What follows belongs to an exercise in optimizing a design on an open flow for small area; a production flow would make more cautious choices. Function was checked by simulation only, so behaviour that the tests miss may differ from the original. Not every run is shown, and edits may drop behaviour that the tests do not exercise.

### design/flow/config.mk
export PLATFORM = sky130hd
export DESIGN_NAME = ov2640_cfg_top
export DESIGN_NICKNAME = ov2640_cfg_top
export VERILOG_FILES = /design/flow/design.v
export SDC_FILE = /design/flow/constraint.sdc
export NUM_CORES = 4
export LEC_CHECK = 0
export CAP_MARGIN = 20
export CORE_MARGIN = 2
export CORE_UTILIZATION = 25
export SLEW_MARGIN = 20
### design/flow/constraint.sdc
create_clock -name core_clock -period 10.0 [get_ports {clk}]
set_input_delay 2.0000 -clock core_clock [delete_from_list [all_inputs] [get_ports {clk}]]
set_output_delay 2.0000 -clock core_clock [all_outputs]
set_load 0.01 [all_outputs]
### design/flow/design.v
module OV2640_Registers (
    input clk, 
    input rst_n,
    input resend, 
    input advance, 
    input [7:0] zoom,
    output [15:0] command, 
    output finished
);
    reg [15:0] sreg;
    reg finished_temp;
    reg [8:0] address;
    assign command = sreg; 
    assign finished = finished_temp;
    always @ (sreg) begin
        if(sreg == 16'hFFFF) begin
            finished_temp <= 1;
        end
        else begin
            finished_temp <= 0;
        end
    end
    always @ (posedge clk) begin
        if(rst_n == 0) begin             
            address <= {9{1'b0}};
        end
        else if(resend == 1) begin       
            address <= {8{1'b0}};
        end
        else if(advance == 1) begin      
            address <= address+1;
        end
        if(rst_n == 0) begin
            sreg <= 16'h0000;
        end
        else
        case (address) 
          000 : sreg <= 16'hFF_05;
          001 : sreg <= 16'h12_80;
          002 : sreg <= 16'hFF_00;
          003 : sreg <= 16'h2c_ff;
          004 : sreg <= 16'h2e_df;
          005 : sreg <= 16'hFF_01;
          006 : sreg <= 16'h3c_32;
          007 : sreg <= 16'h11_80; 
          008 : sreg <= 16'h09_02; 
          009 : sreg <= 16'h04_28;
          010 : sreg <= 16'h13_E5;
          011 : sreg <= 16'h14_48;
          012 : sreg <= 16'h15_00; 
          013 : sreg <= 16'h2c_0c;
          014 : sreg <= 16'h33_78;
          015 : sreg <= 16'h3a_33;
          016 : sreg <= 16'h3b_fb;
          017 : sreg <= 16'h3e_00;
          018 : sreg <= 16'h43_11;
          019 : sreg <= 16'h16_10;
          020 : sreg <= 16'h39_02;
          021 : sreg <= 16'h35_88;
          022 : sreg <= 16'h22_0a;
          023 : sreg <= 16'h37_40;
          024 : sreg <= 16'h23_00;
          025 : sreg <= 16'h34_a0;
          026 : sreg <= 16'h06_02;
          027 : sreg <= 16'h06_88;
          028 : sreg <= 16'h07_c0;
          029 : sreg <= 16'h0d_b7;
          030 : sreg <= 16'h0e_01;
          031 : sreg <= 16'h4c_00;
          032 : sreg <= 16'h4a_81;
          033 : sreg <= 16'h21_99;
          034 : sreg <= 16'h24_40;
          035 : sreg <= 16'h25_38;
          036 : sreg <= 16'h26_82; 	
          037 : sreg <= 16'h48_FF; 
          038 : sreg <= {8'h49_,zoom}; 
          039 : sreg <= 16'h5c_00;
          040 : sreg <= 16'h63_00;
          041 : sreg <= 16'h46_00;
          042 : sreg <= 16'h47_00;
          043 : sreg <= 16'h0C_3A; 
          044 : sreg <= 16'h5D_55;
          045 : sreg <= 16'h5E_7d;
          046 : sreg <= 16'h5F_7d;
          047 : sreg <= 16'h60_55;
          048 : sreg <= 16'h61_70;
          049 : sreg <= 16'h62_80;
          050 : sreg <= 16'h7c_05;
          051 : sreg <= 16'h20_80;
          052 : sreg <= 16'h28_30;
          053 : sreg <= 16'h6c_00;
          054 : sreg <= 16'h6d_80;
          055 : sreg <= 16'h6e_00;
          056 : sreg <= 16'h70_02;
          057 : sreg <= 16'h71_94;
          058 : sreg <= 16'h73_c1;
          059 : sreg <= 16'h3d_34;
          060 : sreg <= 16'h5a_57;
          061 : sreg <= 16'h4F_bb;
          062 : sreg <= 16'h50_9c;
          063 : sreg <= 16'hFF_00;
          064 : sreg <= 16'he5_7f;
          065 : sreg <= 16'hF9_C0;
          066 : sreg <= 16'h41_24;
          067 : sreg <= 16'hE0_14;
          068 : sreg <= 16'h76_ff;
          069 : sreg <= 16'h33_a0;
          070 : sreg <= 16'h42_20;
          071 : sreg <= 16'h43_18;
          072 : sreg <= 16'h4c_00;
          073 : sreg <= 16'h87_D0;
          074 : sreg <= 16'h88_3f;
          075 : sreg <= 16'hd7_03;
          076 : sreg <= 16'hd9_10;
          077 : sreg <= 16'hD3_82;
          078 : sreg <= 16'hc8_08;
          079 : sreg <= 16'hc9_80;
          080 : sreg <= 16'h7C_00;
          081 : sreg <= 16'h7D_00;
          082 : sreg <= 16'h7C_03;
          083 : sreg <= 16'h7D_48;
          084 : sreg <= 16'h7D_48;
          085 : sreg <= 16'h7C_08;
          086 : sreg <= 16'h7D_20;
          087 : sreg <= 16'h7D_10;
          088 : sreg <= 16'h7D_0e;
          089 : sreg <= 16'h90_00;
          090 : sreg <= 16'h91_0e;
          091 : sreg <= 16'h91_1a;
          092 : sreg <= 16'h91_31;
          093 : sreg <= 16'h91_5a;
          094 : sreg <= 16'h91_69;
          095 : sreg <= 16'h91_75;
          096 : sreg <= 16'h91_7e;
          097 : sreg <= 16'h91_88;
          098 : sreg <= 16'h91_8f;
          099 : sreg <= 16'h91_96;
          100 : sreg <= 16'h91_a3;
          101 : sreg <= 16'h91_af;
          102 : sreg <= 16'h91_c4;
          103 : sreg <= 16'h91_d7;
          104 : sreg <= 16'h91_e8;
          105 : sreg <= 16'h91_20;
          106 : sreg <= 16'h92_00;
          107 : sreg <= 16'h93_06;
          108 : sreg <= 16'h93_e3;
          109 : sreg <= 16'h93_03;
          110 : sreg <= 16'h93_03;
          111 : sreg <= 16'h93_00;
          112 : sreg <= 16'h93_02;
          113 : sreg <= 16'h93_00;
          114 : sreg <= 16'h93_00;
          115 : sreg <= 16'h93_00;
          116 : sreg <= 16'h93_00;
          117 : sreg <= 16'h93_00;
          118 : sreg <= 16'h93_00;
          119 : sreg <= 16'h93_00;
          120 : sreg <= 16'h96_00;
          121 : sreg <= 16'h97_08;
          122 : sreg <= 16'h97_19;
          123 : sreg <= 16'h97_02;
          124 : sreg <= 16'h97_0c;
          125 : sreg <= 16'h97_24;
          126 : sreg <= 16'h97_30;
          127 : sreg <= 16'h97_28;
          128 : sreg <= 16'h97_26;
          129 : sreg <= 16'h97_02;
          130 : sreg <= 16'h97_98;
          131 : sreg <= 16'h97_80;
          132 : sreg <= 16'h97_00;
          133 : sreg <= 16'h97_00;
          134 : sreg <= 16'ha4_00;
          135 : sreg <= 16'ha8_00;
          136 : sreg <= 16'hc5_11;
          137 : sreg <= 16'hc6_51;
          138 : sreg <= 16'hbf_80;
          139 : sreg <= 16'hc7_10;
          140 : sreg <= 16'hb6_66;
          141 : sreg <= 16'hb8_A5;
          142 : sreg <= 16'hb7_64;
          143 : sreg <= 16'hb9_7C;
          144 : sreg <= 16'hb3_af;
          145 : sreg <= 16'hb4_97;
          146 : sreg <= 16'hb5_FF;
          147 : sreg <= 16'hb0_C5;
          148 : sreg <= 16'hb1_94;
          149 : sreg <= 16'hb2_0f;
          150 : sreg <= 16'hc4_5c;
          151 : sreg <= 16'ha6_00;
          152 : sreg <= 16'ha7_20;
          153 : sreg <= 16'ha7_d8;
          154 : sreg <= 16'ha7_1b;
          155 : sreg <= 16'ha7_31;
          156 : sreg <= 16'ha7_00;
          157 : sreg <= 16'ha7_18;
          158 : sreg <= 16'ha7_20;
          159 : sreg <= 16'ha7_d8;
          160 : sreg <= 16'ha7_19;
          161 : sreg <= 16'ha7_31;
          162 : sreg <= 16'ha7_00;
          163 : sreg <= 16'ha7_18;
          164 : sreg <= 16'ha7_20;
          165 : sreg <= 16'ha7_d8;
          166 : sreg <= 16'ha7_19;
          167 : sreg <= 16'ha7_31;
          168 : sreg <= 16'ha7_00;
          169 : sreg <= 16'ha7_18;
          170 : sreg <= 16'h7f_00;
          171 : sreg <= 16'he5_1f;
          172 : sreg <= 16'he1_77;
          173 : sreg <= 16'hdd_7f;
          174 : sreg <= 16'hC2_0E;
          175 : sreg <= 16'hFF_01;
          176 : sreg <= 16'hFF_00;
          177 : sreg <= 16'hE0_04;
          178 : sreg <= 16'hDA_04; 
          179 : sreg <= 16'hD7_03;
          180 : sreg <= 16'hE1_77;
          181 : sreg <= 16'hE0_00;
          182 : sreg <= 16'hFF_00;
          183 : sreg <= 16'h05_01;
          184 : sreg <= 16'h5A_A0; 
          185 : sreg <= 16'h5B_78; 
          186 : sreg <= 16'h5C_00; 
          187 : sreg <= 16'hFF_01;
          188 : sreg <= 16'h11_80; 
          189 : sreg <= 16'hFF_01;
          190 : sreg <= 16'h12_40; 
          191 : sreg <= 16'h03_0A; 
          192 : sreg <= 16'h32_09; 
          193 : sreg <= 16'h17_11; 
          194 : sreg <= 16'h18_43; 
          195 : sreg <= 16'h19_00; 
          196 : sreg <= 16'h1A_4b; 
          197 : sreg <= 16'h3d_38; 
          198 : sreg <= 16'h35_da;
          199 : sreg <= 16'h22_1a;
          200 : sreg <= 16'h37_c3;
          201 : sreg <= 16'h34_c0;
          202 : sreg <= 16'h06_88;
          203 : sreg <= 16'h0d_87;
          204 : sreg <= 16'h0e_41;
          205 : sreg <= 16'h42_03;
          206 : sreg <= 16'hFF_00; 
          207 : sreg <= 16'h05_01;
          208 : sreg <= 16'hE0_04;
          209 : sreg <= 16'hC0_64;    
          210 : sreg <= 16'hC1_4B;      
          211 : sreg <= 16'h8C_00; 
          212 : sreg <= 16'h53_00; 
          213 : sreg <= 16'h54_00; 
          214 : sreg <= 16'h51_C8;   
          215 : sreg <= 16'h52_96;   
          216 : sreg <= 16'h55_00; 
          217 : sreg <= 16'h57_00; 
          218 : sreg <= 16'h86_3D;
          219 : sreg <= 16'h50_80;         
          220 : sreg <= 16'hD3_80; 
          221 : sreg <= 16'h05_00;
          222 : sreg <= 16'hE0_00;
          223 : sreg <= 16'hFF_00;
          224 : sreg <= 16'h05_00;
          225 : sreg <= 16'hFF_00;
          226 : sreg <= 16'hE0_04;
          227 : sreg <= 16'hDA_04; 
          228 : sreg <= 16'hD7_03;
          229 : sreg <= 16'hE1_77;
          230 : sreg <= 16'hE0_00;            
          default : sreg <= 16'hFF_FF;     
        endcase  
    end 
endmodule               
module I2C_Interface #(parameter SID = 8'h42) ( 
    input clk,                                   
    input rst_n,                                 
    output siod,                                 
    output siod_oe,                              
    output sioc,                                 
    output taken,                                
    input send,                                  
    input [7:0] rega,                            
    input [7:0] value);                          
    reg [7:0] divider;
    reg [31:0] busy_sr;
    reg [31:0] data_sr;
    reg sioc_temp;
    reg taken_temp;
    reg siod_temp;
    reg siod_oe_temp;
    localparam id = SID; 
    assign siod = siod_temp;
    assign siod_oe = siod_oe_temp;
    assign sioc = sioc_temp;
    assign taken = taken_temp;
    always @ (busy_sr or data_sr[31]) begin
        if(busy_sr[11:10] == 2'b10 || busy_sr[20:19] == 2'b10 || busy_sr[29:28] == 2'b10) begin
            siod_temp <= 1'b0;
            siod_oe_temp <= 1'b0;
        end
        else begin
            siod_temp <= data_sr[31];
            siod_oe_temp <= 1'b1;
        end
    end
    always @ (posedge clk) begin
        taken_temp <= 1'b0;
        if(rst_n == 0) begin
            divider <= 8'b00000001;
            busy_sr <= {32{1'b0}};
            data_sr <= {32{1'b1}};
            sioc_temp <= 1'b1;
        end
        else if(busy_sr[31] == 0) begin
            sioc_temp <= 1;
            if(send == 1) begin
                if(divider == 8'b00000000) begin
                    data_sr <= {3'b100, id, 1'b0, rega, 1'b0, value, 1'b0, 2'b01};
                    busy_sr <= {3'b111, 9'b111111111, 9'b111111111, 9'b111111111, 2'b11};
                    taken_temp <= 1'b1;
                end
                else begin
                    divider <= divider + 1;
                end
            end
        end
        else begin
            case ({busy_sr[31:29],busy_sr[2:0]})         
                6'b111_111: begin                        
                    case (divider[7:6])                  
                        2'b00: sioc_temp <= 1;          
                        2'b01: sioc_temp <= 1;          
                        2'b10: sioc_temp <= 1;          
                        default: sioc_temp <= 1;
                    endcase
                end
                6'b111_110: begin                        
                    case (divider[7:6])                  
                        2'b00: sioc_temp <= 1;           
                        2'b01: sioc_temp <= 1;
                        2'b10: sioc_temp <= 1;
                        default: sioc_temp <= 1;
                    endcase
                end
                6'b111_100: begin                        
                    case (divider[7:6])                  
                        2'b00: sioc_temp <= 0;           
                        2'b01: sioc_temp <= 0;           
                        2'b10: sioc_temp <= 0;
                        default: sioc_temp <= 0;
                    endcase
                end
                6'b110_000: begin                        
                    case (divider[7:6])                  
                        2'b00: sioc_temp <= 0;
                        2'b01: sioc_temp <= 1;
                        2'b10: sioc_temp <= 1;
                        default: sioc_temp <= 1;
                    endcase
                end
                6'b100_000: begin                        
                    case (divider[7:6])                  
                        2'b00: sioc_temp <= 1;           
                        2'b01: sioc_temp <= 1;
                        2'b10: sioc_temp <= 1;
                        default: sioc_temp <= 1;
                    endcase
                end
                6'b000_000: begin                        
                    case (divider[7:6])                  
                        2'b00: sioc_temp <= 1;           
                        2'b01: sioc_temp <= 1;           
                        2'b10: sioc_temp <= 1;
                        default: sioc_temp <= 1;
                    endcase
                end
                default: begin                          
                    case (divider[7:6])
                        2'b00: sioc_temp <= 0;          
                        2'b01: sioc_temp <= 1;          
                        2'b10: sioc_temp <= 1;
                        default: sioc_temp <= 0;
                    endcase
                end
            endcase
            if(divider == 8'b11111111) begin
                busy_sr <= {busy_sr[30:0], 1'b0};         
                data_sr <= {data_sr[30:0], 1'b1};         
                divider <= {8{1'b0}};                    
            end
            else begin
                divider <= divider + 1;
            end
        end
    end
endmodule
module OV2640_Controller (
    input clk,                               
    input rst_n,                             
    input resend,                            
    output config_finished,                  
    output sioc,                             
    output siod,                             
    output siod_oe,                          
    output reset,                            
    output pwdn,                             
    input [7:0]zoom
);
    wire [15:0] command;
    wire finished;
    wire taken;
    reg send;
    assign config_finished = finished;
    assign reset = 1;
    assign pwdn = 0;
    always @ (finished) begin
        send = ~finished;
    end
    OV2640_Registers LUT(
        .clk(clk),                           
        .rst_n(rst_n),
        .advance(taken),                     
        .command(command),                   
        .finished(finished),                 
        .resend(resend),                     
        .zoom(zoom)
    );
    I2C_Interface #(
        .SID (8'h60) 
    ) I2C (
        .clk(clk),                           
        .rst_n(rst_n),
        .taken(taken),                       
        .siod(siod),                         
        .siod_oe(siod_oe),
        .sioc(sioc),                         
        .send(send),                         
        .rega(command[15:8]),                
        .value(command[7:0])                 
    );
endmodule
module ov2640_cfg_top (
    input        clk,                
    input        rst_n,              
    input        zoom_in,            
    input        zoom_out,           
    input        resend,             
    output       config_finished,    
    output       sioc,               
    output       siod_o,             
    output       siod_oe,            
    output       cam_reset,          
    output       cam_pwdn            
);
reg [7:0] zoom_counter;
always @(posedge clk) begin
    if (!rst_n) begin
        zoom_counter <= 8'b0;
    end
    else if (zoom_in) begin
        zoom_counter <= zoom_counter + 8'b1;
    end
    else if (zoom_out) begin
        zoom_counter <= zoom_counter - 8'b1;
    end
end
OV2640_Controller u_OV2640_Controller
(
    .clk             (clk),
    .rst_n           (rst_n),
    .resend          (resend),
    .config_finished (config_finished),
    .sioc            (sioc),
    .siod            (siod_o),
    .siod_oe         (siod_oe),
    .reset           (cam_reset),
    .pwdn            (cam_pwdn),
    .zoom            (zoom_counter)
);
endmodule
### design/flow/run.sh
#!/bin/bash
# synth_recipe.tcl (not shown) runs the flow's synth.tcl, then flattens the netlist and writes it again
# the make line also repeats each setting of config.mk as NAME=value (left out here)
make -C /OpenROAD-flow-scripts/flow DESIGN_CONFIG=/design/flow/config.mk WORK_HOME=/design/flow/orfs CLKGATE_MAP_FILE= SYNTH_SCRIPT=/design/flow/synth_recipe.tcl finish
run_1/layer_met3.png
Cells faint in the background.
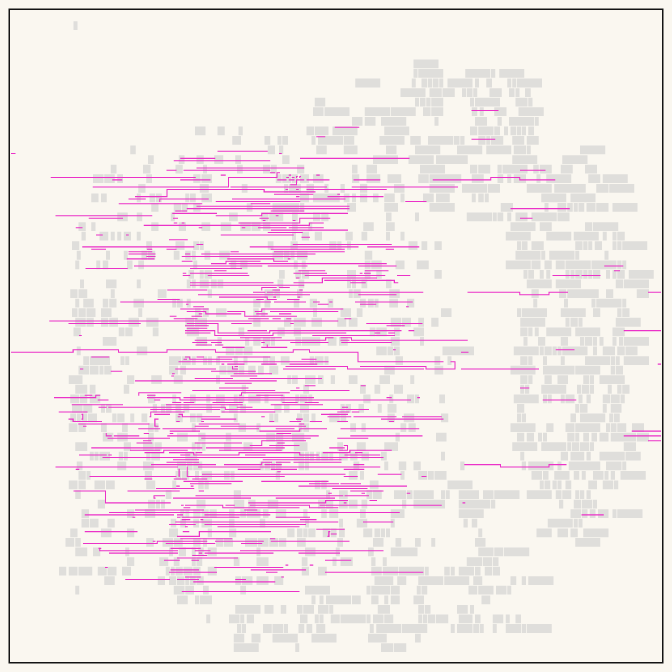
nets with wire on the layer	230
share of all routed wire	11%
met3 usage: 0.0836
via count: 10100
WL final: 49800 um

run_1/layer_met2.png
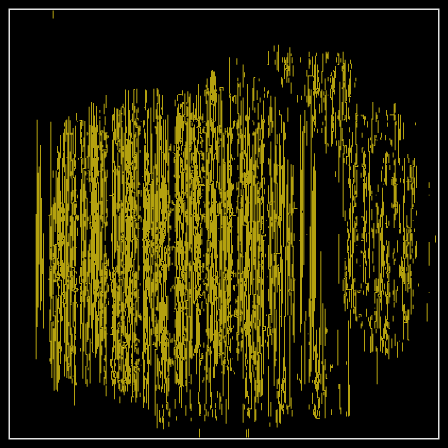
wire length on this layer	20.5 mm
main direction	vertical
nets with wire on the layer	950
met2 Resource Use GR: 0.429

==> impl_results.md, run 1 <==
* Synth Warn # at 4
* Max frequency at 0.210 GHz
* Initial DRC count at 1711
* TritonCTS Buffers at 9
* Highest-count cells in the layout ignoring fill and taps: nand2_1, nor2_1, dfxtp_1
* CP endpoint: u_OV2640_Controller.LUT.sreg[4]$_SDFF_PN0_
* Share of layout cells above drive strength 1 at 0.0775
* Final Skew at 12.2 ps
* Seq/Total Area, Yosys at 0.258
* DRT Pass-1 Iters at 8
* Worst path bufs/invs at 2
* Clock latency (worst-skew pair) at 360 ps
* Outcome: complete, no violations
* GRT Max-Usage Layer: met2
* Mapped cell area at 0.00822 mm^2
* Number of antenna diodes at 0
* Finished Cell Area at 0.00910 mm^2
* Top cell category: multi-input gates
* Post-synth top cells: nand2_1, nor2_1, dfxtp_1
* Synth top area share at 0.258
* Placed Instances at 1562
* RePlAce Congestion at 1.11
* Largest net degree at the start of global routing at 56
* Non-CTS inverters at 15
* Routed length per instance at 31.5 um
* Die area at 0.0343 mm^2
* CTS tree: done
* Mean Syn Cell Area at 7.06 um^2
* Worst setup margin at 5250 ps
* Via-to-Cell Ratio at 6.40
* EDFF count, synth at 0
* Net count after synthesis at 1184
run_1/flops_by_reg.png
Other sequential cells in the stronger grey, the rest of the logic in the fainter grey.
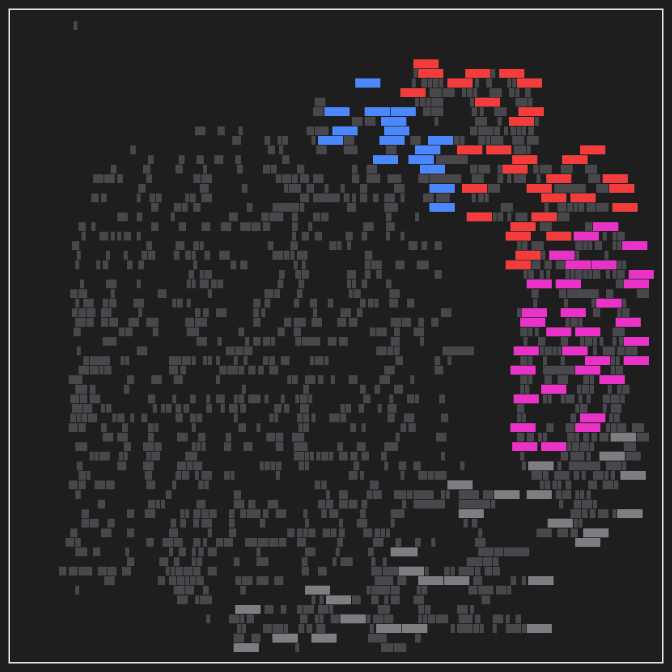
colour	signal	sequential cells	where
red	`u_OV2640_Controller.I2C.data_sr`	31	north-east
magenta	`u_OV2640_Controller.I2C.busy_sr`	32	east
blue	`u_OV2640_Controller.LUT.sreg`	16	north
Core Util, Final: 0.280

run_1/clock_tree.png
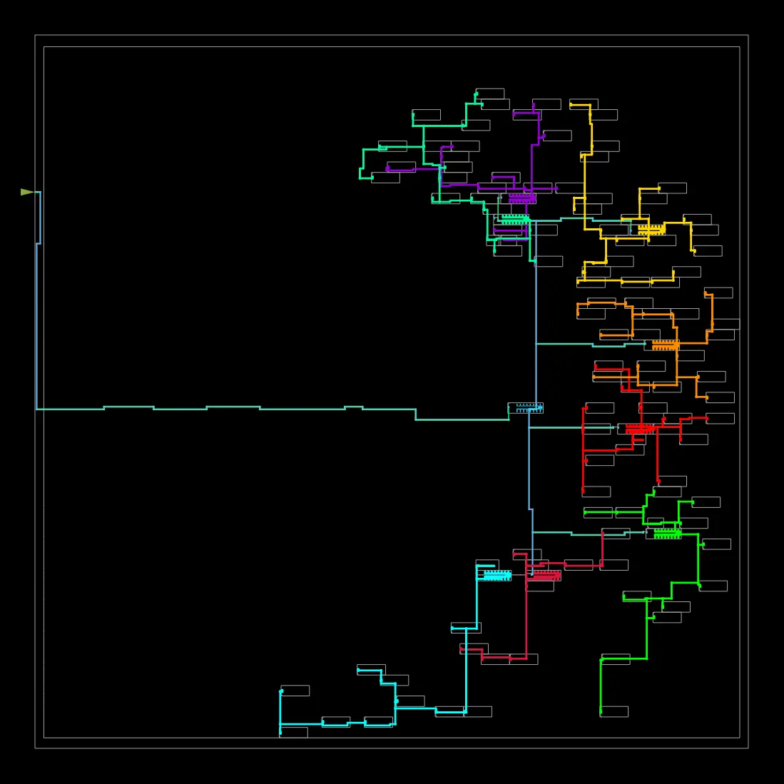
Num Clock Sinks: 106
H-tree levels: 3
clock root buffer master: clkbuf_16

==> run 1: sequential cells by signal, indices dropped and copies added (netlist names) <==
| register | cells |
|---|---|
| zoom_counter | 8 |
| u_OV2640_Controller.I2C.busy_sr | 32 |
| u_OV2640_Controller.I2C.divider | 8 |
| u_OV2640_Controller.LUT.sreg | 16 |
| u_OV2640_Controller.I2C.sioc_temp | 1 |
| u_OV2640_Controller.I2C.taken_temp | 1 |
| u_OV2640_Controller.LUT.address | 9 |
| u_OV2640_Controller.I2C.data_sr | 31 |
==> run 1: per-stage QoR <==
stage          utilization  hold WS (ps)
6_report             0.280           476
5_1_grt              0.280           502
4_1_cts              0.280           478
3_5_place_dp         0.271           466
3_3_place_gp         0.271           463
2_1_floorplan            -           447
==> run 1: cell families after synthesis <==
| family | count (synthesis) | synth area share |
|---|---|---|
| other cells | 2 | 0.000914 |
| fa+ha+maj | 15 | 0.0238 |
| xor+xnor | 19 | 0.0202 |
| simple gates | 558 | 0.343 |
| flops | 106 | 0.258 |
| buf+inv | 111 | 0.0572 |
| compound gates | 334 | 0.274 |
| mux | 19 | 0.0233 |
run_1/clk_routes.png
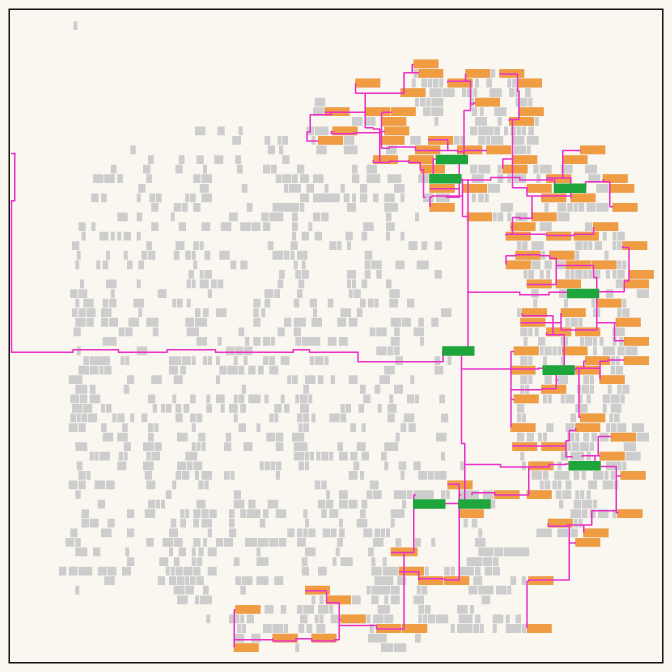

--- run 2 (changed files replaced; the others as in run 1) ---
==> design/flow/design.v <==
module OV2640_Registers (
    input      [7:0]  idx,
    output reg [15:0] cmd
);
    always @(*) begin
        case (idx)
            8'd1: cmd = 16'hFF_05;
            8'd2: cmd = 16'h12_80;
            8'd3: cmd = 16'hFF_00;
            8'd4: cmd = 16'h2c_ff;
            8'd5: cmd = 16'h2e_df;
            8'd6: cmd = 16'hFF_01;
            8'd7: cmd = 16'h3c_32;
            8'd8: cmd = 16'h11_80;
            8'd9: cmd = 16'h09_02;
            8'd10: cmd = 16'h04_28;
            8'd11: cmd = 16'h13_E5;
            8'd12: cmd = 16'h14_48;
            8'd13: cmd = 16'h15_00;
            8'd14: cmd = 16'h2c_0c;
            8'd15: cmd = 16'h33_78;
            8'd16: cmd = 16'h3a_33;
            8'd17: cmd = 16'h3b_fb;
            8'd18: cmd = 16'h3e_00;
            8'd19: cmd = 16'h43_11;
            8'd20: cmd = 16'h16_10;
            8'd21: cmd = 16'h39_02;
            8'd22: cmd = 16'h35_88;
            8'd23: cmd = 16'h22_0a;
            8'd24: cmd = 16'h37_40;
            8'd25: cmd = 16'h23_00;
            8'd26: cmd = 16'h34_a0;
            8'd27: cmd = 16'h06_02;
            8'd28: cmd = 16'h06_88;
            8'd29: cmd = 16'h07_c0;
            8'd30: cmd = 16'h0d_b7;
            8'd31: cmd = 16'h0e_01;
            8'd32: cmd = 16'h4c_00;
            8'd33: cmd = 16'h4a_81;
            8'd34: cmd = 16'h21_99;
            8'd35: cmd = 16'h24_40;
            8'd36: cmd = 16'h25_38;
            8'd37: cmd = 16'h26_82;
            8'd38: cmd = 16'h48_FF;
            8'd39: cmd = 16'h49_xx;
            8'd40: cmd = 16'h5c_00;
            8'd41: cmd = 16'h63_00;
            8'd42: cmd = 16'h46_00;
            8'd43: cmd = 16'h47_00;
            8'd44: cmd = 16'h0C_3A;
            8'd45: cmd = 16'h5D_55;
            8'd46: cmd = 16'h5E_7d;
            8'd47: cmd = 16'h5F_7d;
            8'd48: cmd = 16'h60_55;
            8'd49: cmd = 16'h61_70;
            8'd50: cmd = 16'h62_80;
            8'd51: cmd = 16'h7c_05;
            8'd52: cmd = 16'h20_80;
            8'd53: cmd = 16'h28_30;
            8'd54: cmd = 16'h6c_00;
            8'd55: cmd = 16'h6d_80;
            8'd56: cmd = 16'h6e_00;
            8'd57: cmd = 16'h70_02;
            8'd58: cmd = 16'h71_94;
            8'd59: cmd = 16'h73_c1;
            8'd60: cmd = 16'h3d_34;
            8'd61: cmd = 16'h5a_57;
            8'd62: cmd = 16'h4F_bb;
            8'd63: cmd = 16'h50_9c;
            8'd64: cmd = 16'hFF_00;
            8'd65: cmd = 16'he5_7f;
            8'd66: cmd = 16'hF9_C0;
            8'd67: cmd = 16'h41_24;
            8'd68: cmd = 16'hE0_14;
            8'd69: cmd = 16'h76_ff;
            8'd70: cmd = 16'h33_a0;
            8'd71: cmd = 16'h42_20;
            8'd72: cmd = 16'h43_18;
            8'd73: cmd = 16'h4c_00;
            8'd74: cmd = 16'h87_D0;
            8'd75: cmd = 16'h88_3f;
            8'd76: cmd = 16'hd7_03;
            8'd77: cmd = 16'hd9_10;
            8'd78: cmd = 16'hD3_82;
            8'd79: cmd = 16'hc8_08;
            8'd80: cmd = 16'hc9_80;
            8'd81: cmd = 16'h7C_00;
            8'd82: cmd = 16'h7D_00;
            8'd83: cmd = 16'h7C_03;
            8'd84: cmd = 16'h7D_48;
            8'd85: cmd = 16'h7D_48;
            8'd86: cmd = 16'h7C_08;
            8'd87: cmd = 16'h7D_20;
            8'd88: cmd = 16'h7D_10;
            8'd89: cmd = 16'h7D_0e;
            8'd90: cmd = 16'h90_00;
            8'd91: cmd = 16'h91_0e;
            8'd92: cmd = 16'h91_1a;
            8'd93: cmd = 16'h91_31;
            8'd94: cmd = 16'h91_5a;
            8'd95: cmd = 16'h91_69;
            8'd96: cmd = 16'h91_75;
            8'd97: cmd = 16'h91_7e;
            8'd98: cmd = 16'h91_88;
            8'd99: cmd = 16'h91_8f;
            8'd100: cmd = 16'h91_96;
            8'd101: cmd = 16'h91_a3;
            8'd102: cmd = 16'h91_af;
            8'd103: cmd = 16'h91_c4;
            8'd104: cmd = 16'h91_d7;
            8'd105: cmd = 16'h91_e8;
            8'd106: cmd = 16'h91_20;
            8'd107: cmd = 16'h92_00;
            8'd108: cmd = 16'h93_06;
            8'd109: cmd = 16'h93_e3;
            8'd110: cmd = 16'h93_03;
            8'd111: cmd = 16'h93_03;
            8'd112: cmd = 16'h93_00;
            8'd113: cmd = 16'h93_02;
            8'd114: cmd = 16'h93_00;
            8'd115: cmd = 16'h93_00;
            8'd116: cmd = 16'h93_00;
            8'd117: cmd = 16'h93_00;
            8'd118: cmd = 16'h93_00;
            8'd119: cmd = 16'h93_00;
            8'd120: cmd = 16'h93_00;
            8'd121: cmd = 16'h96_00;
            8'd122: cmd = 16'h97_08;
            8'd123: cmd = 16'h97_19;
            8'd124: cmd = 16'h97_02;
            8'd125: cmd = 16'h97_0c;
            8'd126: cmd = 16'h97_24;
            8'd127: cmd = 16'h97_30;
            8'd128: cmd = 16'h97_28;
            8'd129: cmd = 16'h97_26;
            8'd130: cmd = 16'h97_02;
            8'd131: cmd = 16'h97_98;
            8'd132: cmd = 16'h97_80;
            8'd133: cmd = 16'h97_00;
            8'd134: cmd = 16'h97_00;
            8'd135: cmd = 16'ha4_00;
            8'd136: cmd = 16'ha8_00;
            8'd137: cmd = 16'hc5_11;
            8'd138: cmd = 16'hc6_51;
            8'd139: cmd = 16'hbf_80;
            8'd140: cmd = 16'hc7_10;
            8'd141: cmd = 16'hb6_66;
            8'd142: cmd = 16'hb8_A5;
            8'd143: cmd = 16'hb7_64;
            8'd144: cmd = 16'hb9_7C;
            8'd145: cmd = 16'hb3_af;
            8'd146: cmd = 16'hb4_97;
            8'd147: cmd = 16'hb5_FF;
            8'd148: cmd = 16'hb0_C5;
            8'd149: cmd = 16'hb1_94;
            8'd150: cmd = 16'hb2_0f;
            8'd151: cmd = 16'hc4_5c;
            8'd152: cmd = 16'ha6_00;
            8'd153: cmd = 16'ha7_20;
            8'd154: cmd = 16'ha7_d8;
            8'd155: cmd = 16'ha7_1b;
            8'd156: cmd = 16'ha7_31;
            8'd157: cmd = 16'ha7_00;
            8'd158: cmd = 16'ha7_18;
            8'd159: cmd = 16'ha7_20;
            8'd160: cmd = 16'ha7_d8;
            8'd161: cmd = 16'ha7_19;
            8'd162: cmd = 16'ha7_31;
            8'd163: cmd = 16'ha7_00;
            8'd164: cmd = 16'ha7_18;
            8'd165: cmd = 16'ha7_20;
            8'd166: cmd = 16'ha7_d8;
            8'd167: cmd = 16'ha7_19;
            8'd168: cmd = 16'ha7_31;
            8'd169: cmd = 16'ha7_00;
            8'd170: cmd = 16'ha7_18;
            8'd171: cmd = 16'h7f_00;
            8'd172: cmd = 16'he5_1f;
            8'd173: cmd = 16'he1_77;
            8'd174: cmd = 16'hdd_7f;
            8'd175: cmd = 16'hC2_0E;
            8'd176: cmd = 16'hFF_01;
            8'd177: cmd = 16'hFF_00;
            8'd178: cmd = 16'hE0_04;
            8'd179: cmd = 16'hDA_04;
            8'd180: cmd = 16'hD7_03;
            8'd181: cmd = 16'hE1_77;
            8'd182: cmd = 16'hE0_00;
            8'd183: cmd = 16'hFF_00;
            8'd184: cmd = 16'h05_01;
            8'd185: cmd = 16'h5A_A0;
            8'd186: cmd = 16'h5B_78;
            8'd187: cmd = 16'h5C_00;
            8'd188: cmd = 16'hFF_01;
            8'd189: cmd = 16'h11_80;
            8'd190: cmd = 16'hFF_01;
            8'd191: cmd = 16'h12_40;
            8'd192: cmd = 16'h03_0A;
            8'd193: cmd = 16'h32_09;
            8'd194: cmd = 16'h17_11;
            8'd195: cmd = 16'h18_43;
            8'd196: cmd = 16'h19_00;
            8'd197: cmd = 16'h1A_4b;
            8'd198: cmd = 16'h3d_38;
            8'd199: cmd = 16'h35_da;
            8'd200: cmd = 16'h22_1a;
            8'd201: cmd = 16'h37_c3;
            8'd202: cmd = 16'h34_c0;
            8'd203: cmd = 16'h06_88;
            8'd204: cmd = 16'h0d_87;
            8'd205: cmd = 16'h0e_41;
            8'd206: cmd = 16'h42_03;
            8'd207: cmd = 16'hFF_00;
            8'd208: cmd = 16'h05_01;
            8'd209: cmd = 16'hE0_04;
            8'd210: cmd = 16'hC0_64;
            8'd211: cmd = 16'hC1_4B;
            8'd212: cmd = 16'h8C_00;
            8'd213: cmd = 16'h53_00;
            8'd214: cmd = 16'h54_00;
            8'd215: cmd = 16'h51_C8;
            8'd216: cmd = 16'h52_96;
            8'd217: cmd = 16'h55_00;
            8'd218: cmd = 16'h57_00;
            8'd219: cmd = 16'h86_3D;
            8'd220: cmd = 16'h50_80;
            8'd221: cmd = 16'hD3_80;
            8'd222: cmd = 16'h05_00;
            8'd223: cmd = 16'hE0_00;
            8'd224: cmd = 16'hFF_00;
            8'd225: cmd = 16'h05_00;
            8'd226: cmd = 16'hFF_00;
            8'd227: cmd = 16'hE0_04;
            8'd228: cmd = 16'hDA_04;
            8'd229: cmd = 16'hD7_03;
            8'd230: cmd = 16'hE1_77;
            8'd231: cmd = 16'hE0_00;
            default: cmd = 16'hxxxx;
        endcase
    end
endmodule
module ov2640_cfg_top (
    input        clk,                
    input        rst_n,              
    input        zoom_in,            
    input        zoom_out,           
    input        resend,             
    output       config_finished,    
    output       sioc,               
    output       siod_o,             
    output       siod_oe,            
    output       cam_reset,          
    output       cam_pwdn            
);
assign cam_reset = 1'b1;
assign cam_pwdn  = 1'b0;
reg [7:0] zoom_counter;
always @(posedge clk) begin
    if (!rst_n)
        zoom_counter <= 8'b0;
    else if (zoom_in)
        zoom_counter <= zoom_counter + 8'b1;
    else if (zoom_out)
        zoom_counter <= zoom_counter - 8'b1;
end
reg  [13:0] c;
reg  [7:0]  cur;
reg         z, o, rs_d;
reg  [7:0]  zsnap;
reg         sioc_r;
wire       idle = c[13];
wire [4:0] k    = c[12:8];
wire [7:0] ptr  = z ? {7'b0, o} : cur;            
wire       fin  = ~z & (cur == 8'd231);           
wire       load = idle & ~fin;
wire       step = (c == 14'd1);                   
always @(posedge clk) begin
    rs_d <= resend;
    if (!rst_n) begin
        c <= 14'd7937;                           
        z <= 1'b1;
        o <= 1'b0;
    end else begin
        if (load) begin
            c   <= 14'd0;
            cur <= ptr;
            z   <= rs_d;
            o   <= 1'b0;
        end else begin
            if (!idle)
                c <= c + 14'd1;
            if (step)
                cur <= cur + 8'd1;
            z <= z | rs_d;
            o <= rs_d ? 1'b0 : (step ? 1'b1 : o);
        end
    end
    if (c == 14'd8191)
        zsnap <= zoom_counter;
end
always @(posedge clk) begin
    if (!rst_n)
        sioc_r <= 1'b1;
    else case (k)
        5'd0, 5'd1, 5'd31: sioc_r <= 1'b1;
        5'd2:              sioc_r <= 1'b0;
        5'd30:             sioc_r <= c[7:6] != 2'b00;
        default:           sioc_r <= c[7] ^ c[6];
    endcase
end
wire [15:0] cmd;
OV2640_Registers u_rom (.idx(cur), .cmd(cmd));
wire [7:0] value = (cur == 8'd39) ? zsnap : cmd[7:0];
reg sd;
always @(*) begin
    case (k)
        5'd0:  sd = 1'b1;                          
        5'd4, 5'd5: sd = 1'b1;                     
        5'd12: sd = cmd[15];
        5'd13: sd = cmd[14];
        5'd14: sd = cmd[13];
        5'd15: sd = cmd[12];
        5'd16: sd = cmd[11];
        5'd17: sd = cmd[10];
        5'd18: sd = cmd[9];
        5'd19: sd = cmd[8];
        5'd21: sd = value[7];
        5'd22: sd = value[6];
        5'd23: sd = value[5];
        5'd24: sd = value[4];
        5'd25: sd = value[3];
        5'd26: sd = value[2];
        5'd27: sd = value[1];
        5'd28: sd = value[0];
        5'd31: sd = 1'b1;                          
        default: sd = 1'b0;
    endcase
end
assign config_finished = fin;
assign sioc    = sioc_r;
assign siod_o  = sd;
assign siod_oe = ~((k == 5'd11) | (k == 5'd20) | (k == 5'd29));
endmodule
run_2/clk_routes.png
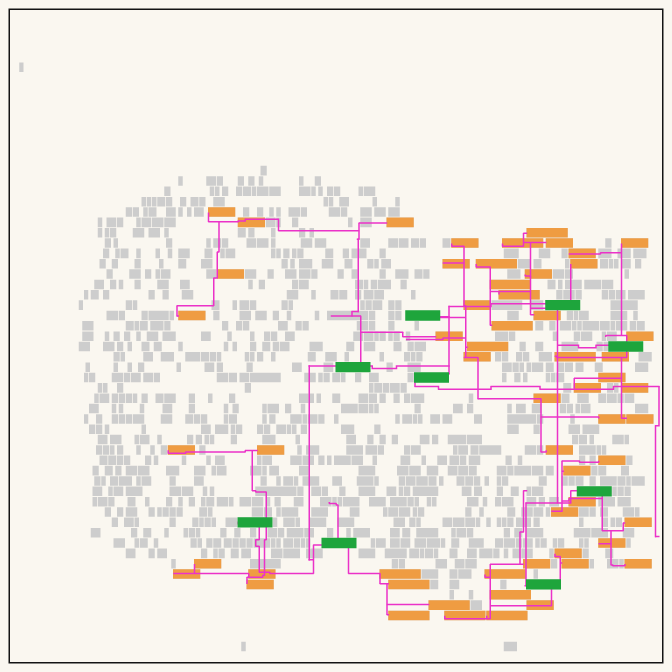
[magenta] clock wires | length: 1200 um
[orange] flip-flops | count: 58
[green] clock drivers | count: 9
routed clock nets	10
Final Skew: 20.2 ps
clock latency (worst-skew pair): 360 ps

run_2/placement.png
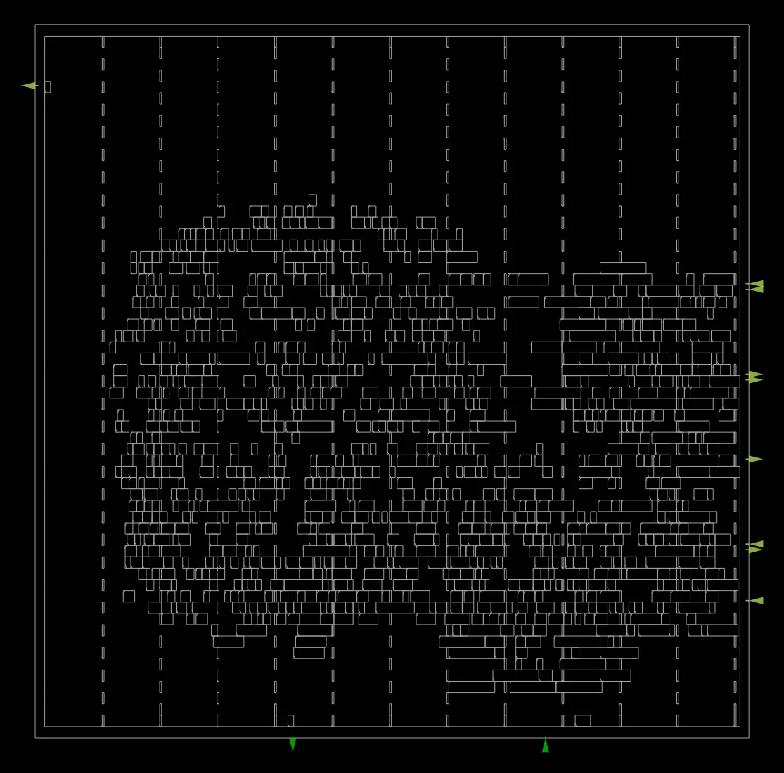
tap cells: 378
# fillers: 3069
Rows: 61

==> run 2 against run 1 <==
Effect of this change:
- global-route usage decreased by 4.4 points
- sequential share of layout area decreased by 6.2 points
- highest routed layer is now met4
- die area decreased by 14%
- core utilization decreased by 0.28 points
==> impl_results.md, run 2 <==
* Clock root buffer master: clkbuf_16
* Finished Cell Area at 0.00769 mm^2 (-15%)
* Die area at 0.0294 mm^2 (-14%)
* Met3 usage at 0.0971 (+0.0135)
* Met2 Resource Use GR at 0.336 (-0.0929)
* Worst setup margin at 3210 ps (-2040 ps)
* Clk buf depth at 2
* Post-synth top cells: nand2_1, o21ai_0, nor2_1
* DRT Pass-1 Iters at 7 (-1)
* Critical Path End Type: register
* Placed Instances at 1331 (-15%)
* CTS tree: done
* Seq/Total Area, Yosys at 0.189 (-0.0697)
* GRT Max-Usage Layer: met2
* Highest-count cells in the layout ignoring fill and taps: nand2_1, o21ai_0, nor2_1
* Global-route wire length before repair at 53800 um
* Top-count cell post-synth: nand2_1
* Share of layout cells above drive strength 1 at 0.0722 (-0.00523)
* Initial DRC count at 1855 (+8.4%)
* Max frequency at 0.147 GHz (-30%)
* Net count after synthesis at 1048 (-11%)
* CP endpoint: cmd[7]$_DFF_P_
* Routed length per instance at 27.2 um (-14%)
* Outcome: complete, no violations
* RePlAce Congestion at 1.06 (-4.5%)
* Hold Slack at 433 ps (-43.7 ps)
* Num Clock Sinks at 58 (-45%)
* Mapped cell area at 0.00701 mm^2 (-15%)
* Synth Warn # at 2 (-2)
* Port Buf Inserts at 8
* Number of antenna diodes at 0 (unchanged)
* TritonCTS Buffers at 9 (unchanged)
* WP data arrival at 7020 ps
* Via count at 8906 (-12%)
* Core Util, Final at 0.278 (-0.00279)
* Mean Syn Cell Area at 6.93 um^2 (-1.8%)
* Largest net degree at the start of global routing at 74 (+32%)
* Largest register FFs at 16 (-50%)
* Count of pins over their slew limit at 0
* WL final at 36600 um (-26%)
* EDFF count, synth at 16 (+16)
* H-tree levels at 3 (unchanged)
* Via-to-Cell Ratio at 6.61 (+3.3%)
* Synth top area share at 0.120 (-0.138)
==> run 2: cell types whose count changed after synthesis, moves of 14 or more <==
cell      previous run  this run
o21ai_0             67       102
buf_2               13        40
nand2b_1            18         1
edfxtp_1             0        16
nand4_1             26         5
nand2_1            190       117
a211oi_1             8        22
o211ai_1            10        28
nor2_1             113        96
dfxtp_1            106        42
clkbuf_1            69        39
ha_1                14        31
a31oi_1             42        19
==> run 2: final cells by class <==
class,count,area share
multi-input combinational,833,0.676
timing repair buffer,36,0.0377
clock buffer,10,0.0298
sequential,58,0.172
tap,378,0.0615
inverter,26,0.0130
clock inverter,6,0.0106
==> run 2: cell families after synthesis <==
kind of cell	after synthesis	share of synthesized area
fa+ha+maj	32	0.0582
flops	58	0.189
buf+inv	120	0.0755
simple gates	357	0.237
xor+xnor	18	0.0225
compound gates	407	0.387
other cells	2	0.00107
mux	17	0.0302
==> run 2: critical path: cells and delay by family <==
kind | cells | cell delay (ps)
fa+ha+maj | 1 | 520
buf+inv | 5 | 2310
compound gates | 5 | 1540
simple gates | 3 | 620
run_2/flops_by_reg.png
Other sequential cells in the stronger grey, the rest of the logic in the fainter grey.
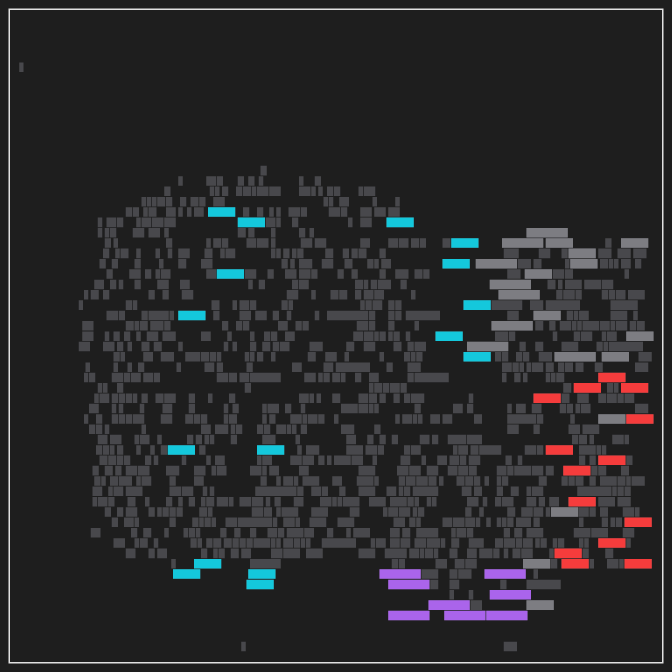

==> run 3: too many edits to list; what changed since run 2 <==
design/flow/design.v: 343 -> 1191 lines; modules unchanged: 1
  OV2640_Registers: edited, 241 -> 6 lines
  OV2640_Registers_logic: new, 1083 lines
==> module OV2640_Registers as of run 3 <==
module OV2640_Registers (
    input  [7:0]  idx,
    output [15:0] cmd
);
    OV2640_Registers_logic u (.x0(idx[7]), .x1(idx[6]), .x2(idx[5]), .x3(idx[4]), .x4(idx[3]), .x5(idx[2]), .x6(idx[1]), .x7(idx[0]), .z00(cmd[15]), .z01(cmd[14]), .z02(cmd[13]), .z03(cmd[12]), .z04(cmd[11]), .z05(cmd[10]), .z06(cmd[9]), .z07(cmd[8]), .z08(cmd[7]), .z09(cmd[6]), .z10(cmd[5]), .z11(cmd[4]), .z12(cmd[3]), .z13(cmd[2]), .z14(cmd[1]), .z15(cmd[0]));
endmodule
--- a/design/flow/config.mk
+++ b/design/flow/config.mk
@@ -6,6 +6,7 @@
 export NUM_CORES = 4
 export LEC_CHECK = 0
+export ABC_AREA = 1
 export CAP_MARGIN = 20
 export CORE_MARGIN = 2
-export CORE_UTILIZATION = 25
+export CORE_UTILIZATION = 50
 export SLEW_MARGIN = 20
run_3/flops_by_reg.png
Other sequential cells in the stronger grey, the rest of the logic in the fainter grey.
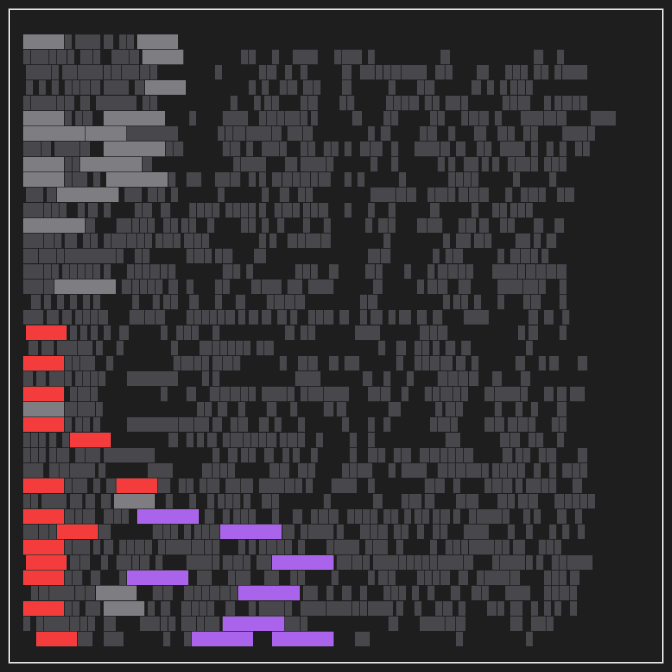
colour	signal	sequential cells
purple	`cur`	8
red	`c`	14
Core Util, Final: 0.540
Sequential cell area: 0.00100 mm^2
Seq/total area: 0.153

run_3/clock_tree.png
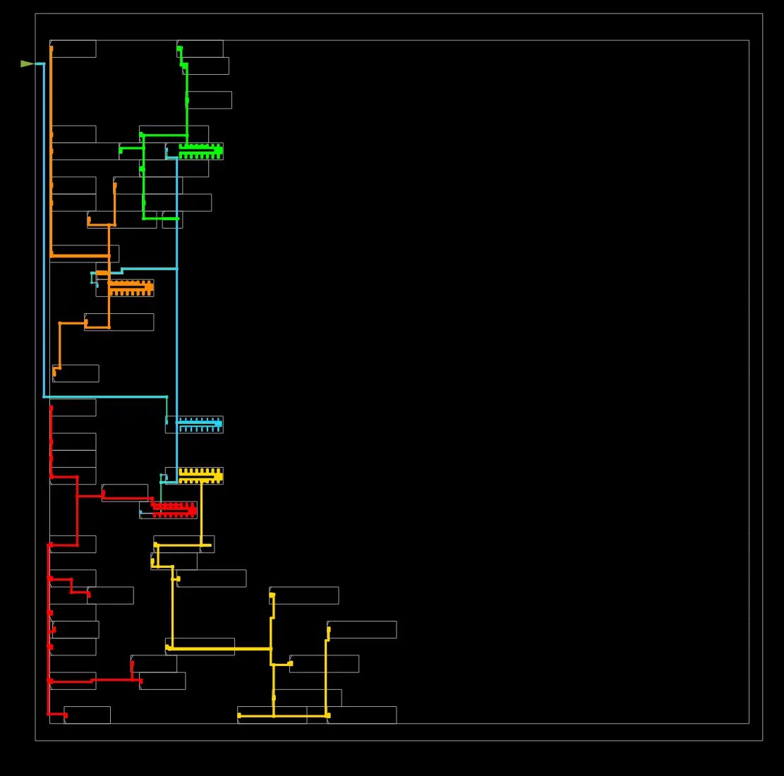
TritonCTS Buffers: 5
H-tree levels: 2

==> run 3 against run 2 <==
Effect of this change:
- still clean
- design area decreased by 15%
- first-iteration DRC count increased by 14%
- die area shrank 54%
- fmax is 3.1% lower
- via count down 3.2%
- final cell count shrank 5.7%
- synthesized area fell by 11%
- synthesized cell count up 10%
- hold slack improved by 6.2 ps
- setup slack worse by 220 ps
- critical endpoint is now siod_o
==> impl_results.md, run 3 <==
* Crit path depth at 17 (+3)
* Multi-input comb cells at 897 (+7.7%)
* Signal buffers share of area at 0.0249 (-0.0129)
* Bufs w/o clock at 19 (-47%)
* Initial DRC count at 2117 (+14%)
* Finished Cell Area at 0.00654 mm^2 (-15%)
* Post-synthesis simple-gate area fraction at 0.409 (+0.173)
* Mux cell area share after synthesis at 0 (-0.0302)
* Net count after synthesis at 1174 (+12%)
* Seq/Total Area, Yosys at 0.160 (-0.0283)
* Compound-Gate Fraction of Synth Area at 0.191 (-0.196)
* Mean Syn Cell Area at 5.60 um^2 (-19%)
* Die area at 0.0134 mm^2 (-54%)
* Routed length per instance at 26.9 um (-0.99%)
* Clock root buffer master: clkbuf_16
* Placed Instances at 1260 (-5.3%)
* Worst path bufs/invs at 5 (unchanged)
* Delay-heaviest family, CP: buffers and inverters
* Seq_cells at 42 (-28%)
* Critical Path End Type: output pin
* Via count at 8620 (-3.2%)
* Outcome: complete, no violations
* Rows at 40 (-34%)
run 3: metal layers:
layer / part of all wire / track usage / vias up
met5: 0.0016 / 0.0593 / -
met4: 0.10 / 0.369 / 4
met3: 0.18 / 0.284 / 340
met2: 0.40 / 0.742 / 934
met1: 0.32 / 0.576 / 3716
li1: - / - / 3626
run 3: worst paths after layout:
kind	start	end	slack (ps)
setup / recovery	cur[7]$_SDFFCE_PP0P_	siod_o	2990
hold / removal	rs_d$_DFF_P_	o$_SDFFE_PP0N_	440
setup reg to reg	cur[0]$_DFFE_PP_	cur[6]$_SDFFCE_PP0P_	6570
hold reg to reg	rs_d$_DFF_P_	o$_SDFFE_PP0N_	440
run_3/layer_met3.png
Cells faint in the background.
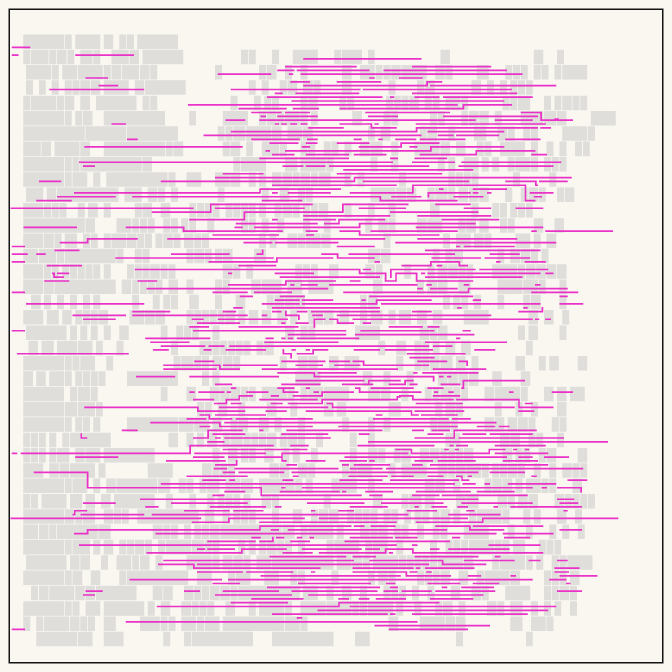

## Run 4: large edit since run 3, in outline
design/flow/design.v: 1191 -> 1213 lines; modules unchanged: 1
  OV2640_Registers_logic: edited, 1083 -> 1098 lines
  ov2640_cfg_top: edited, 102 -> 109 lines
==> module ov2640_cfg_top as of run 4 <==
module ov2640_cfg_top (
    input        clk,                
    input        rst_n,              
    input        zoom_in,            
    input        zoom_out,           
    input        resend,             
    output       config_finished,    
    output       sioc,               
    output       siod_o,             
    output       siod_oe,            
    output       cam_reset,          
    output       cam_pwdn            
);
assign cam_reset = 1'b1;
assign cam_pwdn  = 1'b0;
reg  [7:0] zoom_counter;
wire       zoom_dn = zoom_out & ~zoom_in;
wire [7:0] zoom_x  = zoom_counter ^ {8{zoom_dn}};
wire [8:0] zoom_t;
assign zoom_t[0] = zoom_in | zoom_out;
genvar gi;
generate for (gi = 0; gi < 8; gi = gi + 1) begin : g_zoom
    assign zoom_t[gi+1] = zoom_t[gi] & zoom_x[gi];
end endgenerate
always @(posedge clk) begin
    if (!rst_n)
        zoom_counter <= 8'b0;
    else
        zoom_counter <= zoom_counter ^ zoom_t[7:0];
end
localparam [7:0] OFF = 8'd31;
reg  [13:0] c;
reg  [7:0]  cur;
reg         z, o, rs_d;
reg  [7:0]  zsnap;
wire       idle = c[13];
wire [4:0] k    = c[12:8];
wire [7:0] ptr  = z ? OFF + {7'b0, o} : cur;      
wire       fin  = ~z & (cur == OFF + 8'd231);     
wire       load = idle & ~fin;
wire       step = (c == 14'd1);                   
always @(posedge clk) begin
    rs_d <= resend;
    if (!rst_n) begin
        c <= 14'd7937;                           
        z <= 1'b1;
        o <= 1'b0;
    end else begin
        if (load) begin
            c   <= 14'd0;
            cur <= ptr;
            z   <= rs_d;
            o   <= 1'b0;
        end else begin
            if (!idle)
                c <= c + 14'd1;
            if (step)
                cur <= cur + 8'd1;
            z <= z | rs_d;
            o <= rs_d ? 1'b0 : (step ? 1'b1 : o);
        end
    end
    if (c == 14'd8191)
        zsnap <= zoom_counter;
end
wire [7:0] d  = c[7:0];
wire       nz = |d[5:0];
reg        sioc_c;
always @(*) begin
    case (k)
        5'd0, 5'd1, 5'd31: sioc_c = 1'b1;
        5'd2:              sioc_c = (d == 8'd0);
        5'd30:             sioc_c = d[7] | (d[6] & nz);
        default:           sioc_c = nz ? (d[7] ^ d[6]) : d[7];
    endcase
end
wire [15:0] cmd;
OV2640_Registers u_rom (.idx(cur), .cmd(cmd));
wire [7:0] value = (cur == OFF + 8'd39) ? zsnap : cmd[7:0];
reg sd;
always @(*) begin
    case (k)
        5'd0:  sd = 1'b1;                          
        5'd4, 5'd5: sd = 1'b1;                     
        5'd12: sd = cmd[15];
        5'd13: sd = cmd[14];
        5'd14: sd = cmd[13];
        5'd15: sd = cmd[12];
        5'd16: sd = cmd[11];
        5'd17: sd = cmd[10];
        5'd18: sd = cmd[9];
        5'd19: sd = cmd[8];
        5'd21: sd = value[7];
        5'd22: sd = value[6];
        5'd23: sd = value[5];
        5'd24: sd = value[4];
        5'd25: sd = value[3];
        5'd26: sd = value[2];
        5'd27: sd = value[1];
        5'd28: sd = value[0];
        5'd31: sd = 1'b1;                          
        default: sd = 1'b0;
    endcase
end
assign config_finished = fin;
assign sioc    = sioc_c;
assign siod_o  = sd;
assign siod_oe = ~((k == 5'd11) | (k == 5'd20) | (k == 5'd29));
endmodule
==> design/flow/flow/run.sh (new file) <==
#!/bin/bash
# Layout flow: the standard flow (standard.sh), with one change: the
# synthesis maps the logic with an area-oriented ABC script (flow/my_abc.script,
# no gate up-sizing or buffering) instead of ORFS's. flow/my_synth.tcl swaps the
# script into the abc call and otherwise runs synth_recipe.tcl as it is, so the
# registers come out as the standard synthesis makes them.
set -euo pipefail
work=$(pwd)
sed "s#SYNTH_SCRIPT=[^ ]*#SYNTH_SCRIPT=$work/flow/my_synth.tcl#" standard.sh > my_standard.sh
grep -q "SYNTH_SCRIPT=$work/flow/my_synth.tcl" my_standard.sh
bash my_standard.sh > flow_make.log 2>&1 || { tail -50 flow_make.log; exit 1; }
tail -5 flow_make.log
==> design/flow/flow/my_abc.script (new file) <==
strash
&get -n
&dch
&nf -R 1000
&put
topo
==> design/flow/flow/my_synth.tcl (new file) <==
# Standard synthesis (synth_recipe.tcl) with two changes to how the logic is
# mapped, none to the registers (they are mapped before either takes effect):
#  - ABC runs flow/my_abc.script, an area-oriented mapping without ORFS's gate
#    up-sizing and buffering, in place of ORFS's script;
#  - Yosys does not pre-map adders to half/full-adder cells (ADDER_MAP_FILE
#    cleared), so ABC maps that logic too.
set my_abc_script [file join [file dirname [file normalize [info script]]] my_abc.script]
set ::env(ADDER_MAP_FILE) ""
proc abc {args} {
  global my_abc_script
  set i [lsearch -exact $args -script]
  if {$i >= 0} { set args [lreplace $args [expr {$i + 1}] [expr {$i + 1}] $my_abc_script] }
  yosys abc {*}$args
}
source [file join [file dirname [file normalize [info script]]] .. synth_recipe.tcl]
==> design/flow/standard.sh (new file) <==
#!/bin/bash
# synth_recipe.tcl (not shown) runs the flow's synth.tcl, then flattens the netlist and writes it again
# the make line also repeats each setting of config.mk as NAME=value (left out here)
make -C /OpenROAD-flow-scripts/flow DESIGN_CONFIG=/design/flow/config.mk WORK_HOME=/design/flow/orfs CLKGATE_MAP_FILE= SYNTH_SCRIPT=/design/flow/synth_recipe.tcl "${@:-finish}"
--- a/design/flow/config.mk
+++ b/design/flow/config.mk
@@ -6,7 +6,6 @@
 export NUM_CORES = 4
 export LEC_CHECK = 0
-export ABC_AREA = 1
 export CAP_MARGIN = 20
 export CORE_MARGIN = 2
-export CORE_UTILIZATION = 50
+export CORE_UTILIZATION = 25
 export SLEW_MARGIN = 20
removed: design/flow/run.sh
run_4/layer_met3.png
Cells faint in the background.
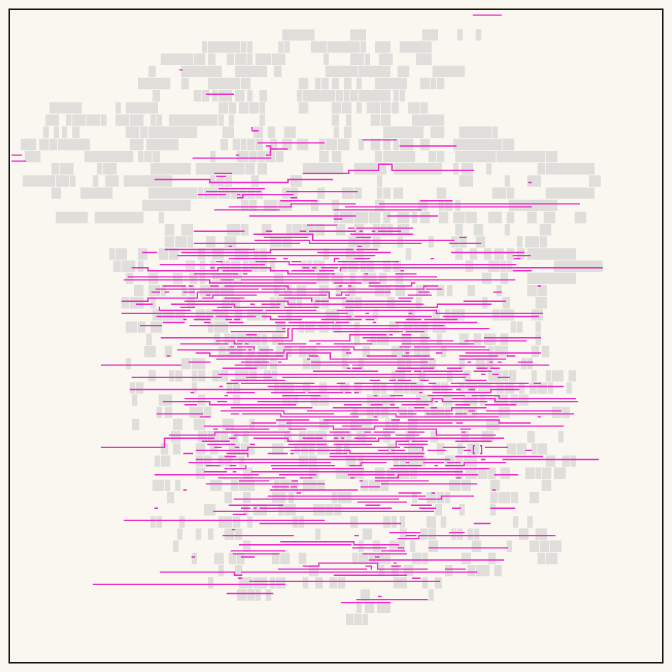
nets with wire on the layer	204
main direction	horizontal
longest straight run	71.8 um
share of all routed wire	16%
wire length on this layer	5280 um
WL final: 33100 um
via count: 7531

run_4/clock_tree.png
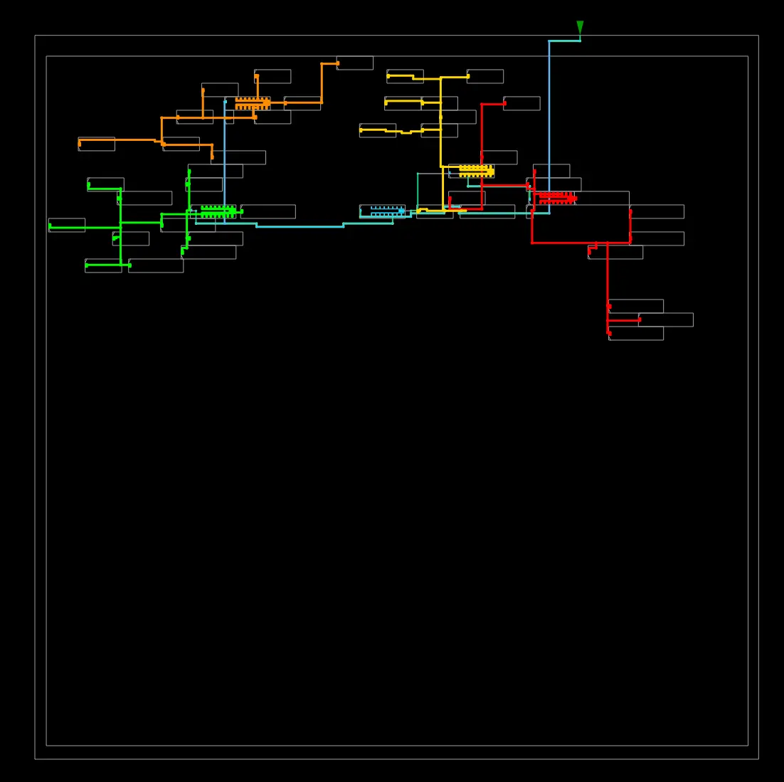
seq_cells: 41
Num Clock Sinks: 41

==> run 4 against run 3 <==
Effect of this change:
- still clean
- clock skew decreased by 1.9 ps
- via count decreased by 13%
- non-clock buffer count increased by 13
- register-to-register slack got worse by 570 ps
- die area increased by 58%
- setup slack got worse by 980 ps
- synthesized cell count decreased by 30%
- critical path type unchanged
- largest cell class unchanged
==> impl_results.md, run 4 <==
* Outcome: complete, no violations
* Finished Cell Area at 0.00576 mm^2 (-12%)
* CP Launch Point: cur[1]$_DFFE_PP_
* Mean Syn Cell Area at 6.45 um^2 (+15%)
* Port Buf Inserts at 8
* HPWL Detailed at 22700 um
* Max Cap Viol at 0
* Crit Reg-Reg Startpoint: cur[2]$_DFFE_PP_
* Hold Slack at 441 ps
* Delay-heaviest family, CP: compound AO/OA/AOI/OAI gates
* Worst path bufs/invs at 2 (-3)
* R2R setup slack at 6000 ps (-570 ps)
* Seq/Total Area, Yosys at 0.196 (+0.0354)
* RePlAce Congestion at 1.25
* Largest net degree at the start of global routing at 54
* Global-route wire length before repair at 47400 um
* Most common cell after layout, fill and taps aside: nor2_1
* Critical Path End Type: output pin
* Initial antenna violation count at 1
* H-tree levels at 2 (unchanged)
* Crit path cell chain: buf_4, or2_0, nor2_1, o21ai_0, o211ai_1, nor3_1, a21oi_1, a31oi_1, nor2_1, a2111oi_0, nor3_1, nand3_1, nor4_1, o31ai_1, clkdlybuf4s50_1
* Routed length per instance at 30.6 um (+14%)
* Post_cts resized at 0
* Syn Inst Count at 778
* Net count after synthesis at 783 (-33%)
* Die area at 0.0212 mm^2 (+58%)
* Ports at 11
* Placed Area at 0.00559 mm^2
* Netlist cell types at 50
* TritonCTS Buffers at 5 (unchanged)
* EDFF count, synth at 16
* Rows at 51 (+28%)
* Initial DRC count at 1849 (-13%)
* Main synth FF type: dfxtp_1
* Worst hold start: rs_d$_DFF_P_
* Layout overhead on the synthesized area at 14.8%
* Die Height at 146 um
* Top post-synthesis cells by area: dfxtp_1, edfxtp_1, nor2_1, nand2_1, a21oi_1
* Placed Instances at 1073 (-15%)
* Critical-path top delay cell: o21ai_0
* Core Util, Final at 0.294 (-0.246)
* Clock root buffer master: clkbuf_16
* Final Skew at 7.63 ps
* Core area at 0.0196 mm^2
* Final std cells w/o fill at 1081
* Synth area leader: dfxtp_1
* Clk buf depth at 2
-- run 4: cell families after synthesis --
family / after synthesis / synth area share
other: 2 / 0.00150
AOI/OAI and AO/OA: 300 / 0.380
DFF: 41 / 0.196
buffers and inverters: 8 / 0.00748
xor gates and xnor gates: 19 / 0.0332
and+or+nand+nor: 408 / 0.382
-- run 4: layer usage --
| layer | vias up | wire length (um) | global-route usage | part of all wire |
|---|---|---|---|---|
| li1 | 3114 | - | - | - |
| met4 | 0 | 2830 | 0.168 | 0.085 |
| met3 | 264 | 5280 | 0.162 | 0.16 |
| met2 | 731 | 12500 | 0.411 | 0.38 |
| met1 | 3422 | 12500 | 0.370 | 0.38 |
| met5 | - | 0 | 0.00227 | 0 |
-- run 4: path summary, 6_finish.rpt --
check,endpoint,depth (start not counted)
setup / recovery,siod_o,15
hold / removal,o$_SDFFE_PP0N_,1
hold reg to reg,o$_SDFFE_PP0N_,1
setup reg to reg,cur[7]$_SDFFCE_PP0P_,7
-- run 4: final cells by class --
type                    instances  area, um^2
clock buffers                   6         129
clock inverters                 2        35.0
fillers                      2197       13800
inverters                       6        22.5
multi-input cells             729        4000
flip-flops and latches         41         981
well taps                     265         332
repair buffers                 32         260
run_4/clk_routes.png
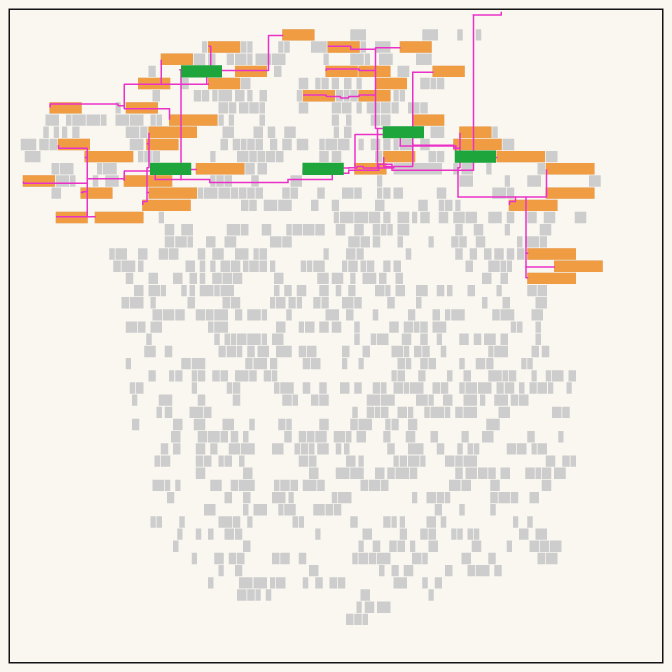

--- run 5 (diff from run 4) ---
==> design/flow/flow/run.sh (replaced) <==
#!/bin/bash
# Layout flow: the standard flow (standard.sh) with these changes:
#  - synthesis maps the logic with an area-oriented ABC script
#    (flow/my_abc.script: &deepsyn, then &dch/&nf mapping with mfs2
#    resubstitution; no gate up-sizing or buffering) instead of ORFS's.
#    flow/my_synth.tcl swaps that script into the abc call and otherwise runs
#    synth_recipe.tcl as it is, so the registers come out as the standard
#    synthesis makes them.
# Each tool's full output is in flow_make.log and in orfs/logs/.
set -euo pipefail
work=$(pwd)
sed "s#SYNTH_SCRIPT=[^ ]*#SYNTH_SCRIPT=$work/flow/my_synth.tcl#" standard.sh > my_standard.sh
grep -q "SYNTH_SCRIPT=$work/flow/my_synth.tcl" my_standard.sh
bash my_standard.sh > flow_make.log 2>&1 || { tail -50 flow_make.log; exit 1; }
tail -5 flow_make.log
==> design/flow/flow/my_abc.script (replaced) <==
strash
&get -n
&deepsyn -T 900
&put
&get -n
&dch -f
&nf -R 1000
&put
mfs2
strash
&get -n
&dch -f
&nf -R 1000
&put
mfs2
strash
&get -n
&dch -f
&nf -R 1000
&put
topo
--- a/design/flow/config.mk
+++ b/design/flow/config.mk
@@ -7,5 +7,5 @@
 export LEC_CHECK = 0
 export CAP_MARGIN = 20
 export CORE_MARGIN = 2
-export CORE_UTILIZATION = 25
+export CORE_UTILIZATION = 30
 export SLEW_MARGIN = 20
run_5/clk_routes.png
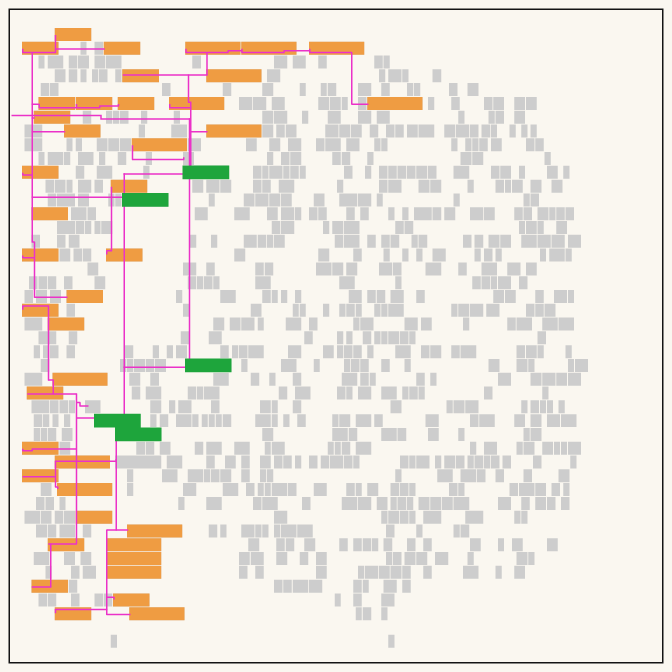
[magenta] clock wires | length: 635 um
[green] clock drivers | count: 5
[orange] flip-flops | count: 41
routed clock nets	6
clock latency (worst-skew pair): 290 ps
Final Skew: 6.81 ps

==> run 5 against run 4 <==
Effect of this change:
- setup slack got worse by 140 ps
- still clean on timing, DRC and antenna
- design area is 6.8% lower
- global-route usage is 3.7 points higher
- critical path depth increased by 7
- largest cell class unchanged
- wire length shrank 15%
- core utilization increased by 5.9 points
==> impl_results.md, run 5 <==
* Hold Slack at 433 ps (-8.49 ps)
* Bufs w/o clock at 40 (+25%)
* Clk_buf instances at 6 (unchanged)
* Clock-cell share at 0.0308 (+0.00233)
* Top post-synthesis cells by area: dfxtp_1, edfxtp_1, o21ai_0, nand2_1, a21oi_1
* Post-synthesis simple-gate area fraction at 0.370 (-0.0117)
* Critical Path End Type: output pin
* Top Metal Used: met4
* Met3 usage at 0.0898 (-0.0723)
* Most common cell after layout, fill and taps aside: nand2_1
* Critical-path top delay cell: or2_0
* Outcome: complete, no violations
* Final std cells w/o fill at 952 (-12%)
* Multi-input comb cells at 667 (-8.5%)
* Placed Area at 0.00520 mm^2 (-7.1%)
* Synth area leader: dfxtp_1
* H-tree levels at 2 (unchanged)
* TritonCTS Buffers at 5 (unchanged)
* Main synth FF type: dfxtp_1
* Worst path bufs/invs at 3 (+1)
* Placed Instances at 944 (-12%)
* Seq_cells at 41 (unchanged)
* DR WL met2 at 11000 um (-12%)
* Initial antenna violation count at 0 (-1)
* HPWL Detailed at 20500 um (-9.7%)
* Finished Cell Area at 0.00536 mm^2 (-6.8%)
* Mux cell area share after synthesis at 0 (unchanged)
* RePlAce Congestion at 1.15 (-8.2%)
* GRT Max-Usage Layer: met2
* Largest net degree at the start of global routing at 56 (+3.7%)
* WL final at 28000 um (-15%)
* Synth Area in Adders at 0 (unchanged)
* Global-route wire length before repair at 41200 um (-13%)
* Routed met3 length at 3900 um (-26%)
* Post_cts resized at 0 (unchanged)
* Seq/total area at 0.183 (+0.0125)
run_5/placement.png
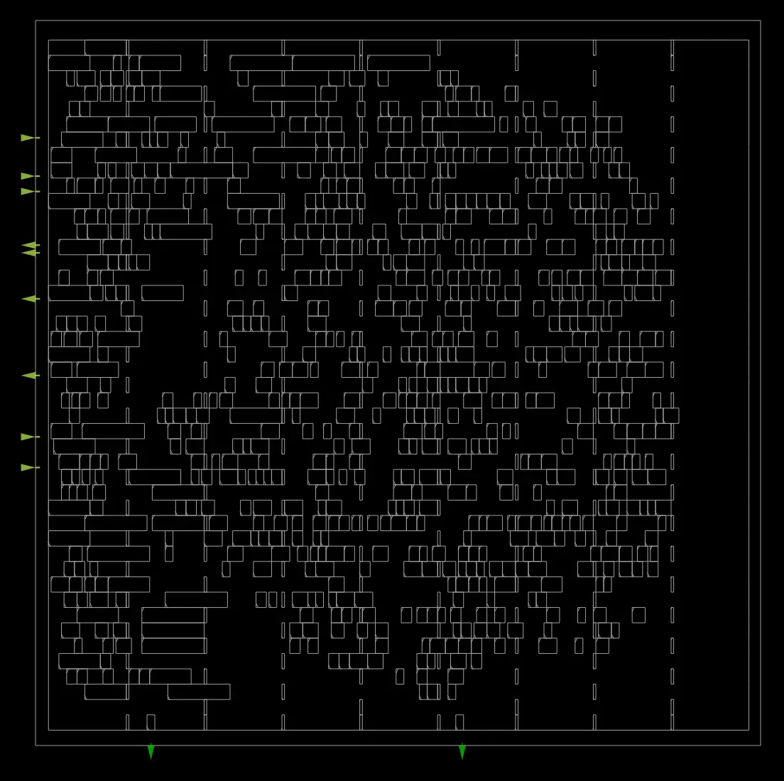
Core Util, Final: 0.353
tap cells: 188

## run 5: changes by cell type in the layout (fill, tap and decap cells not counted), moves of 6 or more
cell | before | now
xor2_1 | 9 | 3
nor3_1 | 45 | 32
a211oi_1 | 13 | 7
nor2_1 | 114 | 90
o22ai_1 | 17 | 8
nor4_1 | 19 | 13
o211ai_1 | 17 | 9
buf_4 | 24 | 32
## run 5: path summary, 6_finish.rpt
check	end	start	depth (start not counted)
max	siod_o	cur[2]$_DFFE_PP_	22
min	o$_SDFFE_PP0N_	rs_d$_DFF_P_	1
max reg2reg	c[2]$_SDFFE_PP0N_	cur[2]$_DFFE_PP_	10
min reg2reg	o$_SDFFE_PP0N_	rs_d$_DFF_P_	1
run_5/layer_met2.png
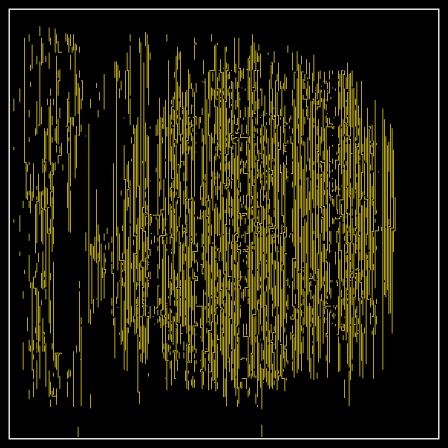

--- run 6 (diff from run 5) ---
==> design/flow/flow/run.sh (replaced) <==
#!/bin/bash
# Layout flow: the standard flow (standard.sh) with these changes:
#  - synthesis maps the logic with an area-oriented ABC script
#    (flow/my_abc.script: &deepsyn for 25 minutes, then &dch/&nf mapping with mfs2
#    resubstitution; no gate up-sizing or buffering) instead of ORFS's.
#    flow/my_synth.tcl swaps that script into the abc call and otherwise runs
#    synth_recipe.tcl as it is, so the registers come out as the standard
#    synthesis makes them;
#  - clock tree: clkbuf_8 buffers, no sink clustering, no dummy loads (CTS_ARGS).
# Each tool's full output is in flow_make.log and in orfs/logs/.
set -euo pipefail
work=$(pwd)
sed "s#SYNTH_SCRIPT=[^ ]*#SYNTH_SCRIPT=$work/flow/my_synth.tcl#" standard.sh > my_standard.sh
grep -q "SYNTH_SCRIPT=$work/flow/my_synth.tcl" my_standard.sh
export CTS_ARGS="-repair_clock_nets -buf_list sky130_fd_sc_hd__clkbuf_8 -dont_use_dummy_load"
bash my_standard.sh > flow_make.log 2>&1 || { tail -50 flow_make.log; exit 1; }
tail -5 flow_make.log
==> design/flow/flow/my_abc.script (replaced) <==
strash
&get -n
&deepsyn -T 1500
&put
&get -n
&dch -f
&nf -R 1000
&put
mfs2
strash
&get -n
&dch -f
&nf -R 1000
&put
mfs2
strash
&get -n
&dch -f
&nf -R 1000
&put
topo
run_6/layer_met2.png
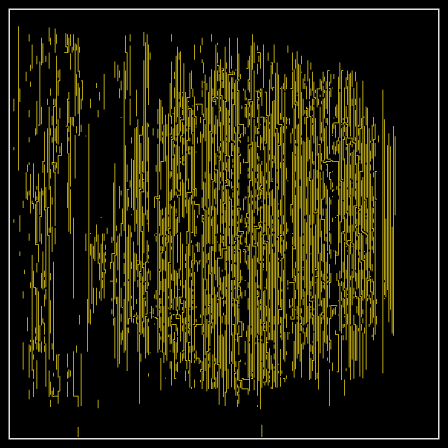
met2 Resource Use GR: 0.491
WL final: 28100 um
via count: 6788

run_6/placement.png
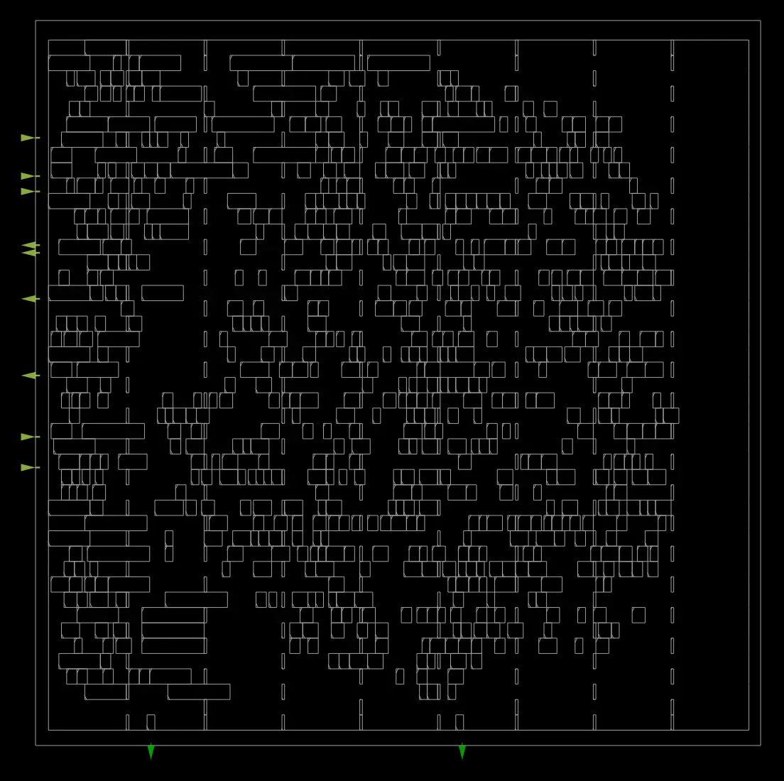
Seq/total area: 0.186
# fillers: 1710
core area: 0.0152 mm^2
Core Util, Final: 0.346
final std cells w/o fill: 949

==> run 6 against run 5 <==
Effect of this change:
- die area stayed put
- fmax is 0.68% lower
- still clean
- highest routed layer unchanged
- final cell count is 0.32% lower
==> impl_results.md, run 6 <==
* Syn Inst Count at 718
* Worst Hold Path Cells at 1 (unchanged)
* Worst path bufs/invs at 3 (unchanged)
* GR Util All Layers at 0.336
* Cells on worst reg2reg path at 10 (unchanged)
* Synth area leader: dfxtp_1
* Net count after synthesis at 723
* Seq/Total Area, Yosys at 0.211
* Initial antenna violation count at 0 (unchanged)
* Hold Slack at 437 ps (+4.13 ps)
* GRT Max-Usage Layer: met2
* Mapped cell area at 0.00466 mm^2
* HPWL Detailed at 20500 um (unchanged)
* Met3 usage at 0.0890 (-0.000832)
* Worst-path clk slew at 90 ps
* Final Skew at 25.7 ps (+18.8 ps)
* Die X at 129 um
* Main synth FF type: dfxtp_1
* Crit Reg-Reg Startpoint: cur[2]$_DFFE_PP_
* Most common cell after layout, fill and taps aside: nand2_1
* CP Launch Point: cur[2]$_DFFE_PP_
* R2R Path End: c[2]$_SDFFE_PP0N_
* Largest net degree at the start of global routing at 56 (unchanged)
* Via-to-Cell Ratio at 7.15
* Die area at 0.0165 mm^2
* Routed met3 length at 3790 um (-2.8%)
* CP endpoint: siod_o
* Finished Cell Area at 0.00527 mm^2 (-1.8%)
* RePlAce Congestion at 1.15 (unchanged)
* Netlist cell types at 51
* Top post-synthesis cells by area: dfxtp_1, edfxtp_1, o21ai_0, nand2_1, a21oi_1
* Post_cts resized at 0 (unchanged)
* Outcome: complete, no violations
* Placed Area at 0.00520 mm^2 (unchanged)
* Critical Path End Type: output pin
* Crit path depth at 22 (unchanged)
* H-tree levels at 2 (unchanged)
* Clock latency (worst-skew pair) at 300 ps (about the same)
* WP data arrival at 6200 ps
* RSZ-0062 raised after global routing: false
* Global-route wire length before repair at 41200 um (about the same)
* Min cycle time layout at 8200 ps
* Worst hold start: rs_d$_DFF_P_
* Data required time of the worst path at 8000 ps
* Top Metal Used: met4
* DR WL met2 at 11300 um (+3.1%)
* Mean Syn Cell Area at 6.48 um^2
* Max frequency at 0.122 GHz
* Grt ovf at 0
* Met1 wire length at 10300 um
* Critical-path top delay cell: or2_0
* Placed Instances at 944 (unchanged)
* Worst hold endpoint: o$_SDFFE_PP0N_
* TritonCTS Buffers at 5 (unchanged)
[run 6: logic make-up (layout without fill, tap and decap cells)]
logic type             after synthesis  in the layout  share of synthesized area
flip-flops                          41             41                      0.211
buffers and inverters               10             53                    0.00967
AO/OA/AOI/OAI                      287            287                      0.385
XOR/XNOR                            12             12                     0.0226
other                                2              2                    0.00161
AND/OR/NAND/NOR                    366            366                      0.370
[run 6: cell type report]
cell class / count / area (um^2) / share of cell area
flip-flops and latches: 41 / 981 / 0.186
repair buffers: 40 / 320 / 0.0608
multi-input cells: 667 / 3630 / 0.689
clock buffers: 5 / 68.8 / 0.0131
inverters: 8 / 30.0 / 0.00570
well taps: 188 / 235 / 0.0447
run_6/flops_by_reg.png
Other sequential cells in the stronger grey, the rest of the logic in the fainter grey.
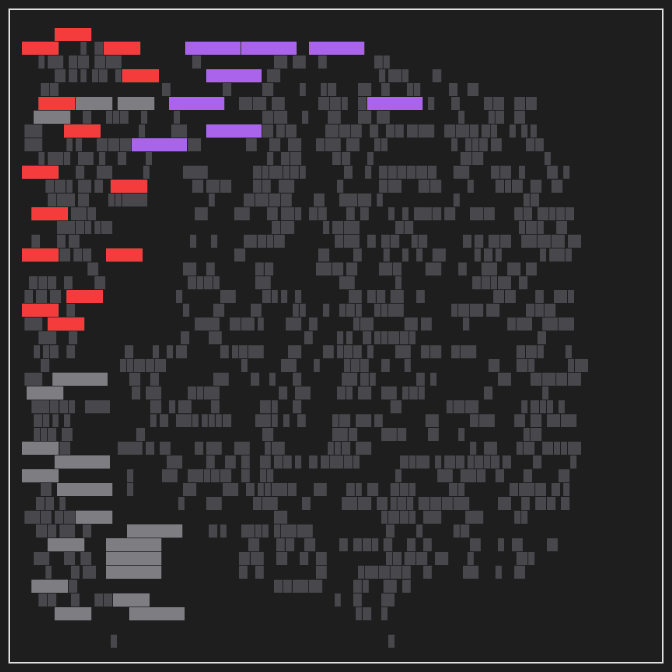

--- run 7 (diff from run 6) ---
--- a/design/flow/flow/run.sh
+++ b/design/flow/flow/run.sh
@@ -1,7 +1,7 @@
 #!/bin/bash
 # Layout flow: the standard flow (standard.sh) with these changes:
 #  - synthesis maps the logic with an area-oriented ABC script
-#    (flow/my_abc.script: &deepsyn for 25 minutes, then &dch/&nf mapping with mfs2
+#    (flow/my_abc.script: &deepsyn for 15 minutes, then &dch/&nf mapping with mfs2
 #    resubstitution; no gate up-sizing or buffering) instead of ORFS's.
 #    flow/my_synth.tcl swaps that script into the abc call and otherwise runs
 #    synth_recipe.tcl as it is, so the registers come out as the standard
==> design/flow/flow/my_abc.script (replaced) <==
strash
&get -n
&deepsyn -T 900
&put
&get -n
&dch -f
&nf -R 1000
&put
mfs2
strash
&get -n
&dch -f
&nf -R 1000
&put
mfs2
strash
&get -n
&dch -f
&nf -R 1000
&put
topo
--- a/design/flow/config.mk
+++ b/design/flow/config.mk
@@ -7,5 +7,5 @@
 export LEC_CHECK = 0
 export CAP_MARGIN = 20
 export CORE_MARGIN = 2
-export CORE_UTILIZATION = 30
+export CORE_UTILIZATION = 40
 export SLEW_MARGIN = 20
run_7/flops_by_reg.png
Other sequential cells in the stronger grey, the rest of the logic in the fainter grey.
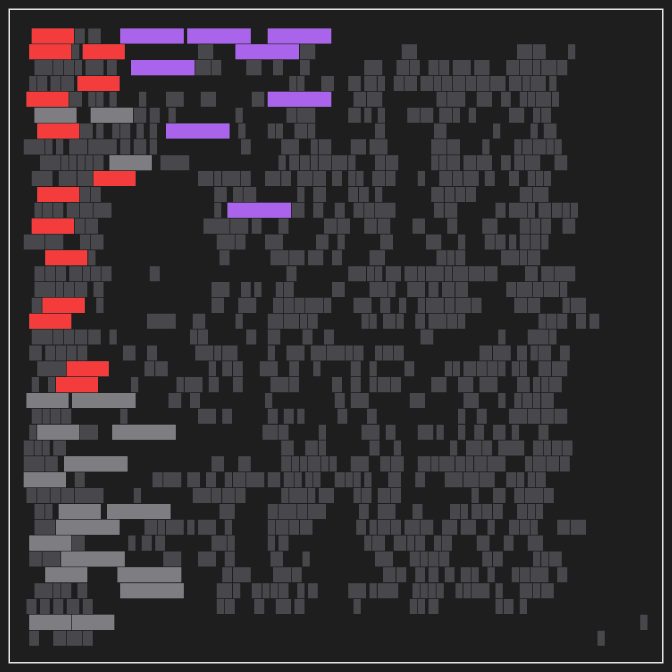
Seq/total area: 0.190
Sequential cell area: 981 um^2
Core Util, Final: 0.453

==> run 7 against run 6 <==
Effect of this change:
- still clean on timing, DRC and antenna
- clock-buffer cell count is the same
- sequential share of layout area grew 0.40 points
- die area down 24%
- design area fell by 2.1%
==> impl_results.md, run 7 <==
* Outcome: complete, no violations
* Most common cell after layout, fill and taps aside: nand2_1
* Crit path depth at 15 (-32%)
* Initial antenna violation count at 2 (+2)
* Top post-synthesis cells by area: dfxtp_1, edfxtp_1, o21ai_0, nand2_1, a21oi_1
* Clk_buf instances at 5 (unchanged)
* Critical Path End Type: output pin
* Met2 Resource Use GR at 0.613 (+0.122)
* Data required time of the worst path at 8000 ps (about the same)
* XOR/XNOR Fraction of Synth Area at 0.0226 (unchanged)
* Die X at 112 um (-13%)
* # fillers at 1190 (-30%)
* Placed Instances at 890 (-5.7%)
* Multi-input comb cells at 667 (unchanged)
* Top cell category: multi-input gates
* Net count after synthesis at 723 (unchanged)
* Die area at 0.0125 mm^2 (-24%)
* Top Metal Used: met5
* WP data arrival at 5980 ps (-220 ps)
* Crit Reg-Reg Startpoint: cur[4]$_DFFE_PP_
* DR WL met2 at 10700 um (-5.3%)
* Synth Area in Adders at 0 (unchanged)
* RSZ-0062 raised after global routing: false
* Tap cells at 143 (-24%)
* Via-to-Cell Ratio at 7.79 (+8.9%)
* Compound-Gate Fraction of Synth Area at 0.385 (unchanged)
* Finished Cell Area at 0.00515 mm^2 (-2.1%)
* Clock-cell share at 0.0134 (+0.000282)
* Routed met3 length at 4600 um (+21%)
* Seq/Total Area, Yosys at 0.211 (unchanged)
* GR Util All Layers at 0.426 (+0.0904)
* Main synth FF type: dfxtp_1
* Max frequency at 0.125 GHz (+2.7%)
* Netlist cell types at 51 (unchanged)
* TritonCTS Buffers at 5 (unchanged)
* Mapped cell area at 0.00466 mm^2 (unchanged)
* Largest family of logic cells by synthesized area: compound AO/OA/AOI/OAI gates
* Multi-input logic area at 0.00364 mm^2 (+0.34%)
* Synth area leader: dfxtp_1
* Grt ovf at 0 (unchanged)
* CP Launch Point: cur[1]$_DFFE_PP_
run_7/clk_routes.png
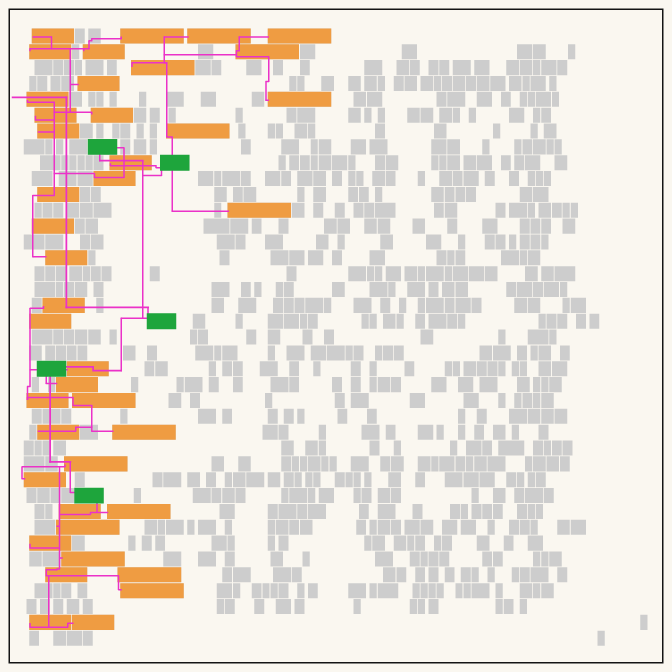
[orange] flip-flops | count: 41
[magenta] clock wires | length: 514 um
[green] clock drivers | count: 5
routed clock nets	6
Final Skew: 21.4 ps
clock latency (worst-skew pair): 300 ps

-- run 7: cell counts after synthesis --
No cell type changed its count.
-- run 7: worst min path at each step --
stage                       startpoint  cells after the start  slack [ps]        endpoint
after CTS                 rs_d$_DFF_P_                      1         450  o$_SDFFE_PP0N_
after global routing      rs_d$_DFF_P_                      1         460  o$_SDFFE_PP0N_
after global placement    rs_d$_DFF_P_                      1         410  o$_SDFFE_PP0N_
final                     rs_d$_DFF_P_                      1         460  o$_SDFFE_PP0N_
after detailed placement  rs_d$_DFF_P_                      1         440  o$_SDFFE_PP0N_
after floorplan           rs_d$_DFF_P_                      1         400  o$_SDFFE_PP0N_
-- run 7: worst register-to-register path, delay by kind of cell, from the launching register on --
kind / cells / cell delay [ps]
and+or+nand+nor: 6 / 2050
DFF: 1 / 790
AOI/OAI and AO/OA: 1 / 420
buffers and inverters: 1 / 380

==> port drivers added, routing unchanged <==
No port has a modelled driver above. Below, the same layouts with a new extraction and two added sets of constraints. Step 1 sets driving cells, clkbuf_16 on the clock port and buf_2 on the other inputs (assumed; they add their load-dependent delay and slew). Step 2, shift: input delay + t, output delay - t, t = (earliest + latest rising clock arrival at the registers) / 2. This alone moves slack from input paths to output paths. a / b / c = no drivers / after step 1 / after step 2; a / b = the first two.
run | t, ns | slack for setup (ns) | hold WS [ns] | slew at the worst register clock pin (ns) | worst slew at a driven data input, ns
run 1 | 0.408 | 5.249 / 5.249 / 5.249 | 0.476 / 0.476 / 0.476 | 0.08 / 0.08 | 0.03
run 2 | 0.392 | 3.208 / 3.223 / 2.831 | 0.433 / 0.433 / 0.433 | 0.07 / 0.07 | 0.03
run 3 | 0.319 | 2.988 / 2.953 / 3.271 | 0.439 / 0.439 / 0.439 | 0.06 / 0.06 | 0.03
run 4 | 0.317 | 2.004 / 1.970 / 2.287 | 0.441 / 0.441 / 0.441 | 0.06 / 0.06 | 0.03
run 5 | 0.322 | 1.859 / 1.822 / 2.144 | 0.433 / 0.433 / 0.433 | 0.07 / 0.07 | 0.03
run 6 | 0.321 | 1.803 / 1.772 / 2.093 | 0.437 / 0.437 / 0.437 | 0.09 / 0.09 | 0.03
run 7 | 0.315 | 2.018 / 1.990 / 2.304 | 0.458 / 0.458 / 0.458 | 0.08 / 0.08 | 0.03
After both steps every run listed still meets setup and hold. The setup slack of run 2, which loses most, moves by +0.015 ns with the drivers and by -0.377 ns with both steps.
